Background: an optimization exercise with open tools, aiming at small area. Do not read the settings as production practice.
At most, simulation tests tie the RTL to the original design; equivalence was not proved.
The series may have gaps, and a smaller design here may also do less where the tests do not look.
For runs 5 to 10 and 13, only the layout was checked, not whether the RTL still works.
Power figures rest on the tool's default switching activity, not on a simulated workload.

## design.v

```verilog
module char_decoder(
        output reg [255:0] OUT,
        input [3:0] IN
    );
    always @(*)
    begin
        case(IN[3:0])
                4'd1:  OUT = {{16{1'b0}}, {16{1'b0}}, {16{1'b0}}, 160'b0000000000100000_0000000000100000_0000000000100000_0000000000100000_0000000000100000_0000000000100000_0000000111100000_0000000000100000_0000000000100000_0000011111100000, {16{1'b0}}, {16{1'b0}}, {16{1'b0}}};  
                4'd2:  OUT = {{16{1'b0}}, {16{1'b0}}, {16{1'b0}}, 160'b0000011111100000_0000100000100000_0000100000100000_0000100000100000_0000100000100000_0000011111100000_0000001000100000_0000001000100000_0000001000100000_0000000111100000, {16{1'b0}}, {16{1'b0}}, {16{1'b0}}};  
                4'd3:  OUT = {{16{1'b0}}, {16{1'b0}}, {16{1'b0}}, 160'b0000001111000000_0000010000100000_0000010000000000_0000010000000000_0000010000000000_0000001111000000_0000000000100000_0000000000100000_0000010000100000_0000001111000000, {16{1'b0}}, {16{1'b0}}, {16{1'b0}}};  
                4'd4:  OUT = {{16{1'b0}}, {16{1'b0}}, {16{1'b0}}, 160'b0000011111100000_0000000000100000_0000000001000000_0000000010000000_0000000100000000_0000001000000000_0000010000000000_0000010000000000_0000010000100000_0000001111000000, {16{1'b0}}, {16{1'b0}}, {16{1'b0}}};  
                4'd5:  OUT = {{16{1'b0}}, {16{1'b0}}, {16{1'b0}}, 160'b0000001111000000_0000010000100000_0000010000000000_0000010000000000_0000010000000000_0000001110000000_0000010000000000_0000010000000000_0000010000100000_0000001111000000, {16{1'b0}}, {16{1'b0}}, {16{1'b0}}};  
                4'd6:  OUT = {{16{1'b0}}, {16{1'b0}}, {16{1'b0}}, 160'b0000000111000000_0000001000000000_0000010000000000_0000010000000000_0000011111000000_0000010000100000_0000010000100000_0000010000100000_0000010000100000_0000001111000000, {16{1'b0}}, {16{1'b0}}, {16{1'b0}}};  
                4'd7:  OUT = {{16{1'b0}}, {16{1'b0}}, {16{1'b0}}, 160'b0000111100111000_0001000010010000_0001000010010000_0001000010010000_0001000010010000_0001000010010000_0001000010010000_0001000010010000_0001000010011000_0000111100010000, {16{1'b0}}, {16{1'b0}}, {16{1'b0}}};  
                4'd8:  OUT = {{16{1'b0}}, {16{1'b0}}, {16{1'b0}}, 160'b0000000000100000_0000000000100000_0000000000100000_0000000000100000_0000000000100000_0000011111100000_0000010000100000_0000010000100000_0000010000100000_0000011111100000, {16{1'b0}}, {16{1'b0}}, {16{1'b0}}};  
                4'd9:  OUT = {{16{1'b0}}, {16{1'b0}}, {16{1'b0}}, 160'b0000000111000000_0000000010000000_0000000010000000_0000000010000000_0000000010000000_0000000010000000_0000000010000000_0000000010000000_0000000000110000_0000000010000000, {16{1'b0}}, {16{1'b0}}, {16{1'b0}}};  
                4'd10: OUT = {{16{1'b0}}, {16{1'b0}}, {16{1'b0}}, 160'b0000111011100000_0001000100010000_0001000100010000_0001000100010000_0001000100010000_0001000000010000_0001000000010000_0001000000010000_0001000000010000_0001000000010000, {16{1'b0}}, {16{1'b0}}, {16{1'b0}}};  
                4'd11: OUT = {{16{1'b0}}, {16{1'b0}}, {16{1'b0}}, 160'b0000000111000000_0000000010000000_0000000010000000_0000000010000000_0000000010000000_0000000010000000_0000000010000000_0000000010000000_0000000010000000_0000000111000000, {16{1'b0}}, {16{1'b0}}, {16{1'b0}}};  
                4'd12: OUT = {{16{1'b0}}, {16{1'b0}}, {16{1'b0}}, 160'b0000010000100000_0000011000100000_0000011000100000_0000010100100000_0000010100100000_0000010010100000_0000010010100000_0000010001100000_0000010001100000_0000010000100000, {16{1'b0}}, {16{1'b0}}, {16{1'b0}}};  
                default: OUT = {256{1'b0}};  
        endcase
    end
endmodule
module draw_board_datapath(
    input clk,
	input resetn,
	input write,
	input update_x_y,
	output reg [2:0] colour,
    output reg [7:0] x,
    output reg [6:0] y, 
    output reg plot,
	output reg [14:0] long_counter,
	output reg [7:0] counter,
	input [2:0] raw_x,
	input [2:0] raw_y,
	output reg [5:0] x_y_pos,  
	input [2:0] current_phase,
	input [2:0] mouse_x,
	input [2:0] mouse_y,
	input [5:0] draw_value,
	input turn_player
    );
	wire [255:0] unit_pixels;
	char_decoder c_d1(
		.OUT(unit_pixels[255:0]),
		.IN(draw_value[4:0])
	);
    always@(posedge clk) begin
		if (update_x_y) begin
			x_y_pos <= x_y_pos + 1'b1; 
		end
		else if (write) begin
			case(draw_value[4:0])
				5'b11000: begin  
					x <= long_counter[7:0];
					y <= long_counter[14:8];
					colour <= 3'b111;
					plot <= 1'b1;
					long_counter <= long_counter + 1'b1;
				end
				5'b11100: begin  
					x <= 8'd138 + counter[3:0];
					y <= 4'd30 + counter[7:4];
					colour <= turn_player ? 3'b100 : 3'b001;
					plot <= 1'b1;
					counter <= counter + 1'b1;
				end
				5'b00000: begin  
					x <= 1'b1 + x_y_pos[2:0]*5'd17 + counter[3:0];
					y <= 1'b1 + x_y_pos[5:3]*5'd17 + counter[7:4];
					plot <= 1'b1;
					if ((raw_x[2:0] == x_y_pos[2:0]) && (raw_y[2:0] == x_y_pos[5:3]))
						colour <= 3'b101;
					else
						colour <= 3'b000;
					counter <= counter + 1'b1;
				end
				5'b11111: begin  
					x <= 1'b1 + x_y_pos[2:0]*5'd17 + counter[3:0];
					y <= 1'b1 + x_y_pos[5:3]*5'd17 + counter[7:4];
					colour <= 3'b111;
					plot <= 1'b1;
					counter <= counter + 1'b1;
				end
				default: begin
						x <= 1'b1 + x_y_pos[2:0]*5'd17 + counter[3:0];
						y <= 1'b1 + x_y_pos[5:3]*5'd17 + counter[7:4];
						plot <= 1'b1;
					if ((current_phase[2:0] == 3'd3) && (mouse_x[2:0] == x_y_pos[2:0]) && (mouse_y[2:0] == x_y_pos[5:3]))
						colour <= (unit_pixels[counter[3:0]+16*counter[7:4] +: 1] && draw_value[5:5] == turn_player) ? 3'b111 : 3'b010;
					else if ((raw_x[2:0] == x_y_pos[2:0]) && (raw_y[2:0] == x_y_pos[5:3]))
						colour <= (unit_pixels[counter[3:0]+16*counter[7:4] +: 1] && draw_value[5:5] == turn_player) ? 3'b111 : (draw_value[5:5] ? 3'b110 : 3'b011);
					else
						colour <= (unit_pixels[counter[3:0]+16*counter[7:4] +: 1] && draw_value[5:5] == turn_player) ? 3'b111 : (draw_value[5:5] ? 3'b100 : 3'b001);
					counter <= counter + 1'b1;
				end
			endcase
		end
		if (!resetn) begin
			x_y_pos <= 6'd0;
			long_counter <= 15'd0;
			counter <= 8'd0;
			x <= 8'd0;
			y <= 7'd0;
			colour <= 3'd0;
			plot <= 1'b0;
		end
	end
endmodule
module draw_board_control(clk, resetn, board, long_counter, counter, x_y_pos, write, update_x_y, draw_value);
	input clk;
	input resetn;
	input [384:0] board;
	input [14:0] long_counter;
	input [7:0] counter;              
	input [5:0] x_y_pos;  
	output reg write;
	output reg update_x_y;
	output reg [5:0] draw_value;
	reg [2:0] current_state, next_state;
	localparam S_START = 3'd0,
			   S_DRAW_BOARD = 3'd1,
			   S_DRAW_PIECE = 3'd2,
			   S_UPDATE_X_Y = 3'd3,
			   S_DRAW_PLAYER_TURN = 3'd4;
	always @(posedge clk)
	begin
		case (current_state)
			S_START: next_state <= S_DRAW_BOARD;
			S_DRAW_BOARD: begin
				if (long_counter == 15'b1111111_10001000)
					next_state <= S_DRAW_PIECE;
				else
					next_state <= S_DRAW_BOARD;
			end
			S_DRAW_PIECE: begin
				if (counter == 8'b11111111)
					next_state <= S_UPDATE_X_Y;
				else
					next_state <= S_DRAW_PIECE;
			end
			S_UPDATE_X_Y: next_state <= S_DRAW_PIECE;
		endcase
		if (!resetn)
			next_state <= S_START;
	end
	always @(posedge clk)
	begin
		write <= 1'b0;
		draw_value <= 6'd0;
		update_x_y <= 1'b0;
		case (current_state)
			S_DRAW_BOARD: begin
				write <= 1'b1;
				draw_value <= 6'b011000;  
			end
			S_DRAW_PIECE: begin
				write <= 1'b1;
				draw_value <= board[(x_y_pos[2:0] + x_y_pos[5:3]*8)*6 +: 6];
			end
			S_UPDATE_X_Y: begin
				update_x_y <= 1'b1;
			end
			S_DRAW_PLAYER_TURN: begin
				write <= 1'b1;
				draw_value <= 6'b011100;
			end
		endcase
		if (!resetn) begin
			write <= 1'b0;
			update_x_y <= 1'b0;
			draw_value <= 6'd0;
		end
	end
	always @(posedge clk)
	begin
		current_state <= next_state;  
		if (!resetn)
			current_state <= S_START;
	end
endmodule
module datapath(
    input clk,
    input resetn,
	input [2:0] raw_x,
	input [2:0] raw_y,
		input [2:0] current_phase,
		input [1:0]command,  
		input go,  
		output reg [2:0] mouse_x,
		output reg [2:0] mouse_y,
		output [11:0] ledr,
	output reg [384:0] board 
    );
	reg [2:0] c_r;
	reg [7:0] x_r;
	reg [6:0] y_r;
	reg [50:0] score;
	reg [8:0] pos;
	reg turn;
	localparam
	C_CAPTURE = 2'b00,
	C_DIE	= 2'b01,
	C_TRADE= 2'b10;
	localparam
		REMOVE_SQUARE = 2'd0,  
		DRAW_SQUARE = 2'd1,
		DRAW_LETTER = 2'd2,
		DRAW_CURSOR = 2'd3;
	localparam
		S_P1_START = 3'b000,
		S_P2_START = 3'b001,
		S_TURN =  3'b010,
		S_MOVE =  3'b011,
		S_CAP =   3'b100,
		S_CAP2 =  3'b101,
		S_STATE1 =  3'b110,
		S_DEAD =   3'b111;
	localparam
		U_F	=5'b00001,
		U_B	=5'b00010,
		U_S	=5'b00011,
		U_2 =5'b00100,
		U_3	=5'b00101,
		U_9	=5'b00110,
		U_10=5'b00111,
		U_P = 5'b01000,
		U_1 = 5'b01001,
		U_W = 5'b01010,
		U_I = 5'b01011,
		U_N = 5'b01100,
		U_BLANK = 6'b000000,
		U_NMOVE = 6'b111111;
	assign ledr[11:6] = board[ (mouse_x[2:0] + mouse_y[2:0] * 4'd8) * 4'd6+:6];
	assign ledr[2:0] = mouse_y;
	assign ledr[5:3] = mouse_x;
	always@(posedge clk) begin
		if(!resetn) begin
			pos <= 1'b0;
			mouse_x <= 3'd0;
			mouse_y <= 3'd0;
		end 
		else begin
			pos <= (raw_x[2:0] + raw_y[2:0] * 4'd8) * 4'd6;
			case (current_phase)
				S_TURN: begin	
					mouse_y[2:0] <= raw_y[2:0];				
					mouse_x[2:0] <= raw_x[2:0];
				end	
				S_CAP:
				begin
					case (command)
						C_CAPTURE:
						begin
							board[ pos+:6] <= board[ (mouse_x + mouse_y * 4'd8) * 4'd6 +: 6];
						end
						C_DIE: board[ (mouse_x + mouse_y * 4'd8) * 4'd6 +:6] <= 6'b000000;
					endcase
				end
				S_CAP2:
				begin
					case (command)
						C_CAPTURE:
						begin
							board[ (mouse_x + mouse_y * 4'd8) * 4'd6+: 6] <= 6'b000000;
						end
					endcase
				end
			endcase
		end
        if(!resetn) begin
				board <= 336'b100001_100010_000000_000000_000000_000000_000000_000000_100010_100011_000000_000000_000000_000000_000000_000000_100100_100100_000000_111111_111111_000000_000111_000110_100101_100111_000000_000000_000000_000000_000101_000101_100000_100000_000000_111111_111111_000000_000100_000100_000000_000000_000000_000000_000000_000000_000011_000010_000000_000000_000000_000000_000000_000000_000010_000001;
        end
      end
endmodule
module control(
	input clk, 
	input resetn,
	input go, 
	input back,
	output [11:0]ledr, 
		output reg [2:0]current_phase,
		output reg [1:0]command,
		output reg turn_player,
		input [384:0] board,
		input [2:0] raw_x,
		input [2:0] raw_y,
		input [2:0] mouse_x,
		input [2:0] mouse_y
	);		
	reg [2:0] next_phase;
	reg temp;  
	reg [8:0] pos;
	localparam
		C_CAPTURE = 2'b00,
		C_DIE	= 2'b01,
		C_TRADE= 2'b10;
	localparam
		U_F	=5'b00001,
		U_B	=5'b00010,
		U_S	=5'b00011,
		U_2 =5'b00100,
		U_3	=5'b00101,
		U_9	=5'b00110,
		U_10=5'b00111,
		U_P = 5'b01000,
		U_1 = 5'b01001,
		U_W = 5'b01010,
		U_I = 5'b01011,
		U_N = 5'b01100,
		U_BLANK = 6'b000000,
		U_NMOVE = 6'b111111;
	localparam
			S_P1_START = 3'd0,
			S_P2_START = 3'd1,
			S_TURN =  3'd2,
			S_MOVE =  3'd3,
			S_CAP =   3'd4,
			S_CAP2 =  3'd5,
			S_STATE1 =  3'd6,
			S_DEAD =   3'd7,
			S_LOAD_X = 			4'd7,
			S_LOAD_X_WAIT = 	4'd1,
			S_LOAD_Y = 			4'd2,
			S_LOAD_Y_WAIT = 	4'd3,
			S_LOAD_COLOUR = 	4'd4,
			S_LOAD_COLOUR_WAIT =4'd5,
			S_LOAD_COLOUR2 = 	4'd6,
			S_LOAD_COLOUR2_WAIT=4'd7,
			S_CYCLE_0 = 		4'd8,
			S_START =			4'd0;
	assign ledr[2:0] = current_phase;
	assign ledr[3:3] = turn_player;
	assign ledr[11:4] = 8'd0;
	always @(posedge clk)
	begin
		pos <= (raw_x[2:0] + raw_y[2:0] * 4'd8) * 4'd6;
		case (current_phase)
			S_TURN: 	
			begin
				next_phase <= S_TURN;
				if (go)
							begin
							next_phase <= S_MOVE;		
							end
			end
			S_MOVE: begin			
				if (back)
					next_phase <= S_TURN;
				else if (go) begin
					if ((raw_x[2:0] > mouse_x ? raw_x[2:0] - mouse_x : mouse_x - raw_x[2:0]) + (raw_y[2:0] > mouse_y ? raw_y[2:0] - mouse_y : mouse_y - raw_y[2:0]) == 1'b1)
					begin	
						if (board[ pos+:6] == 6'b000000) begin
							command <= C_CAPTURE;
							next_phase <=S_CAP;
						end
						else if (board[ pos+:6] != 6'b111111 && board[ pos+:1] != turn_player) 
						begin
							next_phase <=S_CAP;
							if (board[ (mouse_x + mouse_y * 4'd8) * 4'd6+1 +:5] == board[ pos+1 +:5])
							begin
								command <= C_TRADE;
							end
							else if (board[ pos+1 +:5] == U_B)
								command <= C_DIE;
							else if (board[ pos+1 +:5] == U_F) begin
								command <= C_CAPTURE;
							end
							else if (board[ pos+1 +:5] == U_S)begin
								command <= C_CAPTURE;
							end
							else if (board[ (mouse_x + mouse_y * 4'd8) * 4'd6+1 +:5] == U_3 && board[ pos+1 +:5] == U_B)
							begin
								command <= C_CAPTURE;
							end
							else if (board[ (mouse_x + mouse_y * 4'd8) * 4'd6+1 +:5] == U_S && board[ pos+1 +:5] == U_10)
							begin
								command <= C_CAPTURE;
							end
							if (board[ (mouse_x + mouse_y * 4'd8) * 4'd6+1 +:5] > board[ pos+ 1 +:5])
							begin
								command <= C_CAPTURE;
							end
							else
								command <= C_DIE;
						end
					end
				end
				else next_phase <= S_MOVE;
			end
			S_CAP: next_phase <= S_CAP2;
			S_CAP2: 
				begin 
				next_phase <= S_TURN;
					if (turn_player == 1'b0)
						turn_player <= 1'b1;
					else
						turn_player <= 1'b0;
				end
		endcase
		if (!resetn) begin
			current_phase <= S_TURN;
			next_phase <= S_TURN;
			turn_player <= 1'b0;
			command <= C_CAPTURE;
			end
		else begin
			current_phase <= next_phase;
			end
	end
endmodule
module stratigo
	(
		CLOCK_50,						 
        KEY,
        SW,
		LEDR,
		PIX_X,
		PIX_Y,
		PIX_COLOUR,
		PIX_PLOT
	);
	input			CLOCK_50;				 
	input   [9:0]   SW;
	input   [3:0]   KEY;
	output  [17:0] LEDR;
	output	[7:0]	PIX_X;
	output	[6:0]	PIX_Y;
	output	[2:0]	PIX_COLOUR;
	output			PIX_PLOT;
	wire [2:0] colour;
	wire [7:0] x;
	wire [6:0] y;
	wire plot;
	wire [14:0] long_counter;
	wire [7:0] counter;
	wire [5:0] x_y_pos;
	wire write;
	wire update_x_y;
	wire [5:0] draw_value;
	wire resetn;
	wire turn_player;
	assign resetn = KEY[2];
	wire [384:0] board;
	wire [2:0] current_phase;
	wire [1:0] command;
	wire [2:0] mouse_x;
	wire [2:0] mouse_y;
	wire [11:0] control_ledr;
	assign PIX_X = x;
	assign PIX_Y = y;
	assign PIX_COLOUR = colour;
	assign PIX_PLOT = plot;
		draw_board_datapath board_path(
		.clk(CLOCK_50),
		.resetn(resetn),
		.write(write),
		.update_x_y(update_x_y),
		.colour(colour),
		.x(x),
		.y(y),
		.plot(plot),
		.long_counter(long_counter),
		.counter(counter),
		.raw_x(SW[5:3]),
		.raw_y(SW[2:0]),
		.x_y_pos(x_y_pos),
		.current_phase(current_phase),
		.mouse_x(mouse_x),
		.mouse_y(mouse_y),
		.draw_value(draw_value),
		.turn_player(turn_player)
		);
	draw_board_control board_control(
		.clk(CLOCK_50),
		.resetn(resetn),
		.board(board),
		.long_counter(long_counter),
		.counter(counter),
		.x_y_pos(x_y_pos),
		.write(write),
		.update_x_y(update_x_y),
		.draw_value(draw_value)
		);
	datapath d0(
		.clk(CLOCK_50),
		.resetn(resetn),
		.raw_x(SW[5:3]),
		.raw_y(SW[2:0]),
		.current_phase(current_phase),
		.command(command),
		.go(~KEY[1]),
		.mouse_x(mouse_x),
		.mouse_y(mouse_y),
		.ledr(LEDR[17:6]),
		.board(board)
		);
    control c0(
		.clk(CLOCK_50),
		.resetn(resetn),
		.go(~KEY[1]),
		.back(~KEY[0]),
		.ledr(control_ledr),  
		.current_phase(current_phase),
		.command(command),
		.turn_player(turn_player),
		.board(board),
		.raw_x(SW[5:3]),
		.raw_y(SW[2:0]),
		.mouse_x(mouse_x),
		.mouse_y(mouse_y)
		);
	assign LEDR[3:0] = control_ledr[3:0];
	assign LEDR[5:4] = 2'b00;
endmodule
```

## run.sh

```bash
#!/bin/bash
# synth_recipe.tcl (not shown) runs the flow's synth.tcl, then flattens the netlist and writes it again
# the make line also repeats each setting of config.mk as NAME=value (left out here)
make -C /OpenROAD-flow-scripts/flow DESIGN_CONFIG=/design/flow/config.mk WORK_HOME=/design/flow/orfs CLKGATE_MAP_FILE= SYNTH_SCRIPT=/design/flow/synth_recipe.tcl finish
```

## config.mk

```make
export PLATFORM = sky130hd
export DESIGN_NAME = stratigo
export DESIGN_NICKNAME = stratigo
export VERILOG_FILES = /design/flow/design.v
export SDC_FILE = /design/flow/constraint.sdc
export NUM_CORES = 4
export LEC_CHECK = 0
export CAP_MARGIN = 20
export CORE_MARGIN = 2
export CORE_UTILIZATION = 40
export SLEW_MARGIN = 20
```

## constraint.sdc

```tcl
create_clock -name core_clock -period 10.0 [get_ports {CLOCK_50}]
set_input_delay 2.0000 -clock core_clock [delete_from_list [all_inputs] [get_ports {CLOCK_50}]]
set_output_delay 2.0000 -clock core_clock [all_outputs]
set_load 0.01 [all_outputs]
```

Figure 1. Power grid (run 1).
Scale: 1.5 px per um. Pins as bars on the die edge.
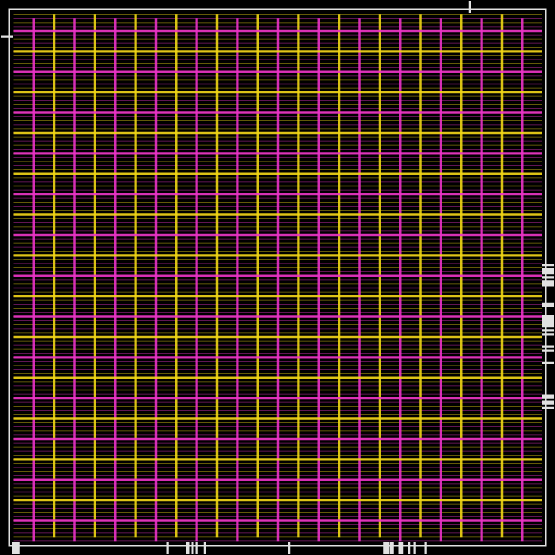
[VSS] magenta
[VDD] yellow
met5 straps: 25
rows: 129
met1 rails: 130

Figure 2. Routed metal, one colour a layer (run 1).
Scale: 1 px per um.
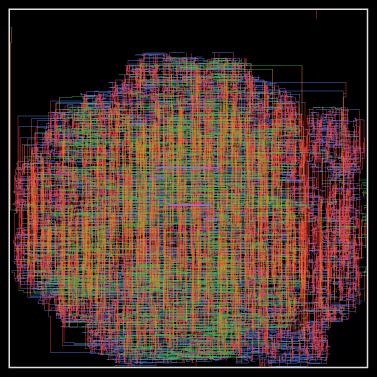
[metal 5] purple | wire length: 147 um
[metal 2] red | wire length: 95.5 mm
[metal 3] green | wire length: 37.2 mm
[metal 4] orange | wire length: 19900 um
[metal 1] blue | wire length: 78.9 mm

Figure 3. Clock wires, drivers and flops (run 1).
Scale: 1.5 px per um.
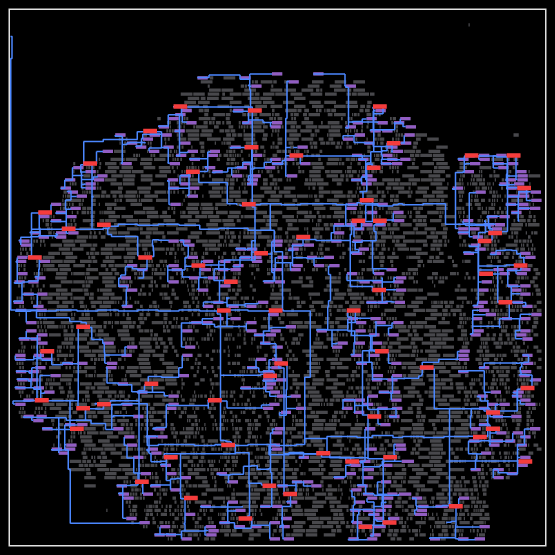
[clock drivers] red | count: 66
[flip-flops] purple | count: 516
[clock wires] blue | length: 9030 um
routed clock nets: 67

==> results.cfg, run 1 <==
[clocking]
clkLatencyLatePin_ns = 0.72
cts.repair.resized = 0
clockBufferDepth = 3
path_clk_slew_ns = 0.06
cts_hold_buf = 0
post_cts_buffers = 0
cts_buffers = 66

[synth]
synth.distinct_cells = 95
synth_compound_area_share_pct = 16.49
yosys-top-cells-area = mux4_2 (34%), dfxtp_1 (21%), mux2i_1 (6.5%)
synth-xor-area-share_pct = 1.381
ys_dominant_reg_cell = dfxtp_1
avgSynthCellArea_sq_um = 10.09
muxShareOfSynthArea_pct = 42.58
synth_most_common_cell = mux4_2
synth_common_cells = mux4_2 (757), dfxtp_1 (516), nand2_1 (505), nor2_1 (441), a21oi_1 (326)
yosys.area.top_type = mux4_2
synthAdderAreaFrac_pct = 2.319
ys_ff_latch = 516
seq_area_frac_synth_pct = 20.76
synth_enable_flop_cells = 0
netlist_area_sq_um = 49760
synthArstFlopShare_pct = 0

[pwr]
pwr-share-seq_pct = 30.8
p_per_area_nw_per_um2 = 128.9
power.share.switching_pct = 38.75
powerSeq_w = 0.00214
totalPowerFinal_w = 0.006932
p_clk_share_pct = 38.2
p_leak_nw = 16.98
power_frac_comb_pct = 31.0

[finish]
antennaDiodeCount = 5
clock_area_share_pct = 4.281
layout-drive-gt1-share_pct = 23.61
clkbuf_count = 88
largest_register_ffs = 385
final_common_cell = mux4_2
fillers = 11871
nNonClkBuffers = 186
layout.area.seq_sq_um = 10350
area_delta_synth_final_pct = 8.087
seq_cell_count = 516

[die]
core_area_sq_um = 123600
pin_count = 52
die_h_um = 356.7
start_util_pct = 40.24

[critical_path]
worstReg2RegEnd = c0.command[0]
critical_path_depth = 22
cp-start-kind = flip-flop
reg2reg_from = d0.mouse_x[0]
endpoint = c0.command[0]
startpoint = d0.mouse_x[0]
cp_num_buf_inv = 2
required_ns = 10.62
criticalPathCategory = reg -> reg
endpoint_kind = flip-flop
cp_top_family = compound AO/OA/AOI/OAI gates
cp_cell_sequence = clkinv_1 > ha_4 > nand2_2 > buf_4 > o221ai_1 > o22ai_1 > nor3_1 > a21oi_1 > a21oi_1 > nand3_1 > o21ai_0 > ha_1 > nor2b_1 > o21ai_0 > nand2b_1 > a21oi_1 > nor2b_1 > o22ai_1 > nand4_1 > o21ai_0 > and3_1 > a311o_1

[place]
port_buffers = 44
placed_cell_area_sq_um = 51420
placed_cells = 6269
place_congestion = 1.024

[global_routing]
antenna_found_initial = 12
met1_usage_pct = 42.87
overflow = 0
track_usage_pct = 35.69
grtUsageMet2_pct = 49.79
top_usage_layer = met2
grt_max_degree = 129

[timing]
fin_hold_ws_ns = 0.4594
setup-violations-final = 0
fin_setup_tns_ns = 0
hold_violations = 0
max_freq_ghz = 0.1331
tightest_slew_ns = 1.291
worst_slew_margin_rel_pct = 13.71
drv_slew = 0

[route]
drc = 0
wl_met1_mm = 78.87
first_iter_violations = 7467
wl_met3_mm = 37.22
wl_per_cell_um = 36.23
dr.pass1.iters = 6
wirelength_mm = 231.6

[worst_hold_path]
holdPathEnd = c0.current_phase[2]
worstHoldPathType = reg -> reg
min_from = c0.next_phase[2]

[job]
maxCapViolCount = 0

[outcome]
status = finished clean
==> run 2: a larger rewrite; changed files in full <==
==> design.v <==
module char_decoder(
	input [3:0] IN,
	input [3:0] ROW,
	input [3:0] COL,
	output PIX
	);
	reg [15:0] line;
	always @(*) begin
		case ({IN, ROW})
			8'h13: line = 16'b0000011111100000;
			8'h14: line = 16'b0000000000100000;
			8'h15: line = 16'b0000000000100000;
			8'h16: line = 16'b0000000111100000;
			8'h17: line = 16'b0000000000100000;
			8'h18: line = 16'b0000000000100000;
			8'h19: line = 16'b0000000000100000;
			8'h1a: line = 16'b0000000000100000;
			8'h1b: line = 16'b0000000000100000;
			8'h1c: line = 16'b0000000000100000;
			8'h23: line = 16'b0000000111100000;
			8'h24: line = 16'b0000001000100000;
			8'h25: line = 16'b0000001000100000;
			8'h26: line = 16'b0000001000100000;
			8'h27: line = 16'b0000011111100000;
			8'h28: line = 16'b0000100000100000;
			8'h29: line = 16'b0000100000100000;
			8'h2a: line = 16'b0000100000100000;
			8'h2b: line = 16'b0000100000100000;
			8'h2c: line = 16'b0000011111100000;
			8'h33: line = 16'b0000001111000000;
			8'h34: line = 16'b0000010000100000;
			8'h35: line = 16'b0000000000100000;
			8'h36: line = 16'b0000000000100000;
			8'h37: line = 16'b0000001111000000;
			8'h38: line = 16'b0000010000000000;
			8'h39: line = 16'b0000010000000000;
			8'h3a: line = 16'b0000010000000000;
			8'h3b: line = 16'b0000010000100000;
			8'h3c: line = 16'b0000001111000000;
			8'h43: line = 16'b0000001111000000;
			8'h44: line = 16'b0000010000100000;
			8'h45: line = 16'b0000010000000000;
			8'h46: line = 16'b0000010000000000;
			8'h47: line = 16'b0000001000000000;
			8'h48: line = 16'b0000000100000000;
			8'h49: line = 16'b0000000010000000;
			8'h4a: line = 16'b0000000001000000;
			8'h4b: line = 16'b0000000000100000;
			8'h4c: line = 16'b0000011111100000;
			8'h53: line = 16'b0000001111000000;
			8'h54: line = 16'b0000010000100000;
			8'h55: line = 16'b0000010000000000;
			8'h56: line = 16'b0000010000000000;
			8'h57: line = 16'b0000001110000000;
			8'h58: line = 16'b0000010000000000;
			8'h59: line = 16'b0000010000000000;
			8'h5a: line = 16'b0000010000000000;
			8'h5b: line = 16'b0000010000100000;
			8'h5c: line = 16'b0000001111000000;
			8'h63: line = 16'b0000001111000000;
			8'h64: line = 16'b0000010000100000;
			8'h65: line = 16'b0000010000100000;
			8'h66: line = 16'b0000010000100000;
			8'h67: line = 16'b0000010000100000;
			8'h68: line = 16'b0000011111000000;
			8'h69: line = 16'b0000010000000000;
			8'h6a: line = 16'b0000010000000000;
			8'h6b: line = 16'b0000001000000000;
			8'h6c: line = 16'b0000000111000000;
			8'h73: line = 16'b0000111100010000;
			8'h74: line = 16'b0001000010011000;
			8'h75: line = 16'b0001000010010000;
			8'h76: line = 16'b0001000010010000;
			8'h77: line = 16'b0001000010010000;
			8'h78: line = 16'b0001000010010000;
			8'h79: line = 16'b0001000010010000;
			8'h7a: line = 16'b0001000010010000;
			8'h7b: line = 16'b0001000010010000;
			8'h7c: line = 16'b0000111100111000;
			8'h83: line = 16'b0000011111100000;
			8'h84: line = 16'b0000010000100000;
			8'h85: line = 16'b0000010000100000;
			8'h86: line = 16'b0000010000100000;
			8'h87: line = 16'b0000011111100000;
			8'h88: line = 16'b0000000000100000;
			8'h89: line = 16'b0000000000100000;
			8'h8a: line = 16'b0000000000100000;
			8'h8b: line = 16'b0000000000100000;
			8'h8c: line = 16'b0000000000100000;
			8'h93: line = 16'b0000000010000000;
			8'h94: line = 16'b0000000000110000;
			8'h95: line = 16'b0000000010000000;
			8'h96: line = 16'b0000000010000000;
			8'h97: line = 16'b0000000010000000;
			8'h98: line = 16'b0000000010000000;
			8'h99: line = 16'b0000000010000000;
			8'h9a: line = 16'b0000000010000000;
			8'h9b: line = 16'b0000000010000000;
			8'h9c: line = 16'b0000000111000000;
			8'ha3: line = 16'b0001000000010000;
			8'ha4: line = 16'b0001000000010000;
			8'ha5: line = 16'b0001000000010000;
			8'ha6: line = 16'b0001000000010000;
			8'ha7: line = 16'b0001000000010000;
			8'ha8: line = 16'b0001000100010000;
			8'ha9: line = 16'b0001000100010000;
			8'haa: line = 16'b0001000100010000;
			8'hab: line = 16'b0001000100010000;
			8'hac: line = 16'b0000111011100000;
			8'hb3: line = 16'b0000000111000000;
			8'hb4: line = 16'b0000000010000000;
			8'hb5: line = 16'b0000000010000000;
			8'hb6: line = 16'b0000000010000000;
			8'hb7: line = 16'b0000000010000000;
			8'hb8: line = 16'b0000000010000000;
			8'hb9: line = 16'b0000000010000000;
			8'hba: line = 16'b0000000010000000;
			8'hbb: line = 16'b0000000010000000;
			8'hbc: line = 16'b0000000111000000;
			8'hc3: line = 16'b0000010000100000;
			8'hc4: line = 16'b0000010001100000;
			8'hc5: line = 16'b0000010001100000;
			8'hc6: line = 16'b0000010010100000;
			8'hc7: line = 16'b0000010010100000;
			8'hc8: line = 16'b0000010100100000;
			8'hc9: line = 16'b0000010100100000;
			8'hca: line = 16'b0000011000100000;
			8'hcb: line = 16'b0000011000100000;
			8'hcc: line = 16'b0000010000100000;
			default: line = 16'd0;
		endcase
	end
	assign PIX = line[COL];
endmodule
module draw_board_datapath(
	input clk,
	input rst,
	input write,
	input update_x_y,
	input [5:0] draw_value,
	input [2:0] raw_x,
	input [2:0] raw_y,
	input [1:0] ph,
	input [2:0] mouse_x,
	input [2:0] mouse_y,
	input turn_player,
	output reg [7:0] x,
	output reg [6:0] y,
	output reg [2:0] colour,
	output reg plot,
	output reg [14:0] long_counter,
	output reg [7:0] counter,
	output reg [5:0] x_y_pos  
	);
	wire pix;
	char_decoder c_d1(.IN(draw_value[3:0]), .ROW(counter[7:4]), .COL(counter[3:0]), .PIX(pix));
	wire on_mouse = (mouse_x == x_y_pos[2:0]) && (mouse_y == x_y_pos[5:3]);
	wire on_raw = (raw_x == x_y_pos[2:0]) && (raw_y == x_y_pos[5:3]);
	wire lit = pix && (draw_value[5] == turn_player);
	wire [7:0] sq_x = 8'd1 + x_y_pos[2:0]*5'd17 + counter[3:0];
	wire [6:0] sq_y = 7'd1 + x_y_pos[5:3]*5'd17 + counter[7:4];
	always @(posedge clk) begin
		if (update_x_y)
			x_y_pos <= x_y_pos + 1'b1;
		else if (write) begin
			plot <= 1'b1;
			if (draw_value[4:0] == 5'b11000) begin
				x <= long_counter[7:0];
				y <= long_counter[14:8];
				colour <= 3'b111;
				long_counter <= long_counter + 1'b1;
			end else begin
				counter <= counter + 1'b1;
				if (draw_value[4:0] == 5'b11100) begin
					x <= 8'd138 + counter[3:0];
					y <= 7'd14 + counter[7:4];
					colour <= turn_player ? 3'b100 : 3'b001;
				end else begin
					x <= sq_x;
					y <= sq_y;
					if (draw_value[4:0] == 5'b00000)
						colour <= on_raw ? 3'b101 : 3'b000;
					else if (draw_value[4:0] == 5'b11111)
						colour <= 3'b111;
					else if (ph == 2'd1 && on_mouse)
						colour <= lit ? 3'b111 : 3'b010;
					else if (on_raw)
						colour <= lit ? 3'b111 : (draw_value[5] ? 3'b110 : 3'b011);
					else
						colour <= lit ? 3'b111 : (draw_value[5] ? 3'b100 : 3'b001);
				end
			end
		end
		if (rst) begin
			x_y_pos <= 6'd0;
			long_counter <= 15'd0;
			counter <= 8'd0;
			x <= 8'd0;
			y <= 7'd0;
			colour <= 3'd0;
			plot <= 1'b0;
		end
	end
endmodule
module draw_board_control(
	input clk,
	input rst,
	input [14:0] long_counter,
	input [7:0] counter,
	input [5:0] draw_sq,
	output reg write,
	output reg update_x_y,
	output reg [5:0] draw_value
	);
	reg [1:0] current_state, next_state;
	always @(posedge clk) begin
		case (current_state)
			2'd0: next_state <= 2'd1;
			2'd1: next_state <= (long_counter == 15'b1111111_10001000) ? 2'd2 : 2'd1;
			2'd2: next_state <= (counter == 8'hff) ? 2'd3 : 2'd2;
			2'd3: next_state <= 2'd2;
		endcase
		write <= (current_state == 2'd1) || (current_state == 2'd2);
		update_x_y <= (current_state == 2'd3);
		draw_value <= (current_state == 2'd2) ? draw_sq :
		              (current_state == 2'd1) ? 6'b011000 : 6'd0;
		current_state <= next_state;
		if (rst) begin
			next_state <= 2'd0;
			current_state <= 2'd0;
			write <= 1'b0;
			update_x_y <= 1'b0;
			draw_value <= 6'd0;
		end
	end
endmodule
module datapath(
	input clk,
	input rst,
	input [2:0] rx,
	input [2:0] ry,
	input [1:0] ph,
	input cmd,
	input [5:0] pos,
	output reg [2:0] mouse_x,
	output reg [2:0] mouse_y,
	output [5:0] win,
	output reg [5:0] tgt,
	output [4:0] atk,
	input [5:0] xy_pos,
	output [5:0] draw_sq
	);
	localparam [383:0] PRESET = {48'd0, 336'b100001_100010_000000_000000_000000_000000_000000_000000_100010_100011_000000_000000_000000_000000_000000_000000_100100_100100_000000_111111_111111_000000_000111_000110_100101_100111_000000_000000_000000_000000_000101_000101_100000_100000_000000_111111_111111_000000_000100_000100_000000_000000_000000_000000_000000_000000_000011_000010_000000_000000_000000_000000_000000_000000_000010_000001};
	reg [383:0] board;
	wire [383:0] board_n;
	wire [2:0] k3 = mouse_x + {mouse_x[1:0], 1'b0};
	wire [4:0] m4 = {1'b0, k3, 1'b0};
	assign win = board[m4 +: 6];
	wire copy_we = (ph == 2'd2) && !cmd;
	wire clr = ((ph == 2'd2) && cmd) || ((ph == 2'd3) && !cmd);
	wire [5:0] w0 = win & {6{~rst}};
	wire [5:0] w1 = win | {6{rst}};
	wire [5:0] wc0 = win & {6{~rst & ~clr}};
	wire [5:0] wc1 = (win & {6{~clr}}) | {6{rst}};
	genvar k, i;
	generate
		for (k = 0; k < 64; k = k + 1) begin : sq
			wire we = (copy_we && pos == k) || rst;
			for (i = 0; i < 6; i = i + 1) begin : b
				if (6*k + i < 20) begin : low
					wire hit = clr && (6*k + i >= m4) && (6*k + i < m4 + 6);
					assign board_n[6*k+i] = (we || hit) ? (PRESET[6*k+i] ? wc1[i] : wc0[i]) : board[6*k+i];
				end else begin : high
					assign board_n[6*k+i] = we ? (PRESET[6*k+i] ? w1[i] : w0[i]) : board[6*k+i];
				end
			end
		end
	endgenerate
	wire [5:0] rk = {ry, rx};
	wire [5:0] rd = board_n[6*rk +: 6];
	reg [4:0] atk_r;
	wire [5:0] mk = {mouse_y, mouse_x};
	assign atk = (mouse_y == 3'd0 && !mouse_x[2]) ? board[6*mouse_x + 1 +: 5] : atk_r;
	always @(posedge clk) begin
		board <= board_n;
		tgt <= rd;
		if (ph == 2'd0)
			atk_r <= rd[5:1];
		else if (copy_we && pos == mk)
			atk_r <= win[5:1];
		if (rst) begin
			mouse_x <= 3'd0;
			mouse_y <= 3'd0;
		end else if (ph == 2'd0) begin
			mouse_x <= rx;
			mouse_y <= ry;
		end
	end
	assign draw_sq = board[6*xy_pos +: 6];
endmodule
module control(
	input clk,
	input rst,
	input go,
	input back,
	input [2:0] rx,
	input [2:0] ry,
	input [2:0] mouse_x,
	input [2:0] mouse_y,
	input [5:0] tgt,
	input [4:0] atk,
	output reg [1:0] ph,
	output reg cmd,
	output reg turn_player,
	output reg [5:0] pos
	);
	reg [1:0] nph;
	wire [2:0] dx = (rx > mouse_x) ? rx - mouse_x : mouse_x - rx;
	wire [2:0] dy = (ry > mouse_y) ? ry - mouse_y : mouse_y - ry;
	wire [2:0] dsum = dx + dy;
	wire near = (dsum == 3'd1);
	wire empty = (tgt == 6'b000000);
	wire enemy = (tgt != 6'b111111) && (tgt[0] != turn_player);
	always @(posedge clk) begin
		pos <= {ry, rx};
		case (ph)
			2'd0: nph <= go ? 2'd1 : 2'd0;
			2'd1: begin
				if (back)
					nph <= 2'd0;
				else if (go) begin
					if (near && (empty || enemy)) begin
						nph <= 2'd2;
						cmd <= empty ? 1'b0 : ~(atk > tgt[5:1]);
					end
				end
				else
					nph <= 2'd1;
			end
			2'd2: nph <= 2'd3;
			2'd3: begin
				nph <= 2'd0;
				turn_player <= ~turn_player;
			end
		endcase
		if (rst) begin
			ph <= 2'd0;
			nph <= 2'd0;
			turn_player <= 1'b0;
			cmd <= 1'b0;
		end
		else
			ph <= nph;
	end
endmodule
module stratigo
	(
		CLOCK_50,
		KEY,
		SW,
		LEDR,
		PIX_X,
		PIX_Y,
		PIX_COLOUR,
		PIX_PLOT
	);
	input			CLOCK_50;
	input   [9:0]   SW;
	input   [3:0]   KEY;
	output  [17:0] LEDR;
	output	[7:0]	PIX_X;
	output	[6:0]	PIX_Y;
	output	[2:0]	PIX_COLOUR;
	output			PIX_PLOT;
	wire rst = ~KEY[2];
	wire go = ~KEY[1];
	wire back = ~KEY[0];
	wire [2:0] rx = SW[5:3];
	wire [2:0] ry = SW[2:0];
	wire [1:0] ph;           
	wire cmd;                
	wire turn_player;
	wire [2:0] mouse_x, mouse_y;
	wire [5:0] pos;          
	wire [5:0] win;          
	wire [5:0] tgt;          
	wire [4:0] atk;          
	wire [5:0] xy_pos;
	wire [5:0] draw_sq;      
	wire write, update_x_y;
	wire [5:0] draw_value;
	wire [14:0] long_counter;
	wire [7:0] counter;
	datapath d0(
		.clk(CLOCK_50), .rst(rst), .rx(rx), .ry(ry),
		.ph(ph), .cmd(cmd), .pos(pos),
		.mouse_x(mouse_x), .mouse_y(mouse_y),
		.win(win), .tgt(tgt), .atk(atk),
		.xy_pos(xy_pos), .draw_sq(draw_sq)
	);
	control c0(
		.clk(CLOCK_50), .rst(rst), .go(go), .back(back),
		.rx(rx), .ry(ry), .mouse_x(mouse_x), .mouse_y(mouse_y),
		.tgt(tgt), .atk(atk),
		.ph(ph), .cmd(cmd), .turn_player(turn_player), .pos(pos)
	);
	draw_board_control board_control(
		.clk(CLOCK_50), .rst(rst),
		.long_counter(long_counter), .counter(counter), .draw_sq(draw_sq),
		.write(write), .update_x_y(update_x_y), .draw_value(draw_value)
	);
	draw_board_datapath board_path(
		.clk(CLOCK_50), .rst(rst),
		.write(write), .update_x_y(update_x_y), .draw_value(draw_value),
		.raw_x(rx), .raw_y(ry), .ph(ph),
		.mouse_x(mouse_x), .mouse_y(mouse_y), .turn_player(turn_player),
		.x(PIX_X), .y(PIX_Y), .colour(PIX_COLOUR), .plot(PIX_PLOT),
		.long_counter(long_counter), .counter(counter), .x_y_pos(xy_pos)
	);
	assign LEDR[17:12] = win;
	assign LEDR[11:9] = mouse_x;
	assign LEDR[8:6] = mouse_y;
	assign LEDR[5:4] = 2'b00;
	assign LEDR[3] = turn_player;
	assign LEDR[2:0] = {ph[1], ~ph[1], ph[0]};
endmodule
==> run 2 against run 1 <==
Global-route usage down 3.0 points. Final cell count fell by 34%. Clock skew down 0.034 ns. Setup slack improved by 0.54 ns. Synthesized cell count decreased by 33%. Die area decreased by 40%. Total power is 33% lower.
==> results.cfg, run 2 <==
[synth]
ys_dominant_reg_cell = dfxtp_1
netlist_area_sq_um = 29610
synth_enable_flop_cells = 5
synthArstFlopShare_pct = 0
seq_area_frac_synth_pct = 32.15
avgSynthCellArea_sq_um = 8.964
muxShareOfSynthArea_pct = 17.19
synth_compound_area_share_pct = 22.89
synth_common_cells = dfxtp_1 (468), nor2_1 (300), nand2_1 (248), clkbuf_1 (226), o21ai_0 (207)

[outcome]
status = finished clean

[finish]
fillers = 7001
seq_cell_count = 473
nNonClkBuffers = 180
largest_register_ffs = 384
clkbuf_count = 85
area_delta_synth_final_pct = 11.11

[pwr]
powerSeq_w = 0.00192
power_frac_comb_pct = 12.2
p_leak_nw = 11.12
power.share.switching_pct = 28.42

[clocking]
clkLatencyLatePin_ns = 0.64
cts_hold_buf = 0
post_cts_buffers = 0
cts.repair.resized = 0
path_clk_slew_ns = 0.07

[global_routing]
top_usage_layer = met2
overflow = 0
grt_max_degree = 102

[timing]
tightest_slew_ns = 1.214
fin_setup_tns_ns = 0
fin_hold_ws_ns = 0.4305
worst_slew_margin_rel_pct = 18.66
setup-violations-final = 0
max_freq_ghz = 0.1434

[critical_path]
endpoint = LEDR[17]
critical_path_depth = 7
reg2reg_from = d0.mouse_x[1]
criticalPathCategory = reg -> out
required_ns = 8.00

[job]
maxCapViolCount = 0

[route]
first_iter_violations = 4090
dr.pass1.iters = 19

[place]
port_buffers = 44
placed_cell_area_sq_um = 30970

[die]
start_util_pct = 40.51
Figure 4. Routing view (run 2).
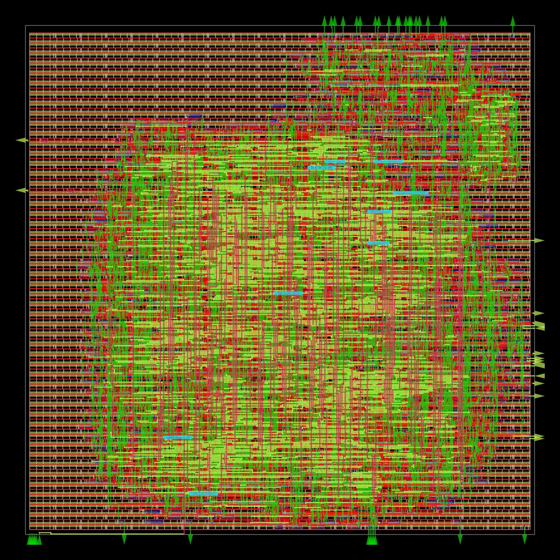
Highest Signal Layer: met5
routed len/inst: 30.68 um
WL met2: 51.33 mm

Figure 5. Power grid (run 2).
Scale: 1.5 px per um. Pins as bars on the die edge.
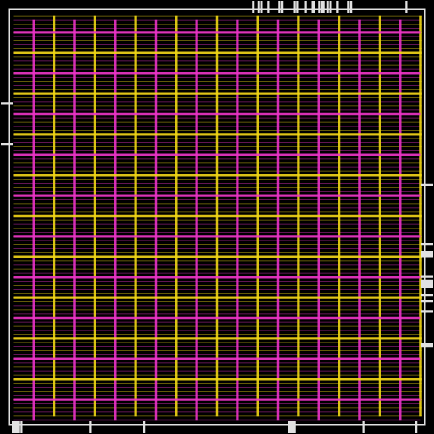
[VSS] magenta
[VDD] yellow
met4 straps: 20
rows: 99

Figure 6. Routed metal, one colour a layer (run 2).
Scale: 1.5 px per um.
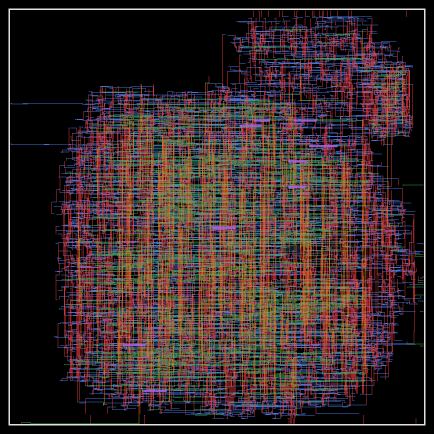
[metal 2] red | wire length: 51.3 mm
[metal 1] blue | wire length: 48.6 mm
[metal 3] green | wire length: 19600 um
[metal 5] purple | wire length: 116 um
[metal 4] orange | wire length: 9150 um

Figure 7. Clock wires, drivers and flops (run 2).
Scale: 1.5 px per um.
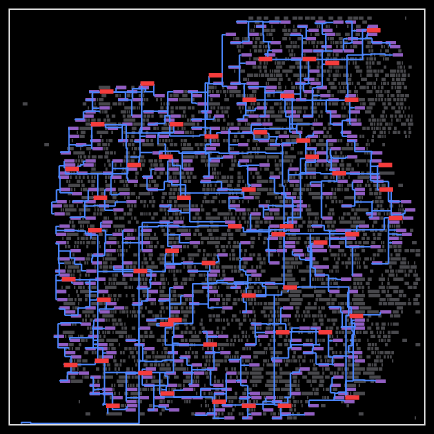

--- run 3 (diff from run 2) ---
==> flow/run.sh (new file) <==
#!/bin/bash
# Standard ORFS layout, except that the combinational logic of the standard
# synthesis netlist is re-mapped by ABC with an area-oriented script before
# floorplanning. Registers (names, cell types) are left as the standard
# synthesis made them. Each tool's output goes to a log file in this folder.
set -euo pipefail
W=$PWD
R=$W/orfs/results/$FLOW_PLATFORM/stratigo/base
LIB=$FLOW_HOME/platforms/$FLOW_PLATFORM/lib/sky130_fd_sc_hd__tt_025C_1v80.lib

# 1. the standard synthesis, unchanged
bash standard.sh $R/1_2_yosys.v > $W/synth_standard.log 2>&1
cp $R/1_2_yosys.v $W/1_2_yosys.standard.v

# 2. re-map the combinational logic for area
subst() {
  sed -e "s|@LIB@|$LIB|g" -e "s|@IN@|$W/1_2_yosys.standard.v|g" -e "s|@OUT@|$R/1_2_yosys.v|g" \
      -e "s|@SCRIPT@|$W/flow/area.abc|g" -e "s|@STAT@|$W/reabc_stat.txt|g" \
      -e "s|@CELLS@|$W/cells_comb.v|g" "$1" > "$2"
}
subst $W/flow/mkcells.ys $W/mkcells.ys
subst $W/flow/reabc.ys $W/reabc.ys
yosys -s $W/mkcells.ys > $W/mkcells.log 2>&1
subst $W/flow/eqchk.ys $W/eqchk.ys
# keep the re-mapped netlist only if it is proven equivalent to the standard one
if ! { yosys -s $W/reabc.ys > $W/reabc.log 2>&1 && yosys -s $W/eqchk.ys > $W/eqchk.log 2>&1; }; then
  echo "re-mapping failed or not proven equivalent; using the standard netlist" > $W/reabc_fallback.txt
  cp $W/1_2_yosys.standard.v $R/1_2_yosys.v
fi

# 3. the rest of the standard flow, from the re-mapped netlist
bash standard.sh > $W/layout.log 2>&1
==> flow/area.abc (new file) <==
strash
dc2
dch -f
map -a
mfs2
strash
dc2
dch -f
map -a
mfs2
strash
dch -f
map -a
topo
==> flow/eqchk.ys (new file) <==
read_liberty -ignore_miss_func @LIB@
read_verilog @IN@
rename stratigo gold
read_verilog @OUT@
rename stratigo gate
hierarchy -check
flatten gold gate
opt_clean
equiv_make gold gate eq
hierarchy -top eq
equiv_simple -seq 2
equiv_induct
equiv_status -assert
==> flow/mkcells.ys (new file) <==
read_liberty -ignore_miss_func @LIB@
delete =sky130_fd_sc_hd__*df* =sky130_fd_sc_hd__*dl* =sky130_fd_sc_hd__conb_* =sky130_fd_sc_hd__*probe* =sky130_fd_sc_hd__lpflow_*
write_verilog -noattr @CELLS@
==> flow/reabc.ys (new file) <==
read_verilog @IN@
read_liberty -lib @LIB@
hierarchy -top stratigo
# turn the combinational cells back into logic; registers and tie cells stay
# the cells the standard synthesis made
techmap -map @CELLS@
opt_clean -purge
techmap
opt -fast
abc -liberty @LIB@ -script @SCRIPT@ -dont_use sky130_fd_sc_hd__lpflow_* -dont_use sky130_fd_sc_hd__probe_p_8 -dont_use sky130_fd_sc_hd__probec_p_8
opt_clean -purge
splitnets
opt_clean -purge
hilomap -singleton -hicell sky130_fd_sc_hd__conb_1 HI -locell sky130_fd_sc_hd__conb_1 LO
insbuf -buf sky130_fd_sc_hd__buf_4 A X
opt_clean -purge
tee -o @STAT@ stat -liberty @LIB@
check -assert -mapped
write_verilog -noattr -nohex -nodec @OUT@
==> standard.sh (new file) <==
#!/bin/bash
# synth_recipe.tcl (not shown) runs the flow's synth.tcl, then flattens the netlist and writes it again
# the make line also repeats each setting of config.mk as NAME=value (left out here)
make -C /OpenROAD-flow-scripts/flow DESIGN_CONFIG=/design/flow/config.mk WORK_HOME=/design/flow/orfs CLKGATE_MAP_FILE= SYNTH_SCRIPT=/design/flow/synth_recipe.tcl "${@:-finish}"
removed: run.sh
Figure 8. Clock wires, drivers and flops (run 3).
Scale: 2 px per um.
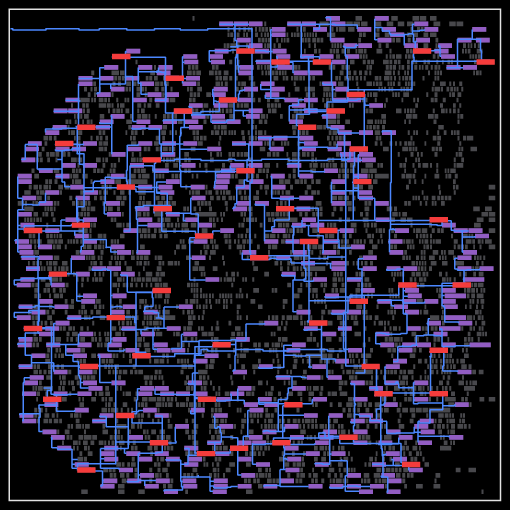
[clock drivers] red | count: 54
[flip-flops] purple | count: 473
[clock wires] blue | length: 6770 um
routed clock nets: 55
flops lie: all over the die

Figure 9. Final layout (run 3).
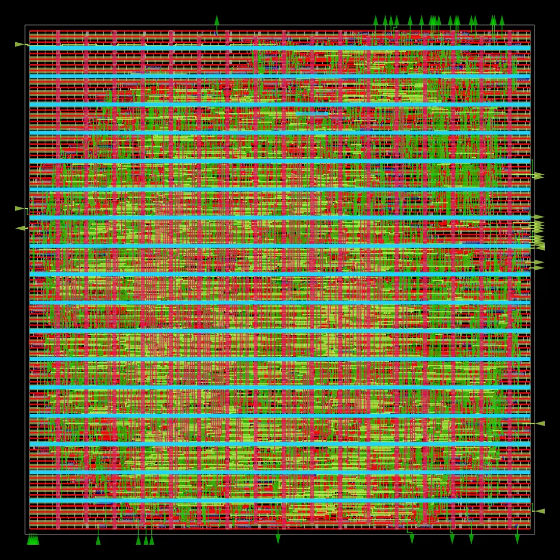
IO Count: 52
fin area: 27070 sq um
DIE AREA: 59990 sq um
total wire length: 122.1 mm
Final Non-Filler Cells: 4150

==> run 3 against run 2 <==
Setup slack gained 0.13 ns. Total power shrank 1.9%. Critical path depth grew 13. Global-route usage grew 7.0 points. Final cell count shrank 1.1%. Sequential power is essentially flat. Register-to-register slack lost 0.54 ns. Critical path type is now reg -> reg. Critical endpoint is now d0.atk_r[3].
==> results.cfg, run 3 <==
[outcome]
status = finished clean

[place]
placed_cell_area_sq_um = 25150
port_buffers = 44
place_congestion = 1.076
placed_cells = 4044

[worst_hold_path]
min_from = board_control.next_state[0]
holdPathEnd = board_control.current_state[0]
worstHoldPathType = reg -> reg

[finish]
area_delta_synth_final_pct = 16.59
final_common_cell = dfxtp_1
largest_register_ffs = 384
clkbuf_count = 79
seq_cell_count = 473
nNonClkBuffers = 119
layout-drive-gt1-share_pct = 6.006
layout.area.seq_sq_um = 9520
antennaDiodeCount = 5

[job]
maxCapViolCount = 0

[clocking]
cts.repair.resized = 0
path_clk_slew_ns = 0.06
cts_hold_buf = 0
clockBufferDepth = 3

[pwr]
pwr-share-seq_pct = 42.4
power_frac_comb_pct = 9.8
powerSeq_w = 0.00192
p_clk_share_pct = 47.8
p_leak_nw = 8.946

[timing]
worst_slew_margin_rel_pct = 15.94
fin_hold_ws_ns = 0.4002
max_freq_ghz = 0.1461
setup-violations-final = 0
tightest_slew_ns = 1.256
fin_setup_tns_ns = 0

[die]
start_util_pct = 40.32
core_area_sq_um = 57590

[global_routing]
met1_usage_pct = 50.76
grtUsageMet2_pct = 56.62
antenna_found_initial = 3
grt_max_degree = 90
top_usage_layer = met2

[route]
wl_met2_mm = 49.54
dr.pass1.iters = 6
first_iter_violations = 4227
wl_met1_mm = 46.03
top_layer = met5
wl_per_cell_um = 29.42
drc = 0

[critical_path]
required_ns = 10.47
reg2reg_from = d0.mouse_x[1]
cp_top_family = compound AO/OA/AOI/OAI gates
cp_num_buf_inv = 6
criticalPathCategory = reg -> reg
worstReg2RegEnd = d0.atk_r[3]
startpoint = d0.mouse_x[1]
critical_path_depth = 20

[synth]
netlist_area_sq_um = 23220
avgSynthCellArea_sq_um = 7.306
Figure 10. Routed metal, one colour a layer (run 3).
Scale: 1.5 px per um.
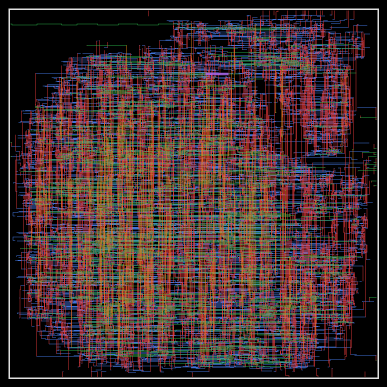
[metal 5] purple | wire length: 13.8 um
[metal 4] orange | wire length: 9240 um
[metal 3] green | wire length: 17300 um
[metal 2] red | wire length: 49.5 mm
[metal 1] blue | wire length: 46.0 mm

--- run 4 (diff from run 3) ---
--- a/design.v
+++ b/design.v
@@ -246,15 +246,19 @@
 	output reg [2:0] mouse_y,
 	output [5:0] win,
-	output reg [5:0] tgt,
+	output [5:0] tgt,
 	output [4:0] atk,
 	input [5:0] xy_pos,
+	input update_x_y,
 	output [5:0] draw_sq
 	);
 	localparam [383:0] PRESET = {48'd0, 336'b100001_100010_000000_000000_000000_000000_000000_000000_100010_100011_000000_000000_000000_000000_000000_000000_100100_100100_000000_111111_111111_000000_000111_000110_100101_100111_000000_000000_000000_000000_000101_000101_100000_100000_000000_111111_111111_000000_000100_000100_000000_000000_000000_000000_000000_000000_000011_000010_000000_000000_000000_000000_000000_000000_000010_000001};
-	reg [383:0] board;
-	wire [383:0] board_n;
+	reg [23:0] fixed;        
+	wire [23:0] fixed_n;
+	reg [359:0] ring;        
+	wire [359:0] ring_n;
+	reg [5:0] s;             
 	wire [2:0] k3 = mouse_x + {mouse_x[1:0], 1'b0};
 	wire [4:0] m4 = {1'b0, k3, 1'b0};
-	assign win = board[m4 +: 6];
+	assign win = fixed[m4 +: 6];
 	wire copy_we = (ph == 2'd2) && !cmd;
 	wire clr = ((ph == 2'd2) && cmd) || ((ph == 2'd3) && !cmd);
@@ -263,30 +267,61 @@
 	wire [5:0] wc0 = win & {6{~rst & ~clr}};
 	wire [5:0] wc1 = (win & {6{~clr}}) | {6{rst}};
+	function [5:0] slot_of;
+		input [5:0] k;
+		input [5:0] s0;
+		begin
+			slot_of = (k >= s0) ? k - s0 : k - s0 + 6'd60;
+		end
+	endfunction
+	wire pos_ring = (pos[5:2] != 4'd0);
+	wire [5:0] pos_slot = slot_of(pos, s);
+	wire [7:0] wr_hi, wr_lo;
+	genvar h;
+	generate
+		for (h = 0; h < 8; h = h + 1) begin : pdec
+			assign wr_hi[h] = (copy_we && pos_ring && pos_slot[5:3] == h) || rst;
+			assign wr_lo[h] = (pos_slot[2:0] == h) || rst;
+		end
+	endgenerate
 	genvar k, i;
 	generate
-		for (k = 0; k < 64; k = k + 1) begin : sq
+		for (k = 0; k < 4; k = k + 1) begin : fsq
 			wire we = (copy_we && pos == k) || rst;
 			for (i = 0; i < 6; i = i + 1) begin : b
 				if (6*k + i < 20) begin : low
 					wire hit = clr && (6*k + i >= m4) && (6*k + i < m4 + 6);
-					assign board_n[6*k+i] = (we || hit) ? (PRESET[6*k+i] ? wc1[i] : wc0[i]) : board[6*k+i];
+					assign fixed_n[6*k+i] = (we || hit) ? (PRESET[6*k+i] ? wc1[i] : wc0[i]) : fixed[6*k+i];
 				end else begin : high
-					assign board_n[6*k+i] = we ? (PRESET[6*k+i] ? w1[i] : w0[i]) : board[6*k+i];
+					assign fixed_n[6*k+i] = we ? (PRESET[6*k+i] ? w1[i] : w0[i]) : fixed[6*k+i];
 				end
 			end
 		end
+		for (k = 0; k < 60; k = k + 1) begin : rsq
+			wire we = wr_hi[((k + 1) % 60) / 8] & wr_lo[((k + 1) % 60) % 8];
+			for (i = 0; i < 6; i = i + 1) begin : b
+				assign ring_n[6*k+i] = we ? (PRESET[6*(k+4)+i] ? w1[i] : w0[i]) : ring[6*(((k + 1) % 60))+i];
+			end
+		end
 	endgenerate
-	wire [5:0] rk = {ry, rx};
-	wire [5:0] rd = board_n[6*rk +: 6];
+	wire [5:0] rd = pos_ring ? ring[6*pos_slot +: 6] : fixed[6*pos[1:0] +: 6];
+	assign tgt = rd;
+	reg was_turn;
 	reg [4:0] atk_r;
 	wire [5:0] mk = {mouse_y, mouse_x};
-	assign atk = (mouse_y == 3'd0 && !mouse_x[2]) ? board[6*mouse_x + 1 +: 5] : atk_r;
+	assign atk = (mouse_y == 3'd0 && !mouse_x[2]) ? fixed[6*mouse_x + 1 +: 5] :
+	             was_turn ? rd[5:1] : atk_r;
+	reg [5:0] cur, nxt;
+	wire [5:0] xy1 = xy_pos + 1'b1;
+	wire [5:0] nxt_n = (copy_we && pos == xy1) ? win : (s == xy1) ? ring[5:0] : nxt;
+	assign draw_sq = (xy_pos[5:2] == 4'd0) ? fixed[6*xy_pos[1:0] +: 6] : cur;
 	always @(posedge clk) begin
-		board <= board_n;
-		tgt <= rd;
-		if (ph == 2'd0)
-			atk_r <= rd[5:1];
-		else if (copy_we && pos == mk)
+		fixed <= fixed_n;
+		ring <= ring_n;
+		s <= (rst || s == 6'd63) ? 6'd4 : s + 1'b1;
+		was_turn <= (ph == 2'd0);
+		if (copy_we && pos == mk)
 			atk_r <= win[5:1];
+		else if (was_turn)
+			atk_r <= rd[5:1];
 		if (rst) begin
 			mouse_x <= 3'd0;
@@ -296,6 +331,10 @@
 			mouse_y <= ry;
 		end
+		nxt <= nxt_n;
+		if (update_x_y)
+			cur <= nxt_n;
+		else if (copy_we && pos == xy_pos)
+			cur <= win;
 	end
-	assign draw_sq = board[6*xy_pos +: 6];
 endmodule
 module control(
@@ -397,5 +436,5 @@
 		.mouse_x(mouse_x), .mouse_y(mouse_y),
 		.win(win), .tgt(tgt), .atk(atk),
-		.xy_pos(xy_pos), .draw_sq(draw_sq)
+		.xy_pos(xy_pos), .update_x_y(update_x_y), .draw_sq(draw_sq)
 	);
 	control c0(
Figure 11. Routed metal, one colour a layer (run 4).
Scale: 1.5 px per um.
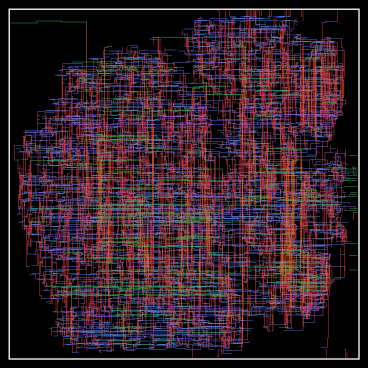
[metal 1] blue | wire length: 31.4 mm
[metal 3] green | wire length: 5000 um
[metal 4] orange | wire length: 2620 um
[metal 2] red | wire length: 33.4 mm

Figure 12. Clock wires, drivers and flops (run 4).
Scale: 2 px per um.
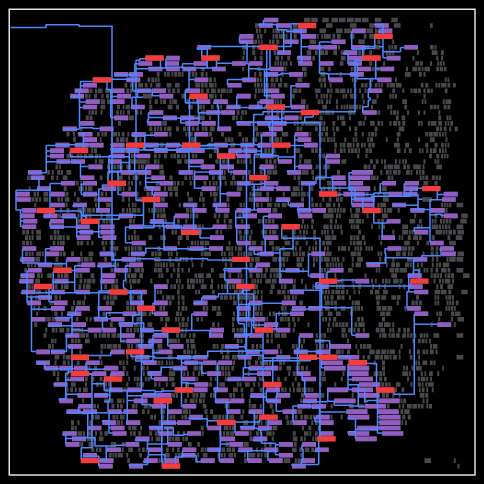
[flip-flops] purple | count: 486
[clock drivers] red | count: 51
[clock wires] blue | length: 6100 um
routed clock nets: 52
flops lie: all over the die

Figure 13. Power grid (run 4).
Scale: 2 px per um. Pins as bars on the die edge.
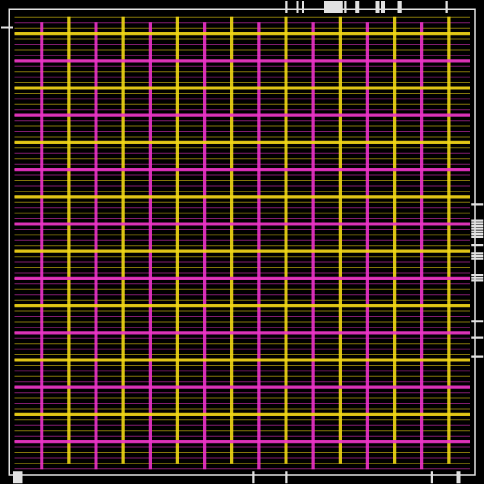
[VDD] yellow
[VSS] magenta
met4 straps: 16
met5 straps: 16
signal pins: 52
met1 rails: 84
rows: 83

==> run 4 against run 3 <==
Still clean on timing, DRC and antenna. Final cell count shrank 15%. Area after synthesis is 10% lower. Wire length decreased by 41%. Clock skew shrank 0.014 ns. Global-route usage decreased by 13 points. Clock-buffer cell count grew 1. First-iteration DRC count shrank 55%. Combinational power increased by 140%. Sequential share of layout area grew 6.9 points.
==> results.cfg, run 4 <==
[worst_hold_path]
min_from = board_control.next_state[0]
holdPathEnd = board_control.current_state[0]
worstHoldPathType = reg -> reg

[global_routing]
antenna_found_initial = 0
top_usage_layer = met2
overflow = 0

[route]
top_layer = met4
wl_met1_mm = 31.37
dr.pass1.iters = 6
wl_met2_mm = 33.39
first_iter_violations = 1918
wirelength_mm = 72.39
wl_met3_mm = 5.002

[critical_path]
reg2reg_from = d0.s[0]
criticalPathCategory = reg -> reg
cp_top_family = simple AND/OR/NAND/NOR gates
endpoint_kind = flip-flop
startpoint = d0.s[0]
cp_num_buf_inv = 5
cp-start-kind = flip-flop
critical_path_depth = 29
required_ns = 10.53
worstReg2RegEnd = c0.cmd

[clocking]
path_clk_slew_ns = 0.06
post_cts_buffers = 0
cts_buffers = 51

[pwr]
p_leak_nw = 8.758
p_clk_share_pct = 34.4
powerSeq_w = 0.00251
pwr-share-seq_pct = 46.2
power_frac_comb_pct = 19.4

[die]
die-area_sq_um = 53880
core_area_sq_um = 51410
start_util_pct = 40.49
die_h_um = 232.1
pin_count = 52

[timing]
worst_slew_margin_rel_pct = 28.28
tightest_slew_ns = 1.064
fin_setup_tns_ns = 0
max_freq_ghz = 0.1550
hold_violations = 0

[finish]
seq_cell_count = 486
antennaDiodeCount = 0
layout-drive-gt1-share_pct = 4.256
largest_register_ffs = 360
fillers = 5194
layout.area.seq_sq_um = 10030

[place]
placed_cells = 3433
placed_cell_area_sq_um = 22210
port_buffers = 44
place_congestion = 0.9964

[outcome]
status = finished clean

[synth]
netlist_area_sq_um = 20820

[job]
maxCapViolCount = 0
--- run 5 (diff from run 4) ---
--- a/design.v
+++ b/design.v
@@ -258,4 +258,7 @@
 	wire [359:0] ring_n;
 	reg [5:0] s;             
+	reg fix;                 
+	reg pend;                
+	reg [5:0] pend_slot;     
 	wire [2:0] k3 = mouse_x + {mouse_x[1:0], 1'b0};
 	wire [4:0] m4 = {1'b0, k3, 1'b0};
@@ -267,4 +270,8 @@
 	wire [5:0] wc0 = win & {6{~rst & ~clr}};
 	wire [5:0] wc1 = (win & {6{~clr}}) | {6{rst}};
+	wire [5:0] wr00 = win & {6{~rst & ~fix}};
+	wire [5:0] wr11 = win | {6{rst | fix}};
+	wire [5:0] wr10 = rst ? 6'b111111 : fix ? 6'b000000 : win;
+	wire [5:0] wr01 = rst ? 6'b000000 : fix ? 6'b111111 : win;
 	function [5:0] slot_of;
 		input [5:0] k;
@@ -276,13 +283,12 @@
 	wire pos_ring = (pos[5:2] != 4'd0);
 	wire [5:0] pos_slot = slot_of(pos, s);
-	wire [7:0] wr_hi, wr_lo;
-	genvar h;
+	wire copy_ring = copy_we && pos_ring;
+	wire [29:0] ev_we;
+	genvar k, i;
 	generate
-		for (h = 0; h < 8; h = h + 1) begin : pdec
-			assign wr_hi[h] = (copy_we && pos_ring && pos_slot[5:3] == h) || rst;
-			assign wr_lo[h] = (pos_slot[2:0] == h) || rst;
+		for (k = 0; k < 30; k = k + 1) begin : ewe
+			assign ev_we[k] = (copy_ring && pos_slot == 2*k + 1) || (pend && pend_slot == 2*k + 1) || rst || fix;
 		end
 	endgenerate
-	genvar k, i;
 	generate
 		for (k = 0; k < 4; k = k + 1) begin : fsq
@@ -298,11 +304,18 @@
 		end
 		for (k = 0; k < 60; k = k + 1) begin : rsq
-			wire we = wr_hi[((k + 1) % 60) / 8] & wr_lo[((k + 1) % 60) % 8];
 			for (i = 0; i < 6; i = i + 1) begin : b
-				assign ring_n[6*k+i] = we ? (PRESET[6*(k+4)+i] ? w1[i] : w0[i]) : ring[6*(((k + 1) % 60))+i];
+				if (k % 2 == 0) begin : ev
+					localparam P0 = PRESET[6*(k+4)+i];
+					localparam P1 = PRESET[6*(((k + 1) % 60) + 4)+i];
+					wire wd = P0 ? (P1 ? wr11[i] : wr10[i]) : (P1 ? wr01[i] : wr00[i]);
+					assign ring_n[6*k+i] = ev_we[k/2] ? wd : ring[6*(k+1)+i];
+				end else begin : od
+					assign ring_n[6*k+i] = ring[6*((k + 1) % 60)+i];
+				end
 			end
 		end
 	endgenerate
-	wire [5:0] rd = pos_ring ? ring[6*pos_slot +: 6] : fixed[6*pos[1:0] +: 6];
+	wire [5:0] rd = !pos_ring ? fixed[6*pos[1:0] +: 6] :
+	                (pend && pend_slot == pos_slot) ? win : ring[6*pos_slot +: 6];
 	assign tgt = rd;
 	reg was_turn;
@@ -319,4 +332,7 @@
 		ring <= ring_n;
 		s <= (rst || s == 6'd63) ? 6'd4 : s + 1'b1;
+		fix <= rst;
+		pend <= copy_ring && !pos_slot[0] && !rst;
+		pend_slot <= (pos_slot == 6'd0) ? 6'd59 : pos_slot - 1'b1;
 		was_turn <= (ph == 2'd0);
 		if (copy_we && pos == mk)
--- a/config.mk
+++ b/config.mk
@@ -9,3 +9,6 @@
 export CORE_MARGIN = 2
 export CORE_UTILIZATION = 40
+export CTS_BUF_LIST = sky130_fd_sc_hd__clkbuf_16
+export CTS_CLUSTER_DIAMETER = 60
+export CTS_CLUSTER_SIZE = 25
 export SLEW_MARGIN = 20
Figure 14. Placed cells, one colour a class (run 5).
Scale: 2 px per um.
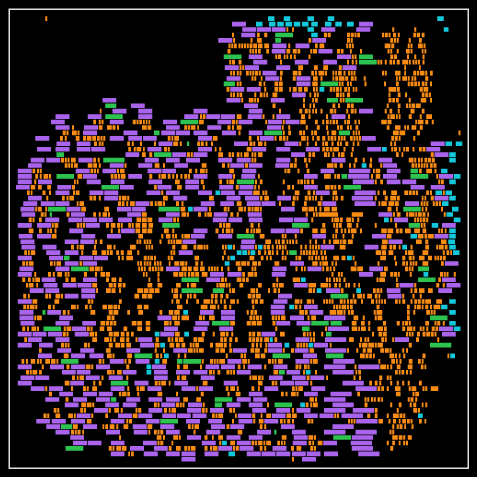
[other buffers and delay cells] cyan | cells: 81
[clock drivers and dummy loads] green | cells: 69
[flops] purple | cells: 494
[combinational and other logic] orange | cells: 1973

Figure 15. Final layout (run 5).
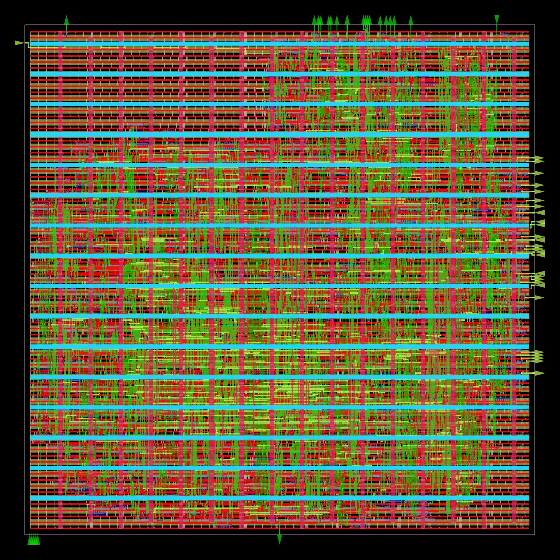
Die X: 228.7 um
fin area: 23060 sq um
DIE AREA: 52320 sq um
Finished Core Util: 46.15%
Final Non-Filler Cells: 3289

Figure 16. Routing view (run 5).
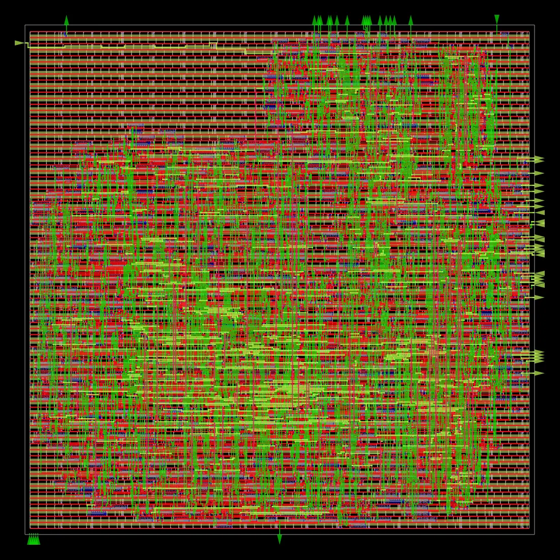
routed wl met3: 5.038 mm
met1 WL: 29.68 mm

==> run 5 against run 4 <==
Still clean on timing, DRC and antenna. Sequential share of layout area rose by 2.1 points. Setup slack got worse by 0.90 ns. Clock-buffer cell count fell by 42. Die area fell by 2.9%. Via count fell by 6.6%. Final cell count fell by 6.6%. Combinational power fell by 19%. Non-clock buffer count rose by 8. Critical path depth fell by 15. Maximum frequency fell by 12%. Critical endpoint is now LEDR[13].
==> results.cfg, run 5 <==
[finish]
area_delta_synth_final_pct = 14.15
antennaDiodeCount = 0
layout-drive-gt1-share_pct = 4.700
clock_area_share_pct = 5.985
clkbuf_count = 38
seq_cell_count = 494
fillers = 4899
largest_register_ffs = 360
layout.area.seq_sq_um = 10190

[clocking]
clkLatencyLatePin_ns = 0.60
cts_hold_buf = 0
clockBufferDepth = 3
post_cts_buffers = 0
path_clk_slew_ns = 0.09
cts.repair.resized = 0

[route]
first_iter_violations = 1924
wl_met2_mm = 32.65
wl_per_cell_um = 21.23
drc = 0
wirelength_mm = 69.83
dr.pass1.iters = 6

[global_routing]
overflow = 0
top_usage_layer = met2
met1_usage_pct = 34.48
grtUsageMet2_pct = 43.17

[critical_path]
cp_num_buf_inv = 5
worstReg2RegEnd = c0.nph[0]
critical_path_depth = 14
criticalPathCategory = reg -> out
endpoint_kind = output port
startpoint = d0.mouse_x[0]
cp-start-kind = flip-flop

[pwr]
powerSeq_w = 0.00239
pwr-share-seq_pct = 48.6
p_per_area_nw_per_um2 = 213.4
p_leak_nw = 8.419
p_clk_share_pct = 34.1
power_frac_comb_pct = 17.3
totalPowerFinal_w = 0.004920

[job]
maxCapViolCount = 0

[timing]
tightest_slew_ns = 1.137
setup-violations-final = 0
fin_setup_tns_ns = 0
drv_slew = 0
worst_slew_margin_rel_pct = 24.18

[worst_hold_path]
min_from = d0.ring[341]
holdPathEnd = d0.ring[335]
worstHoldPathType = reg -> reg

[place]
port_buffers = 44
placed_cell_area_sq_um = 21640
place_congestion = 0.9522

[die]
pin_count = 52
start_util_pct = 40.43

[synth]
avgSynthCellArea_sq_um = 8.123
netlist_area_sq_um = 20200

[outcome]
status = finished clean
--- run 6 (diff from run 5) ---
--- a/config.mk
+++ b/config.mk
@@ -9,6 +9,6 @@
 export CORE_MARGIN = 2
 export CORE_UTILIZATION = 40
-export CTS_BUF_LIST = sky130_fd_sc_hd__clkbuf_16
+export CTS_BUF_LIST = sky130_fd_sc_hd__clkbuf_8
 export CTS_CLUSTER_DIAMETER = 60
-export CTS_CLUSTER_SIZE = 25
+export CTS_CLUSTER_SIZE = 16
 export SLEW_MARGIN = 20
Figure 17. Placed cells, one colour a class (run 6).
Scale: 2 px per um.
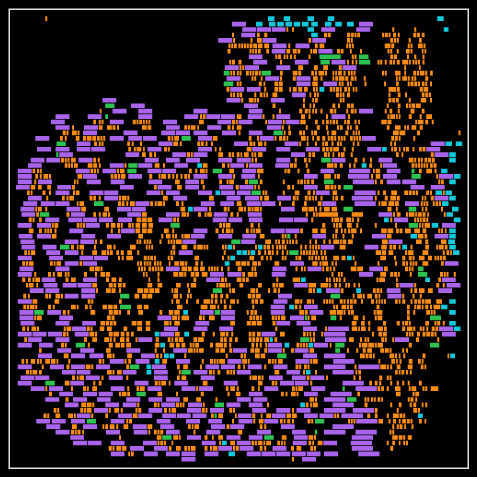
[clock drivers and dummy loads] green | cells: 63
[other buffers and delay cells] cyan | cells: 83
[combinational and other logic] orange | cells: 1973
[flops] purple | cells: 494

Figure 18. Routing view (run 6).
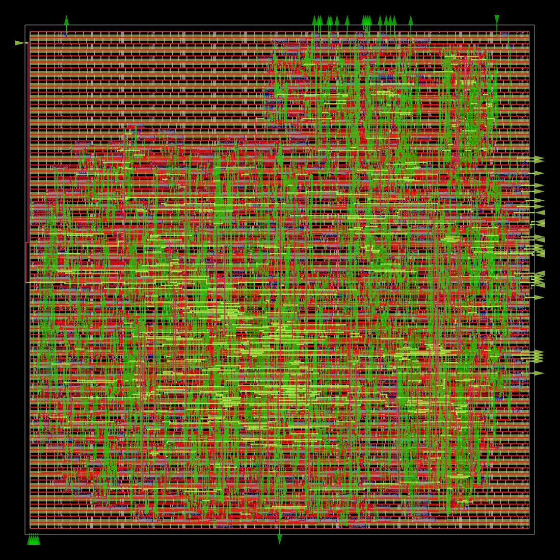
Total GRT Usage: 26.08%
vias after detailed routing: 19.21k
total wire length: 70.23 mm
Highest Signal Layer: met4
met1 WL: 30.21 mm

Figure 19. Clock wires, drivers and flops (run 6).
Scale: 2 px per um.
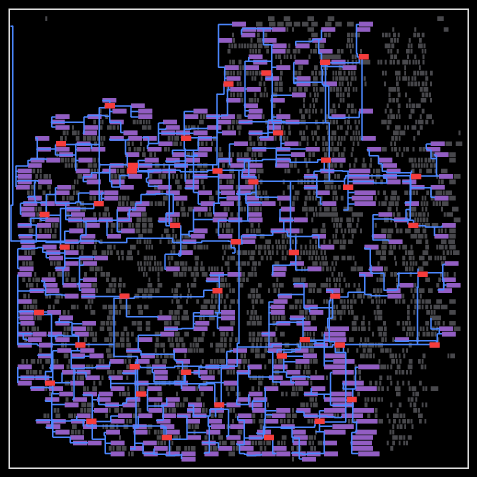
[clock drivers] red | count: 42
[flip-flops] purple | count: 494
[clock wires] blue | length: 5740 um
flops lie: all over the die

==> run 6 against run 5 <==
Sequential power hardly changed. Register-to-register slack got worse by 0.06 ns. Global-route usage hardly changed. Maximum frequency down 0.44%. Final cell count about the same. Clock skew is 0.012 ns higher. Sequential share of layout area rose by 1.1 points. Flip-flop and latch count stayed put. Largest cell class unchanged. Highest routed layer unchanged.
==> results.cfg, run 6 <==
[worst_hold_path]
worstHoldPathType = reg -> reg
holdPathEnd = d0.ring[128]
min_from = d0.ring[134]

[timing]
hold_violations = 0
drv_slew = 0
setup-violations-final = 0
fin_setup_tns_ns = 0
worst_slew_margin_rel_pct = 26.37
fin_hold_ws_ns = 0.3379

[clocking]
cts_hold_buf = 0
path_clk_slew_ns = 0.10
clockBufferDepth = 3
clkLatencyLatePin_ns = 0.66
cts_buffers = 42
post_cts_buffers = 0

[critical_path]
required_ns = 8.00
cp_top_family = buffers and inverters
cp_cell_sequence = clkinv_1 > nor2_1 > nor2_1 > clkinv_1 > nor2_1 > a21oi_1 > nand2_1 > clkinv_1 > nand2_1 > o22ai_1 > nand2_1 > nand2_1 > clkinv_1 > clkdlybuf4s50_1
criticalPathCategory = reg -> out
cp-start-kind = flip-flop
critical_path_depth = 14
endpoint = LEDR[15]
endpoint_kind = output port
cp_num_buf_inv = 5
startpoint = d0.mouse_x[0]
reg2reg_from = c0.pos[1]

[route]
drc = 0
wl_met3_mm = 4.759
dr.pass1.iters = 6
wl_met2_mm = 32.78

[synth]
avgSynthCellArea_sq_um = 8.123
netlist_area_sq_um = 20200

[place]
placed_cell_area_sq_um = 21640
placed_cells = 3218
place_congestion = 0.9522

[job]
maxCapViolCount = 0

[finish]
final_common_cell = nand2_1
fillers = 4984
layout-drive-gt1-share_pct = 4.478
fin_util_pct = 45.00
stdcell_count = 3287
area_delta_synth_final_pct = 11.30
largest_register_ffs = 360
clock_area_share_pct = 3.495
design_area_sq_um = 22490
nNonClkBuffers = 83
seq_cell_count = 494
clkbuf_count = 45
layout.area.seq_sq_um = 10190

[global_routing]
overflow = 0
grt_max_degree = 69
grtUsageMet2_pct = 43.32

[pwr]
p_clk_share_pct = 26.3
powerSeq_w = 0.00239
pwr-share-seq_pct = 54.3
power_frac_comb_pct = 19.4
p_per_area_nw_per_um2 = 195.7
p_leak_nw = 8.176

[die]
die-area_sq_um = 52320
die_h_um = 228.7
core_area_sq_um = 49970
pin_count = 52
start_util_pct = 40.43

[outcome]
status = finished clean
Figure 20. Routed metal, one colour a layer (run 6).
Scale: 1.5 px per um.
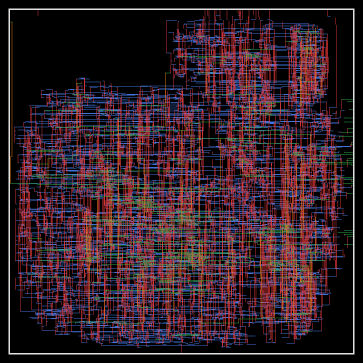

--- run 7 (diff from run 6) ---
--- a/flow/run.sh
+++ b/flow/run.sh
@@ -30,3 +30,4 @@
 
 # 3. the rest of the standard flow, from the re-mapped netlist
-bash standard.sh > $W/layout.log 2>&1
+# port buffers: the smallest buffer cell
+bash standard.sh "BUFFER_PORTS_ARGS=-buffer_cell sky130_fd_sc_hd__buf_1" finish > $W/layout.log 2>&1
Figure 21. Routed metal, one colour a layer (run 7).
Scale: 1.5 px per um.
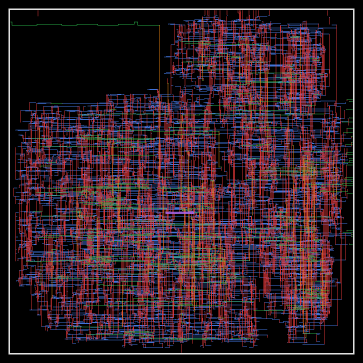
[metal 2] red | wire length: 32.6 mm
[metal 5] purple | wire length: 17.5 um
[metal 1] blue | wire length: 30.2 mm
[metal 4] orange | wire length: 2260 um
[metal 3] green | wire length: 4720 um

Figure 22. Power grid (run 7).
Scale: 2 px per um. Pins as bars on the die edge.
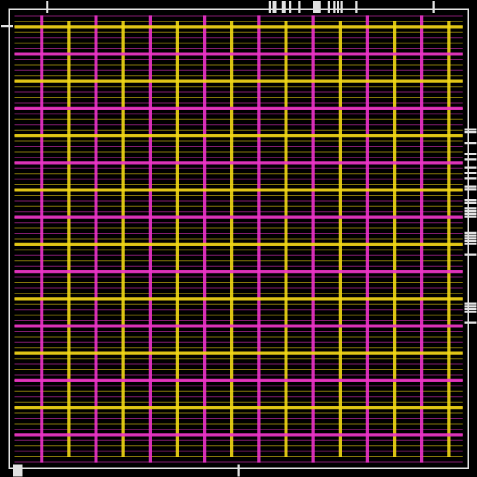
[VSS] magenta
[VDD] yellow
met1 rails: 83
rows: 82
signal pins: 52
met4 straps: 16

==> run 7 against run 6 <==
Combinational power down 2.9%. Clock power about the same. Flip-flop and latch count unchanged. Via count about the same. Sequential power about the same. Final cell count down 0.27%. Clock skew up 0.011 ns. Setup slack better by 0.34 ns. Global-route usage about the same. Largest cell class unchanged. Highest routed layer is now met5.
==> results.cfg, run 7 <==
[outcome]
status = finished clean

[critical_path]
cp_top_family = simple AND/OR/NAND/NOR gates
endpoint = LEDR[15]
cp_num_buf_inv = 5
reg2reg_from = c0.pos[1]
startpoint = d0.mouse_x[0]
required_ns = 8.00
cp_cell_sequence = clkinv_1 > nor2_1 > nor2_1 > clkinv_1 > nor2_1 > a21oi_1 > nand2_1 > clkinv_1 > nand2_1 > o22ai_1 > nand2_1 > nand2_1 > clkinv_1 > buf_1
critical_path_depth = 14
cp-start-kind = flip-flop
worstReg2RegEnd = c0.nph[0]
endpoint_kind = output port
criticalPathCategory = reg -> out

[place]
placed_cells = 3210
placed_cell_area_sq_um = 21330
place_congestion = 0.9656
port_buffers = 44

[global_routing]
top_usage_layer = met2
grtUsageMet2_pct = 43.44
met1_usage_pct = 34.61
grt_pass1_vias = 18149
overflow = 0
grt_max_degree = 70
track_usage_pct = 26.05
antenna_found_initial = 2

[finish]
seq_cell_count = 494
fin_nets = 2603
antennaDiodeCount = 0
largest_register_ffs = 360
stdcell_count = 3278
clock_area_share_pct = 3.513
fillers = 5080
fin_util_pct = 44.34
layout.area.seq_sq_um = 10190
layout-drive-gt1-share_pct = 4.336
final_common_cell = nand2_1
clkbuf_count = 46
design_area_sq_um = 22150
nNonClkBuffers = 78
area_delta_synth_final_pct = 9.662

[die]
pin_count = 52
die_h_um = 228.7
start_util_pct = 40.43
die-area_sq_um = 52320
die_width_um = 228.7
core_area_sq_um = 49970
taps = 672

[route]
wl_met3_mm = 4.720
wl_per_cell_um = 21.31
dr_total_vias = 19224
top_layer = met5
first_iter_violations = 1921
dr.pass1.iters = 6
drc = 0

[clocking]
clockRootBuffer = clkbuf_8
post_cts_buffers = 0
cts_buffers = 41
path_clk_slew_ns = 0.11
clkLatencyLatePin_ns = 0.65
clockBufferDepth = 3
htree_levels = 2
cts.repair.resized = 0
cts_hold_buf = 0

[job]
maxCapViolCount = 0

[timing]
tightest_slew_ns = 1.164
drv_slew = 0
fin_setup_tns_ns = 0
fin_crit_ns = 7.045
hold_violations = 0
setup-violations-final = 0
worst_slew_margin_rel_pct = 22.38
max_freq_ghz = 0.1419
fin_hold_ws_ns = 0.3191

[worst_hold_path]
holdPathEnd = d0.ring[43]
min_from = d0.ring[49]
worstHoldPathType = reg -> reg

[pwr]
p_leak_nw = 8.028
p_clk_share_pct = 26.2
totalPowerFinal_w = 0.004367
p_per_area_nw_per_um2 = 197.1
power_leader = registers
powerSeq_w = 0.00239
power.share.switching_pct = 32.63
power_frac_comb_pct = 19.0
pwr-share-seq_pct = 54.8

[synth]
netlist_area_sq_um = 20200
avgSynthCellArea_sq_um = 8.123
ys_warn_count = 5
Figure 23. Routing view (run 7).
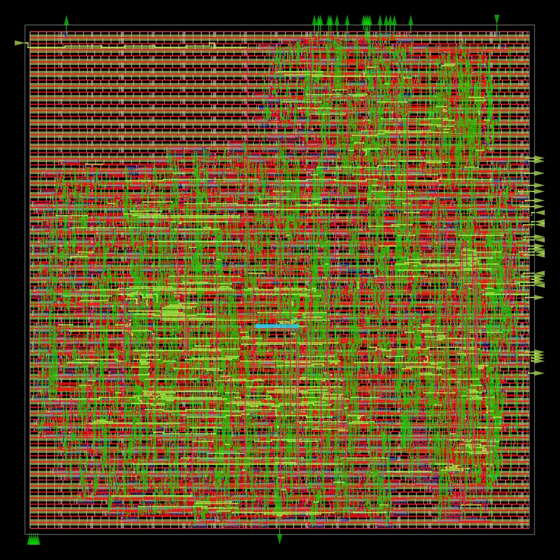
total wire length: 69.85 mm
WL met2: 32.60 mm
met1 WL: 30.25 mm

Figure 24. Final layout (run 7).
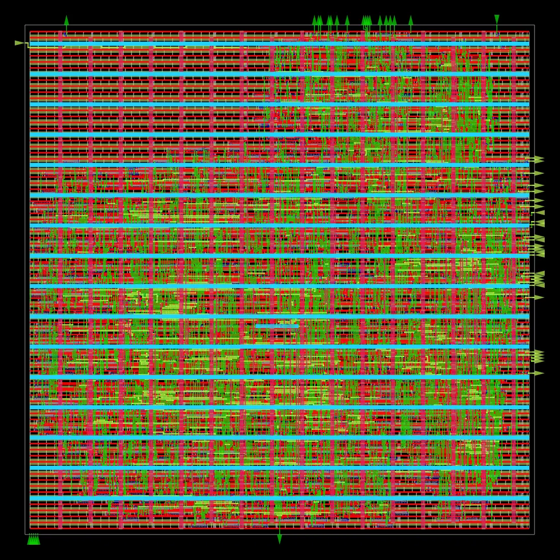

--- run 8 (diff from run 7) ---
--- a/config.mk
+++ b/config.mk
@@ -8,5 +8,5 @@
 export CAP_MARGIN = 20
 export CORE_MARGIN = 2
-export CORE_UTILIZATION = 40
+export CORE_UTILIZATION = 65
 export CTS_BUF_LIST = sky130_fd_sc_hd__clkbuf_8
 export CTS_CLUSTER_DIAMETER = 60
Figure 25. Final layout (run 8).
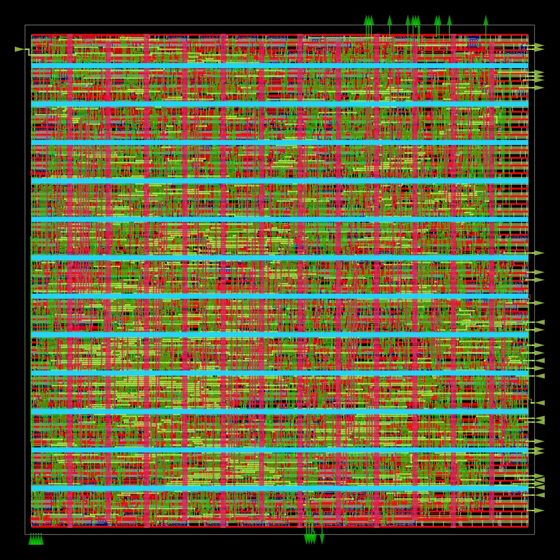
FP Rows: 64
Finished Core Util: 71.05%
Die X: 180.3 um

Figure 26. Clock wires, drivers and flops (run 8).
Scale: 2 px per um.
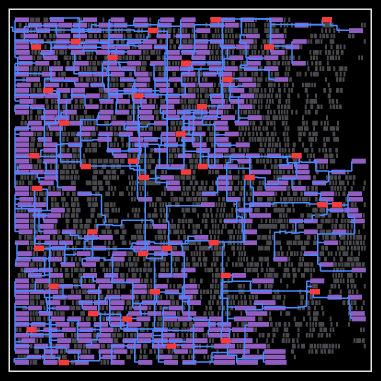
[flip-flops] purple | count: 494
[clock drivers] red | count: 40
[clock wires] blue | length: 5000 um
routed clock nets: 41

==> run 8 against run 7 <==
Still clean on timing, DRC and antenna. Utilization up 27 points. Die area down 38%. Flip-flop and latch count unchanged. Total power down 0.99%. Sequential power about the same. Area after synthesis unchanged. Cell area down 1.9%. Critical path type unchanged. Highest routed layer is now met4.
==> results.cfg, run 8 <==
[pwr]
power_leader = registers
power_frac_comb_pct = 19.2
p_per_area_nw_per_um2 = 198.9
powerSeq_w = 0.00240
p_clk_share_pct = 25.3
pwr-share-seq_pct = 55.5
totalPowerFinal_w = 0.004323
p_leak_nw = 7.992
power.share.switching_pct = 32.86

[clocking]
htree_levels = 2
cts_buffers = 40
post_cts_buffers = 0
clockBufferDepth = 3
clkLatencyLatePin_ns = 0.62
cts_hold_buf = 0
path_clk_slew_ns = 0.10
clockRootBuffer = clkbuf_8

[route]
dr.pass1.iters = 8
wl_met3_mm = 6.530
wirelength_mm = 66.96
drc = 0
first_iter_violations = 2364
dr_total_vias = 19928
wl_met1_mm = 25.09
wl_per_cell_um = 22.36
wl_met2_mm = 30.51

[global_routing]
grt_pass1_vias = 18931
antenna_found_initial = 0
grt_max_degree = 62
overflow = 0
top_usage_layer = met2
met1_usage_pct = 50.19

[timing]
worst_slew_margin_rel_pct = 17.07
drv_slew = 0
fin_crit_ns = 6.814
hold_violations = 0
tightest_slew_ns = 1.231
setup-violations-final = 0
fin_setup_tns_ns = 0
fin_hold_ws_ns = 0.3448

[critical_path]
criticalPathCategory = reg -> out
startpoint = d0.mouse_x[0]
cp_num_buf_inv = 5
cp_cell_sequence = clkinv_1 > nor2_1 > nor2_1 > clkinv_1 > nor2_1 > a21oi_1 > nand2_1 > clkinv_1 > nand2_1 > o221ai_1 > nand2_1 > nand2_1 > clkinv_1 > buf_1
worstReg2RegEnd = c0.cmd
reg2reg_from = c0.pos[1]
required_ns = 8.00
endpoint = LEDR[13]
cp_top_family = simple AND/OR/NAND/NOR gates
cp-start-kind = flip-flop
endpoint_kind = output port

[finish]
nNonClkBuffers = 76
final_common_cell = nand2_1
layout-drive-gt1-share_pct = 4.155
clock_area_share_pct = 3.258
design_area_sq_um = 21730
largest_register_ffs = 360
antennaDiodeCount = 0
buffer_area_share_pct = 1.848
fin_nets = 2600
multi_input_area_share_pct = 42.29
seq_cell_count = 494
stdcell_count = 2995
fillers = 2408
clkbuf_count = 41
layout.area.seq_sq_um = 10190
area_delta_synth_final_pct = 7.581

[job]
maxCapViolCount = 0

[die]
pin_count = 52
start_util_pct = 66.04
core_area_sq_um = 30590
die-area_sq_um = 32510

[outcome]
status = finished clean

[place]
place_congestion = 0.9969
placed_cells = 2935
port_buffers = 44
placed_cell_area_sq_um = 20980

[worst_hold_path]
holdPathEnd = d0.ring[57]
min_from = d0.ring[63]
worstHoldPathType = reg -> reg

[synth]
avgSynthCellArea_sq_um = 8.123
netlist_area_sq_um = 20200
ys_warn_count = 5
Figure 27. Routed metal, one colour a layer (run 8).
Scale: 2 px per um.
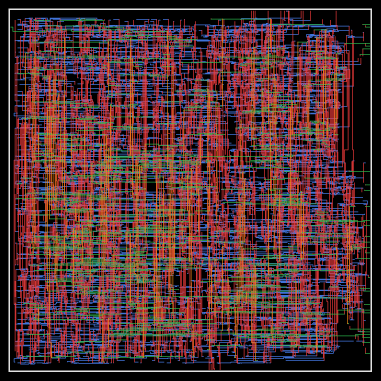
[metal 3] green | wire length: 6530 um
[metal 4] orange | wire length: 4830 um
[metal 1] blue | wire length: 25.1 mm
[metal 2] red | wire length: 30.5 mm

--- run 9 (diff from run 8) ---
--- a/config.mk
+++ b/config.mk
@@ -8,7 +8,7 @@
 export CAP_MARGIN = 20
 export CORE_MARGIN = 2
-export CORE_UTILIZATION = 65
-export CTS_BUF_LIST = sky130_fd_sc_hd__clkbuf_8
-export CTS_CLUSTER_DIAMETER = 60
-export CTS_CLUSTER_SIZE = 16
+export CORE_UTILIZATION = 40
+export CTS_BUF_LIST = sky130_fd_sc_hd__clkbuf_4
+export CTS_CLUSTER_DIAMETER = 40
+export CTS_CLUSTER_SIZE = 8
 export SLEW_MARGIN = 20
Figure 28. Routed metal, one colour a layer (run 9).
Scale: 1.5 px per um.
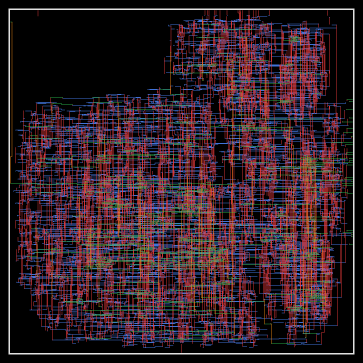
[metal 3] green | wire length: 5210 um
[metal 4] orange | wire length: 2600 um
[metal 1] blue | wire length: 30.2 mm
[metal 2] red | wire length: 32.5 mm

Figure 29. Clock wires, drivers and flops (run 9).
Scale: 2 px per um.
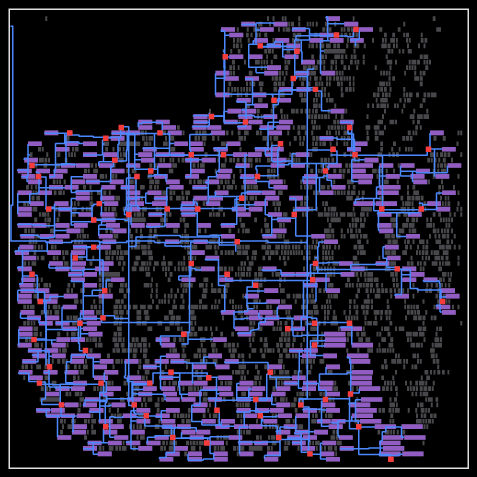
[flip-flops] purple | count: 494
[clock wires] blue | length: 6200 um
[clock drivers] red | count: 83
routed clock nets: 84

Figure 30. Placed cells, one colour a class (run 9).
Scale: 2 px per um.
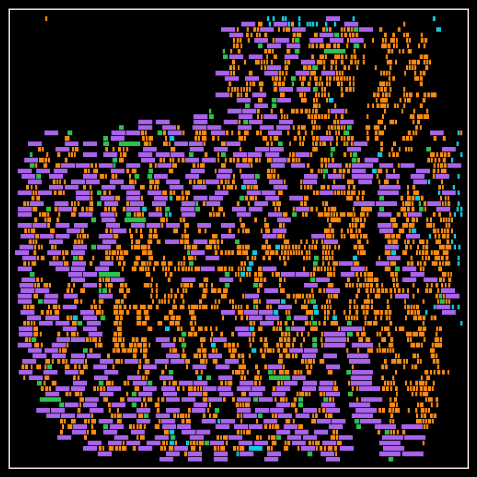
[clock drivers and dummy loads] green | cells: 127
[other buffers and delay cells] cyan | cells: 78
[combinational and other logic] orange | cells: 1973
[flops] purple | cells: 494

==> run 9 against run 8 <==
Clock skew rose by 0.028 ns. Cell area rose by 3.2%. Flip-flop and latch count stayed put. Sequential share of layout area fell by 1.5 points. First-iteration DRC count fell by 25%. Clock-buffer cell count is 57 higher. Total power increased by 6.2%. Utilization fell by 26 points. Sequential power about the same. Critical path type unchanged. Largest power group unchanged. Highest routed layer unchanged.
==> results.cfg, run 9 <==
[outcome]
status = finished clean

[pwr]
power_leader = registers
powerSeq_w = 0.00239
p_leak_nw = 8.229
p_per_area_nw_per_um2 = 204.6
power.share.switching_pct = 32.27
totalPowerFinal_w = 0.004590
pwr-share-seq_pct = 52.1

[route]
dr.pass1.iters = 6
wl_per_cell_um = 21.09
dr_total_vias = 19556
first_iter_violations = 1784
wl_met1_mm = 30.22
wl_met2_mm = 32.54

[timing]
worst_slew_margin_rel_pct = 23.30
fin_hold_ws_ns = 0.3187
setup-violations-final = 0
drv_slew = 0
hold_violations = 0

[finish]
area_delta_synth_final_pct = 11.02
seq_cell_count = 494
stdcell_count = 3347
fin_util_pct = 44.89
fillers = 5077
final_common_cell = nand2_1
clkbuf_count = 98
fin_nets = 2645
multi_input_area_share_pct = 40.90

[critical_path]
cp_num_buf_inv = 5
criticalPathCategory = reg -> out
cp_cell_sequence = clkinv_1 > nor2_1 > nor2_1 > clkinv_1 > nor2_1 > a21oi_1 > nand2_1 > clkinv_1 > nand2_1 > o221ai_1 > nand2_1 > nand2_1 > clkinv_1 > buf_1
required_ns = 8.00
critical_path_depth = 14
cp_top_family = simple AND/OR/NAND/NOR gates

[global_routing]
track_usage_pct = 26.50
grt_max_degree = 70
overflow = 0
top_usage_layer = met2

[clocking]
post_cts_buffers = 0
cts_hold_buf = 0
clockBufferDepth = 3
htree_levels = 3

[worst_hold_path]
worstHoldPathType = reg -> reg
min_from = d0.ring[14]
holdPathEnd = d0.ring[8]

[place]
placed_cells = 3210
place_congestion = 0.9656

[die]
pin_count = 52
die-area_sq_um = 52320
taps = 672
die_width_um = 228.7
placementRows = 82

[synth]
avgSynthCellArea_sq_um = 8.123
netlist_area_sq_um = 20200

[job]
maxCapViolCount = 0
--- run 10 (diff from run 9) ---
--- a/flow/run.sh
+++ b/flow/run.sh
@@ -31,3 +31,5 @@
 # 3. the rest of the standard flow, from the re-mapped netlist
 # port buffers: the smallest buffer cell
-bash standard.sh "BUFFER_PORTS_ARGS=-buffer_cell sky130_fd_sc_hd__buf_1" finish > $W/layout.log 2>&1
+bash standard.sh "BUFFER_PORTS_ARGS=-buffer_cell sky130_fd_sc_hd__buf_1" \
+  "CTS_ARGS=-sink_clustering_enable -repair_clock_nets -sink_clustering_size 16 -sink_clustering_max_diameter 60 -buf_list sky130_fd_sc_hd__clkbuf_8 -dont_use_dummy_load" \
+  finish > $W/layout.log 2>&1
--- a/config.mk
+++ b/config.mk
@@ -9,6 +9,3 @@
 export CORE_MARGIN = 2
 export CORE_UTILIZATION = 40
-export CTS_BUF_LIST = sky130_fd_sc_hd__clkbuf_4
-export CTS_CLUSTER_DIAMETER = 40
-export CTS_CLUSTER_SIZE = 8
 export SLEW_MARGIN = 20
Figure 31. Clock wires, drivers and flops (run 10).
Scale: 2 px per um.
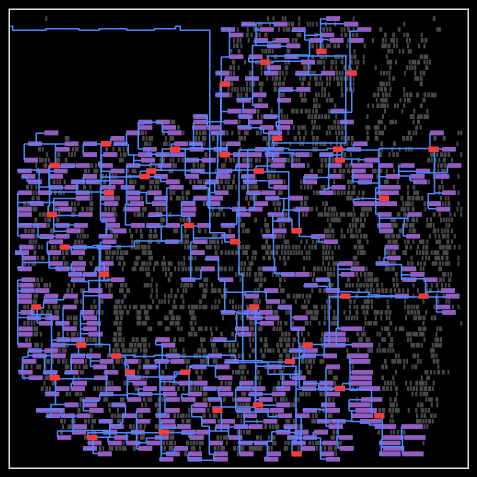
[flip-flops] purple | count: 494
[clock drivers] red | count: 41
[clock wires] blue | length: 5560 um
routed clock nets: 42
flops lie: all over the die

Figure 32. Routing view (run 10).
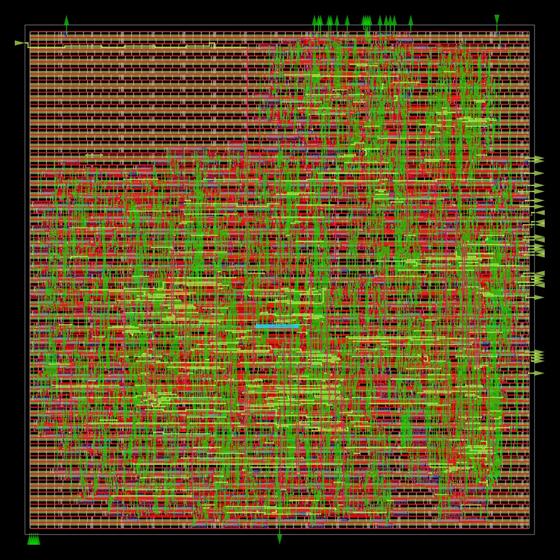
Total GRT Usage: 26.05%
total wire length: 69.92 mm

Figure 33. Routed metal, one colour a layer (run 10).
Scale: 1.5 px per um.
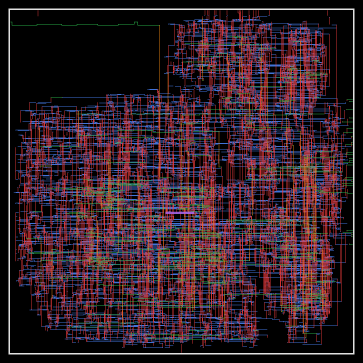
[metal 5] purple | wire length: 17.5 um
[metal 4] orange | wire length: 2300 um
[metal 1] blue | wire length: 30.5 mm
[metal 2] red | wire length: 32.5 mm
[metal 3] green | wire length: 4580 um

==> run 10 against run 9 <==
Clock skew is 0.023 ns higher. Area after synthesis stayed put. Clock power is 27% lower. Maximum frequency is 2.9% higher.
==> results.cfg, run 10 <==
[outcome]
status = finished clean

[clocking]
path_clk_slew_ns = 0.11
cts_buffers = 41
clkLatencyLatePin_ns = 0.65
cts.repair.resized = 0
clockBufferDepth = 3
clockRootBuffer = clkbuf_8
post_cts_buffers = 0

[global_routing]
overflow = 0
met1_usage_pct = 34.66
grt_pass1_vias = 18090
grtUsageMet2_pct = 43.37
grt_max_degree = 70
top_usage_layer = met2
antenna_found_initial = 2

[job]
maxCapViolCount = 0

[critical_path]
endpoint_kind = output port
reg2reg_from = c0.pos[1]
criticalPathCategory = reg -> out
endpoint = LEDR[13]
worstReg2RegEnd = c0.nph[0]
critical_path_depth = 14
cp-start-kind = flip-flop
startpoint = d0.mouse_x[0]
cp_cell_sequence = clkinv_1 > nor2_1 > nor2_1 > clkinv_1 > nor2_1 > a21oi_1 > nand2_1 > clkinv_1 > nand2_1 > o221ai_1 > nand2_1 > nand2_1 > clkinv_1 > buf_1
cp_num_buf_inv = 5

[pwr]
p_per_area_nw_per_um2 = 192.3
pwr-share-seq_pct = 56.7
p_clk_share_pct = 23.6
power_frac_comb_pct = 19.7
powerSeq_w = 0.00239
p_leak_nw = 7.920

[finish]
multi_input_area_share_pct = 41.81
layout.area.seq_sq_um = 10190
final_common_cell = nand2_1
nNonClkBuffers = 78
design_area_sq_um = 21940
layout-drive-gt1-share_pct = 3.712
fillers = 5094
area_delta_synth_final_pct = 8.603
stdcell_count = 3258
fin_util_pct = 43.91
antennaDiodeCount = 0
buffer_area_share_pct = 1.933
clkbuf_count = 41
seq_cell_count = 494
largest_register_ffs = 360
clock_area_share_pct = 2.572

[route]
drc = 0
dr.pass1.iters = 8
wl_met2_mm = 32.47
top_layer = met5
wl_met1_mm = 30.54
dr_total_vias = 19161
wl_met3_mm = 4.583

[die]
core_area_sq_um = 49970
die_h_um = 228.7
placementRows = 82
start_util_pct = 40.43
pin_count = 52
taps = 672

[timing]
worst_slew_margin_rel_pct = 23.12
fin_setup_tns_ns = 0
fin_crit_ns = 7.040
setup-violations-final = 0
tightest_slew_ns = 1.153
fin_hold_ws_ns = 0.3015
hold_violations = 0

[worst_hold_path]
holdPathEnd = d0.ring[43]
worstHoldPathType = reg -> reg
min_from = d0.ring[49]

[synth]
netlist_area_sq_um = 20200
avgSynthCellArea_sq_um = 8.123
ys_warn_count = 5

[place]
placed_cells = 3210
place_ws_ns = 3.682
place_congestion = 0.9656
Figure 34. Final layout (run 10).
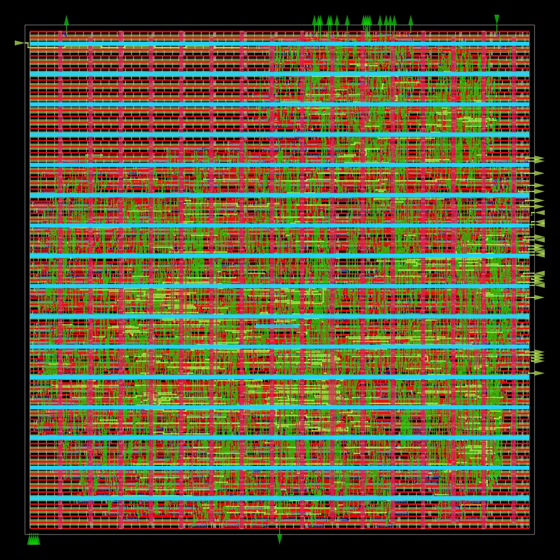

--- run 11 (diff from run 10) ---
--- a/design.v
+++ b/design.v
@@ -316,6 +316,21 @@
 		end
 	endgenerate
+	wire [7:0] sel_hi, sel_lo;
+	genvar q;
+	generate
+		for (q = 0; q < 8; q = q + 1) begin : rdec
+			assign sel_hi[q] = pos_slot[5:3] == q;
+			assign sel_lo[q] = pos_slot[2:0] == q;
+		end
+	endgenerate
+	reg [5:0] ring_rd;
+	integer j;
+	always @(*) begin
+		ring_rd = 6'd0;
+		for (j = 0; j < 60; j = j + 1)
+			ring_rd = ring_rd | (ring[6*j +: 6] & {6{sel_hi[j/8] & sel_lo[j%8]}});
+	end
 	wire [5:0] rd = !pos_ring ? fixed[6*pos[1:0] +: 6] :
-	                (pend && pend_slot == pos_slot) ? win : ring[6*pos_slot +: 6];
+	                (pend && pend_slot == pos_slot) ? win : ring_rd;
 	assign tgt = rd;
 	reg was_turn;
Figure 35. Final layout (run 11).
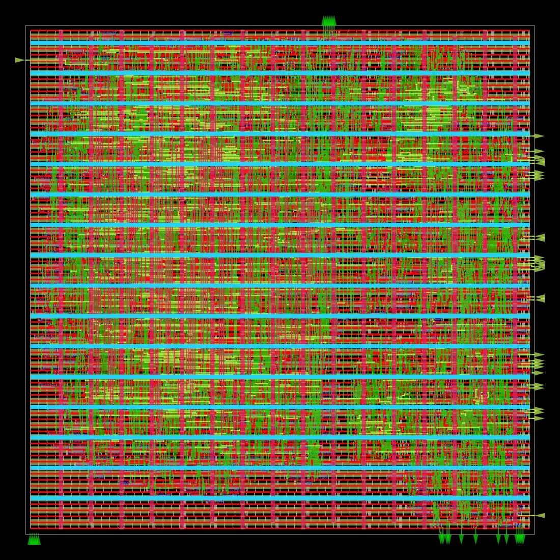
die height: 228.0 um
Final Non-Filler Cells: 3358
FP Rows: 82

Figure 36. Clock wires, drivers and flops (run 11).
Scale: 2 px per um.
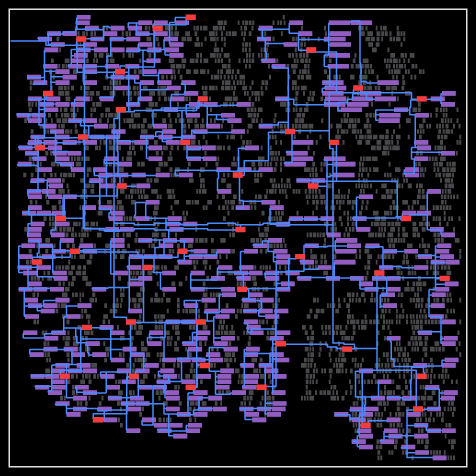
[clock wires] blue | length: 5950 um
[flip-flops] purple | count: 494
[clock drivers] red | count: 43
flops lie: all over the die

==> run 11 against run 10 <==
Wire length is 26% higher. Flip-flop and latch count stayed put. Clock-buffer cell count is 2 higher. Maximum frequency is 7.8% lower. Critical endpoint is now c0.cmd. Clock power is 6% higher. Combinational power is 7.3% higher.
==> results.cfg, run 11 <==
[route]
drc = 0
wl_met1_mm = 34.87
wl_met2_mm = 39.03
ant_nets = 0
dr.pass1.iters = 7
vias_per_cell = 6.001
wl_per_cell_um = 26.25
wl_met3_mm = 7.739
first_iter_violations = 2209
wirelength_mm = 88.15
top_layer = met4
dr_total_vias = 20152

[clocking]
cts.repair.resized = 0
cts_buffers = 43
cts.sinks = 494
clockRootBuffer = clkbuf_8
clkLatencyLatePin_ns = 0.69
cts_hold_buf = 0
clockBufferDepth = 3
path_clk_slew_ns = 0.09
htree_levels = 2
post_cts_buffers = 0

[timing]
fin_hold_ws_ns = 0.3010
period_share_pct = 76.39
max_freq_ghz = 0.1309
worst_slack_ns = 2.361
setup-violations-final = 0
drv_slew = 0
fin_setup_tns_ns = 0
tightest_slew_ns = 1.192
fin_crit_ns = 7.639
worst_slew_margin_rel_pct = 19.91
hold_violations = 0
grt_setup_unrepaired = no

[critical_path]
crit_fanout = 24
reg2reg_from = c0.pos[1]
critical_path.max_stage_delay_ns = 0.55
startpoint = c0.pos[1]
cp_num_buf_inv = 5
criticalPathCategory = reg -> reg
critical_path_depth = 30
worstReg2RegEnd = c0.cmd
cp-start-kind = flip-flop
cp_top_family = compound AO/OA/AOI/OAI gates
endpoint = c0.cmd
required_ns = 10.56
ff2ff_setup_slack_ns = 2.36
endpoint_kind = flip-flop
crit_path_frequent_cell = nor2_1
crit_arrival_ns = 8.20

[global_routing]
track_usage_pct = 33.14
met1_usage_pct = 41.59
grt_pass1_vias = 19023
antenna_found_initial = 2
top_usage_layer = met2
grtUsageMet2_pct = 52.94
grt_max_degree = 56
grt_pass1_wl_mm = 127.7
overflow = 0

[place]
place_congestion = 1.024
placed_cell_area_sq_um = 21690
port_buffers = 44
placed_cells = 3314
place_ws_ns = 2.811

[pwr]
power.share.switching_pct = 34.31
vdd_drop_max_mv = 0.1226
powerSeq_w = 0.00240
totalPowerFinal_w = 0.004348
p_per_area_nw_per_um2 = 195.1
pwr-share-seq_pct = 55.3
power_leader = registers
power_frac_comb_pct = 20.5
p_leak_nw = 8.021
p_clk_share_pct = 24.2

[finish]
multi_input_area_sq_um = 8912
final_common_cell = dfxtp_1
layout.area.seq_sq_um = 10190
fin_util_pct = 44.70
seq_cell_count = 494
nNonClkBuffers = 132
fin_nets = 2702
multi_input_area_share_pct = 39.99
clkbuf_count = 43
clock_area_share_pct = 2.655
antennaDiodeCount = 1
design_area_sq_um = 22290
area_delta_synth_final_pct = 11.01
fillers = 5100
largest_register_ffs = 360
buffer_area_share_pct = 3.711
layout-drive-gt1-share_pct = 6.108
regMostFlops = d0.ring

[worst_hold_path]
min_from = d0.ring[269]
hold_depth = 0
holdPathEnd = d0.ring[263]
worstHoldPathType = reg -> reg

[die]
die_width_um = 228.0
pin_count = 52
start_util_pct = 40.27
die-area_sq_um = 52000
taps = 672
core_area_sq_um = 49860

[synth]
ys_warn_count = 5
synth_cells = 2530
netlist_area_sq_um = 20080
avgSynthCellArea_sq_um = 7.936

[job]
maxCapViolCount = 0

[outcome]
status = finished clean
Figure 37. Placed cells, one colour a class (run 11).
Scale: 2 px per um.
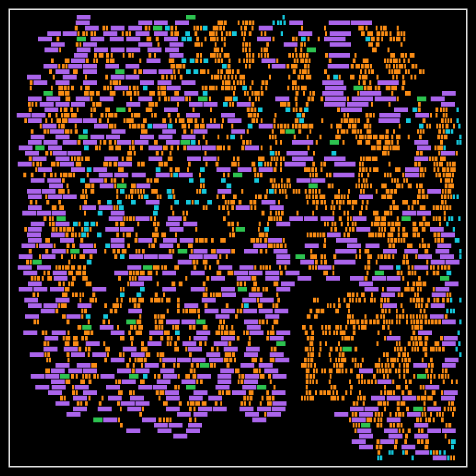
[combinational and other logic] orange | cells: 2016
[other buffers and delay cells] cyan | cells: 132
[flops] purple | cells: 494
[clock drivers] green | cells: 43

--- run 12 (diff from run 11) ---
==> flow/area.abc (replaced) <==
strash
dc2
&get -n
&deepsyn -T 120
&dch -f
&nf -R 1000
&put
topo
--- a/flow/reabc.ys
+++ b/flow/reabc.ys
@@ -13,5 +13,5 @@
 opt_clean -purge
 hilomap -singleton -hicell sky130_fd_sc_hd__conb_1 HI -locell sky130_fd_sc_hd__conb_1 LO
-insbuf -buf sky130_fd_sc_hd__buf_4 A X
+insbuf -buf sky130_fd_sc_hd__buf_1 A X
 opt_clean -purge
 tee -o @STAT@ stat -liberty @LIB@
--- a/config.mk
+++ b/config.mk
@@ -9,3 +9,4 @@
 export CORE_MARGIN = 2
 export CORE_UTILIZATION = 40
+export GPL_TIMING_DRIVEN = 0
 export SLEW_MARGIN = 20
Figure 38. Placed cells, one colour a class (run 12).
Scale: 2 px per um.
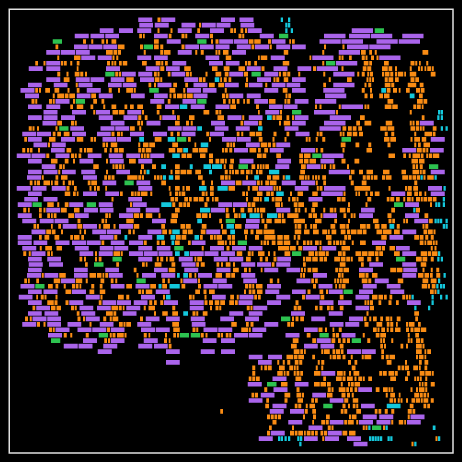
[other buffers and delay cells] cyan | cells: 112
[combinational and other logic] orange | cells: 1524
[clock drivers] green | cells: 42
[flops] purple | cells: 494

Figure 39. Routed metal, one colour a layer (run 12).
Scale: 1.5 px per um.
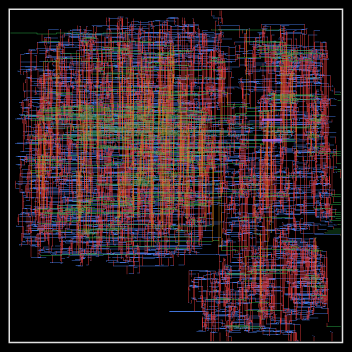
[metal 1] blue | wire length: 29.1 mm
[metal 3] green | wire length: 7470 um
[metal 5] purple | wire length: 23.9 um
[metal 2] red | wire length: 32.7 mm
[metal 4] orange | wire length: 4440 um

Figure 40. Clock wires, drivers and flops (run 12).
Scale: 2 px per um.
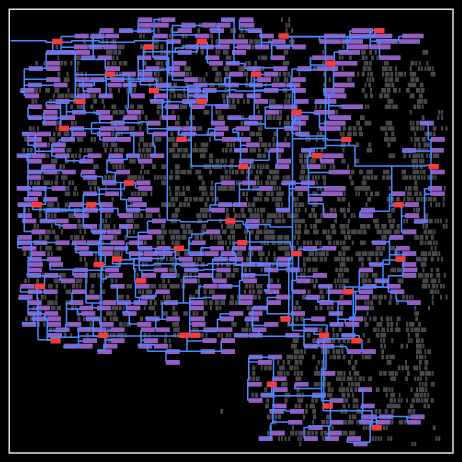
[clock wires] blue | length: 5570 um
[flip-flops] purple | count: 494
[clock drivers] red | count: 42
flops lie: all over the die
routed clock nets: 43

==> run 12 against run 11 <==
Combinational power hardly changed. Final cell count is 17% lower. Register-to-register slack worse by 1.9 ns. Clock skew is 0.013 ns higher. Clock power is 4% lower. Via count is 13% lower. Worst hold slack hardly changed.
==> results.cfg, run 12 <==
[outcome]
status = finished clean

[timing]
period_share_pct = 95.04
tightest_slew_ns = 1.278
max_freq_ghz = 0.1052
worst_slew_margin_rel_pct = 14.52
worst_slack_ns = 0.4960
setup-violations-final = 0
fin_crit_ns = 9.504
grt_setup_unrepaired = no
hold_violations = 0
fin_setup_tns_ns = 0
fin_hold_ws_ns = 0.3008

[pwr]
vdd_drop_max_mv = 0.1504
powerSeq_w = 0.00244
power_frac_comb_pct = 20.5
pwr-share-seq_pct = 56.1
p_leak_nw = 7.641
power.share.switching_pct = 33.30
power_leader = registers

[clocking]
cts.sinks = 494
clockBufferDepth = 3
clockRootBuffer = clkbuf_8
clkLatencyLatePin_ns = 0.68
post_cts_buffers = 0
cts_hold_buf = 0

[global_routing]
overflow = 0
top_usage_layer = met2
grt_max_degree = 37
track_usage_pct = 29.17
grtUsageMet2_pct = 45.14
grt_pass1_vias = 16880
grt_pass1_wl_mm = 108.0
met1_usage_pct = 36.84
antenna_found_initial = 3

[critical_path]
critical_path.max_stage_delay_ns = 0.99
slowest_stage = a2111oi_1
endpoint = c0.cmd
criticalPathCategory = reg -> reg
ff2ff_setup_slack_ns = 0.50
endpoint_kind = flip-flop
cp-start-kind = flip-flop
startpoint = c0.pos[1]
required_ns = 10.48
cp_num_buf_inv = 1
cp_top_family = compound AO/OA/AOI/OAI gates
critical_path_depth = 29
crit_arrival_ns = 9.98
worstReg2RegEnd = c0.cmd
crit_fanout = 10

[finish]
buffer_area_share_pct = 3.349
fin_nets = 2189
area_delta_synth_final_pct = 11.37
clkbuf_count = 42
regMostFlops = d0.ring
design_area_sq_um = 21000
antennaDiodeCount = 0
stdcell_count = 2779
layout-drive-gt1-share_pct = 6.308
clock_area_share_pct = 2.753
fillers = 4514
layout.area.seq_sq_um = 10190
fin_util_pct = 45.10
seq_cell_count = 494
multi_input_area_sq_um = 8661
multi_input_area_share_pct = 41.25
largest_register_ffs = 360
final_common_cell = dfxtp_1
nNonClkBuffers = 112

[route]
wirelength_mm = 73.77
wl_per_cell_um = 26.55
ant_nets = 0
top_layer = met5
first_iter_violations = 2113
dr.pass1.iters = 9
wl_met1_mm = 29.13
dr_total_vias = 17633
drc = 0

[die]
start_util_pct = 40.50
placementRows = 79
core_area_sq_um = 46560
taps = 607
die-area_sq_um = 48890
pin_count = 52
die_h_um = 221.1
die_width_um = 221.1

[place]
placed_cells = 2735
placed_cell_area_sq_um = 20390
place_congestion = 0.9629
place_ws_ns = 0.9768

[worst_hold_path]
hold_depth = 0
min_from = d0.ring[170]
worstHoldPathType = reg -> reg
holdPathEnd = d0.ring[164]

[synth]
ys_warn_count = 5
--- run 13 (diff from run 12) ---
--- a/design.v
+++ b/design.v
@@ -260,5 +260,5 @@
 	reg fix;                 
 	reg pend;                
-	reg [5:0] pend_slot;     
+	reg [5:1] pend_slot;     
 	wire [2:0] k3 = mouse_x + {mouse_x[1:0], 1'b0};
 	wire [4:0] m4 = {1'b0, k3, 1'b0};
@@ -288,5 +288,5 @@
 	generate
 		for (k = 0; k < 30; k = k + 1) begin : ewe
-			assign ev_we[k] = (copy_ring && pos_slot == 2*k + 1) || (pend && pend_slot == 2*k + 1) || rst || fix;
+			assign ev_we[k] = (copy_ring && pos_slot == 2*k + 1) || (pend && pend_slot == k) || rst || fix;
 		end
 	endgenerate
@@ -332,5 +332,5 @@
 	end
 	wire [5:0] rd = !pos_ring ? fixed[6*pos[1:0] +: 6] :
-	                (pend && pend_slot == pos_slot) ? win : ring_rd;
+	                (pend && pos_slot[0] && pend_slot == pos_slot[5:1]) ? win : ring_rd;
 	assign tgt = rd;
 	reg was_turn;
@@ -349,5 +349,5 @@
 		fix <= rst;
 		pend <= copy_ring && !pos_slot[0] && !rst;
-		pend_slot <= (pos_slot == 6'd0) ? 6'd59 : pos_slot - 1'b1;
+		pend_slot <= (pos_slot == 6'd0) ? 5'd29 : pos_slot[5:1] - 1'b1;
 		was_turn <= (ph == 2'd0);
 		if (copy_we && pos == mk)
--- a/config.mk
+++ b/config.mk
@@ -8,5 +8,5 @@
 export CAP_MARGIN = 20
 export CORE_MARGIN = 2
-export CORE_UTILIZATION = 40
+export CORE_UTILIZATION = 55
 export GPL_TIMING_DRIVEN = 0
 export SLEW_MARGIN = 20
Figure 41. Placed cells, one colour a class (run 13).
Scale: 3 px per um.
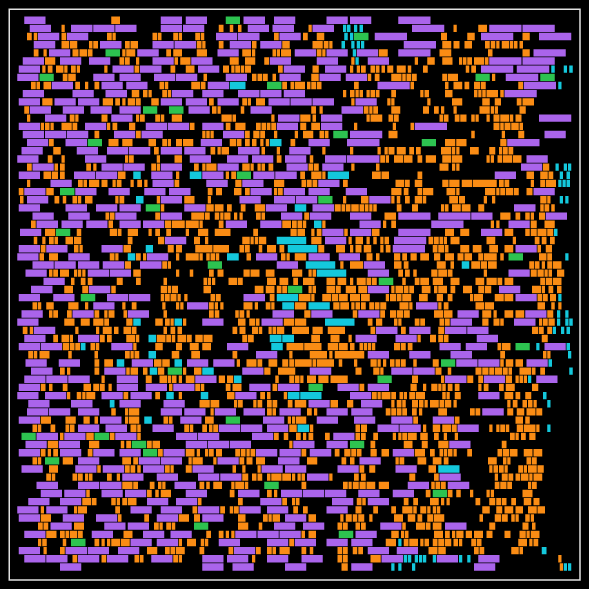
[combinational and other logic] orange | cells: 1551
[flops] purple | cells: 493
[other buffers and delay cells] cyan | cells: 102
[clock drivers] green | cells: 39

Figure 42. Clock wires, drivers and flops (run 13).
Scale: 2 px per um.
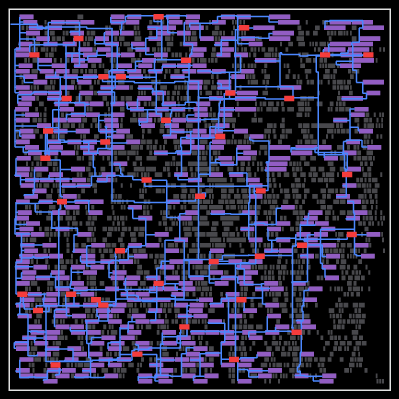
[clock wires] blue | length: 5370 um
[clock drivers] red | count: 39
[flip-flops] purple | count: 493
flops lie: all over the die

==> run 13 against run 12 <==
Still clean on timing, DRC and antenna. Critical path depth is 6 lower. Maximum frequency is 9.1% higher. Die area is 26% lower. Via count is 0.57% higher. Flip-flop and latch count is 1 lower. First-iteration DRC count is 22% higher. Area after synthesis is 0.64% higher. Utilization is 16 points higher. Cell area hardly changed. Register-to-register slack better by 0.79 ns.
==> results.cfg, run 13 <==
[finish]
largest_register_ffs = 360
layout-drive-gt1-share_pct = 5.263
fillers = 3023
clkbuf_count = 39
regMostFlops = d0.ring
layout.area.seq_sq_um = 10170
nNonClkBuffers = 102
buffer_area_share_pct = 3.547
design_area_sq_um = 20990
multi_input_area_sq_um = 8832
multi_input_cells = 1515
seq_cell_count = 493
antennaDiodeCount = 0
fin_util_pct = 61.21
final_common_cell = dfxtp_1
seq_share_pct = 48.46
clock_area_share_pct = 2.558
multi_input_area_share_pct = 42.08
stdcell_count = 2640

[critical_path]
cp-start-kind = flip-flop
required_ns = 10.47
crit_arrival_ns = 9.18
endpoint_kind = flip-flop
ff2ff_setup_slack_ns = 1.29
crit_fanout = 13
endpoint = c0.cmd
slowest_stage = nor3_2
reg2reg_from = c0.pos[1]
crit_path_frequent_cell = a21oi_1
worstReg2RegEnd = c0.cmd
startpoint = c0.pos[1]
cp_cell_sequence = xnor2_1 > a21oi_1 > maj3_1 > maj3_1 > nor2_1 > a21oi_1 > maj3_1 > nor2_1 > nand2_1 > xnor2_2 > nand2_1 > nor3_2 > a221oi_1 > a21oi_1 > nor3_1 > a221oi_1 > nand3_1 > o311ai_0 > o211ai_1 > o211a_1 > and3_1 > o21ai_0 > a21oi_1
criticalPathCategory = reg -> reg
cp_num_buf_inv = 0

[route]
first_iter_violations = 2583
ant_nets = 0
wl_met3_mm = 6.819
wl_met1_mm = 27.01
drc = 0
dr_total_vias = 17734
wl_per_cell_um = 26.14
top_layer = met5
wl_met2_mm = 31.11
dr.pass1.iters = 9
wirelength_mm = 69.02

[global_routing]
antenna_found_initial = 4
grt_pass1_wl_mm = 103.2
track_usage_pct = 37.96
grt_pass1_vias = 16483
grt_max_degree = 33
overflow = 0
met1_usage_pct = 49.98
top_usage_layer = met2
grtUsageMet2_pct = 60.43

[pwr]
power_frac_comb_pct = 22.4
power.share.switching_pct = 34.36
p_per_area_nw_per_um2 = 223.5
power_leader = registers
p_leak_nw = 7.670
totalPowerFinal_w = 0.004692
vdd_drop_max_mv = 0.1857
powerSeq_w = 0.00266

[die]
die-area_sq_um = 36000
core_area_sq_um = 34290
placementRows = 68
pin_count = 52
taps = 455
die_width_um = 189.7

[timing]
drv_slew = 0
finalClockSkew_ns = 0.09341
period_share_pct = 87.12
grt_setup_unrepaired = no
fin_crit_ns = 8.712
worst_slew_margin_rel_pct = 20.62
max_freq_ghz = 0.1148
fin_setup_tns_ns = 0
setup-violations-final = 0
worst_slack_ns = 1.288
hold_violations = 0

[clocking]
cts_buffers = 39
clockBufferDepth = 3
path_clk_slew_ns = 0.10
cts.sinks = 493
post_cts_buffers = 0
htree_levels = 2
clkLatencyLatePin_ns = 0.65
clockRootBuffer = clkbuf_8
cts.repair.resized = 0
cts_hold_buf = 0

[synth]
avgSynthCellArea_sq_um = 9.210
netlist_area_sq_um = 18970
synth_cells = 2060

[worst_hold_path]
min_from = d0.ring[111]
hold_depth = 0

[outcome]
status = finished clean

[place]
port_buffers = 44
placed_cell_area_sq_um = 20380
placed_cells = 2598
place_congestion = 1.026

[job]
maxCapViolCount = 0
Figure 43. Routed metal, one colour a layer (run 13).
Scale: 2 px per um.
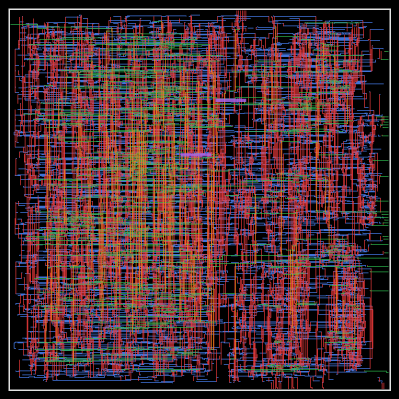
[metal 4] orange | wire length: 4060 um
[metal 3] green | wire length: 6820 um
[metal 5] purple | wire length: 27.6 um
[metal 1] blue | wire length: 27.0 mm
[metal 2] red | wire length: 31.1 mm


## Gallery

Power grid.
Scale: 2 px per um. Pins as bars on the die edge.
panel A
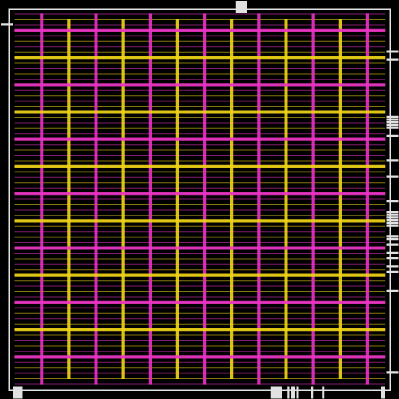
panel B
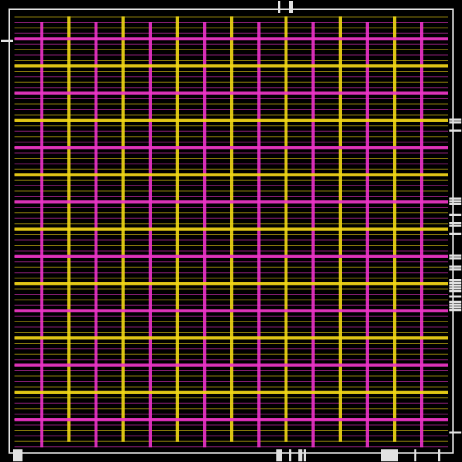
panel C
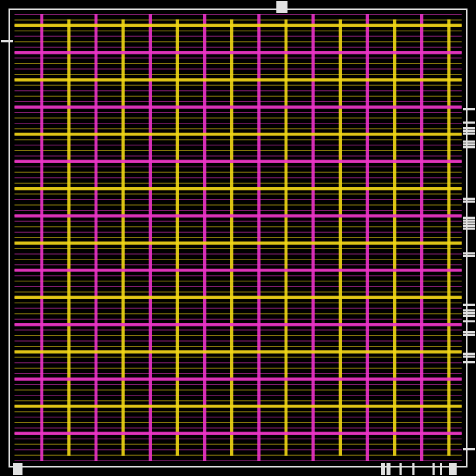
panel D
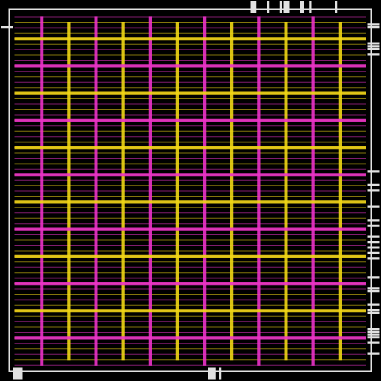
panel E
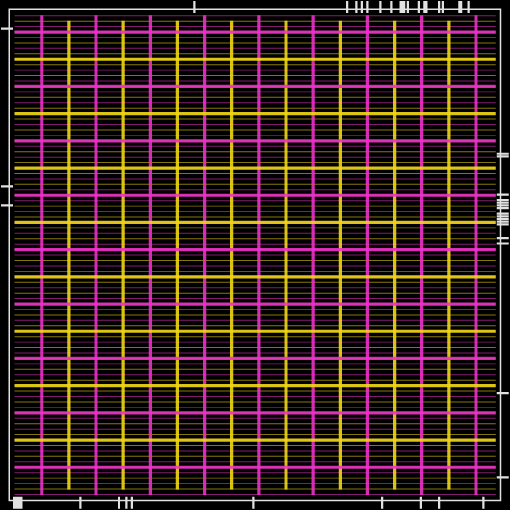
The one with the largest die is panel E.
Panel E comes from run 3.
Panel B comes from run 12.
Panel C comes from run 11.
Panel A comes from run 13.
Panel D comes from run 8.

Key to panel E:
[VSS] magenta
[VDD] yellow
met5 straps: 17
signal pins: 52
rows: 88
met4 straps: 17


==> layout pictures side by side <==
Final layout.
Plate I
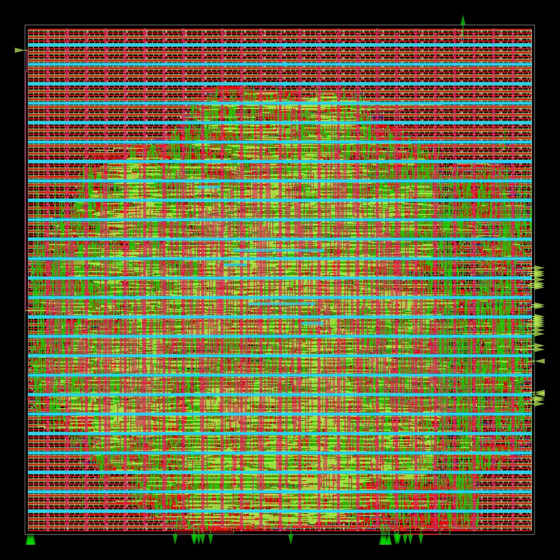
Plate II
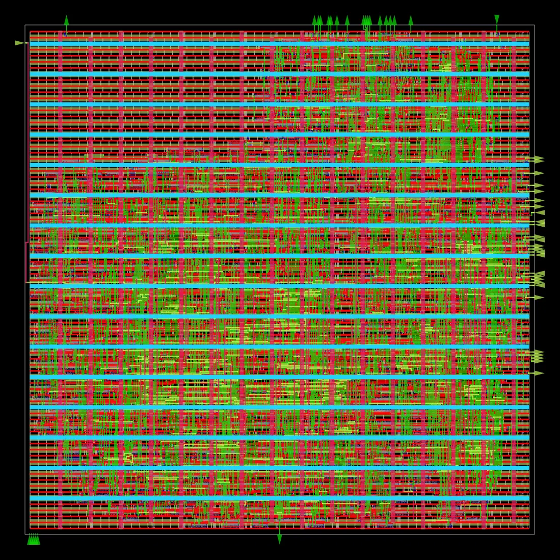
Plate III
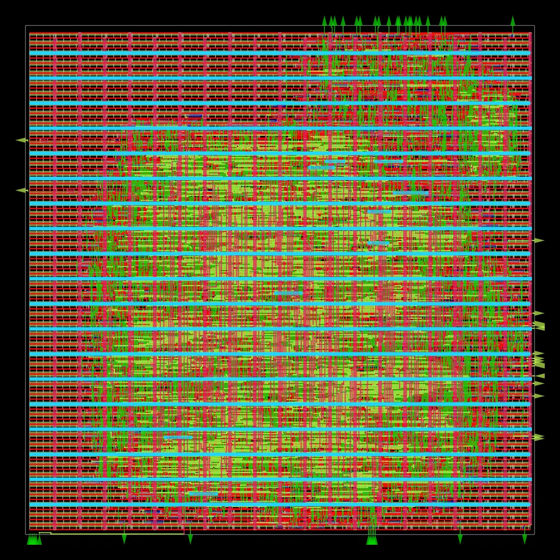
Plate IV
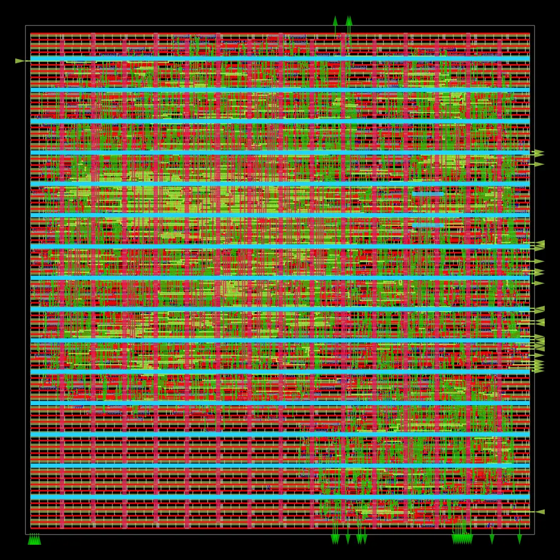
Plate V
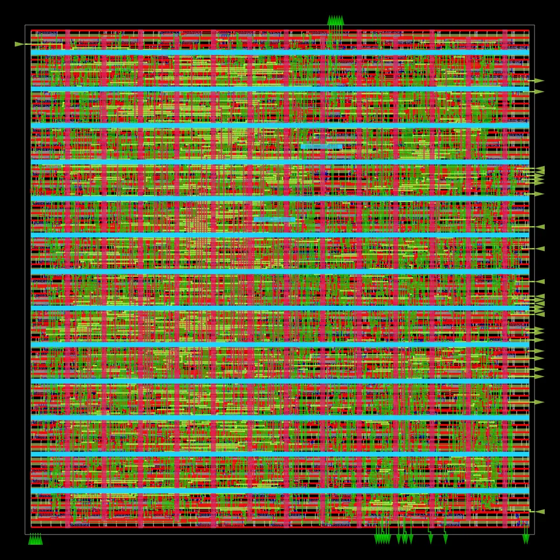
| from | picture |
|---|---|
| run 1 | Plate I |
| run 9 | Plate II |
| run 13 | Plate V |
| run 12 | Plate IV |
| run 2 | Plate III |

## re-timing with driven ports
No port has a modelled driver above. Below, the same layouts with a new extraction and two added sets of constraints. Step 1, drivers: a clkbuf_16 drives CLOCK_50 and a buf_2 each remaining input, both assumed. Step 2 also shifts input and output timing later by t, the mid clock arrival at the registers, as if the neighbouring blocks saw the same clock. Slacks: ideal / step 1 / step 2; pairs: ideal / step 1.
run	t, ns	setup slack, ns	slew at the worst register clock pin (ns)	worst data-port slew with drivers (ns)	cell pins on the clock port's net
run 1	0.764	2.490 / 2.490 / 2.490	0.07 / 0.07	0.06	1
run 2	0.704	3.026 / 2.959 / 3.456	0.07 / 0.07	0.04	1
run 3	0.690	3.154 / 3.154 / 2.642	0.07 / 0.07	0.04	1
run 4	0.647	3.548 / 3.548 / 3.548	0.06 / 0.06	0.04	1
run 5	0.641	2.650 / 2.593 / 3.234	0.09 / 0.09	0.04	1
run 6	0.687	2.618 / 2.564 / 3.249	0.10 / 0.10	0.04	1
run 7	0.668	2.955 / 2.903 / 3.416	0.11 / 0.11	0.04	1
run 8	0.646	3.186 / 3.137 / 3.435	0.11 / 0.11	0.04	1
run 9	0.872	2.759 / 2.706 / 3.381	0.11 / 0.11	0.04	1
run 10	0.645	2.960 / 2.908 / 3.384	0.11 / 0.11	0.04	1
run 11	0.704	2.361 / 2.361 / 2.361	0.10 / 0.10	0.03	1
run 12	0.683	0.496 / 0.496 / 0.496	0.11 / 0.11	0.03	1
run 13	0.656	1.288 / 1.288 / 1.288	0.11 / 0.11	0.03	1
After both steps setup and hold are still met in every run listed. The setup slack of run 3, which loses most, moves by 0.000 ns with the drivers and by -0.512 ns with both steps.
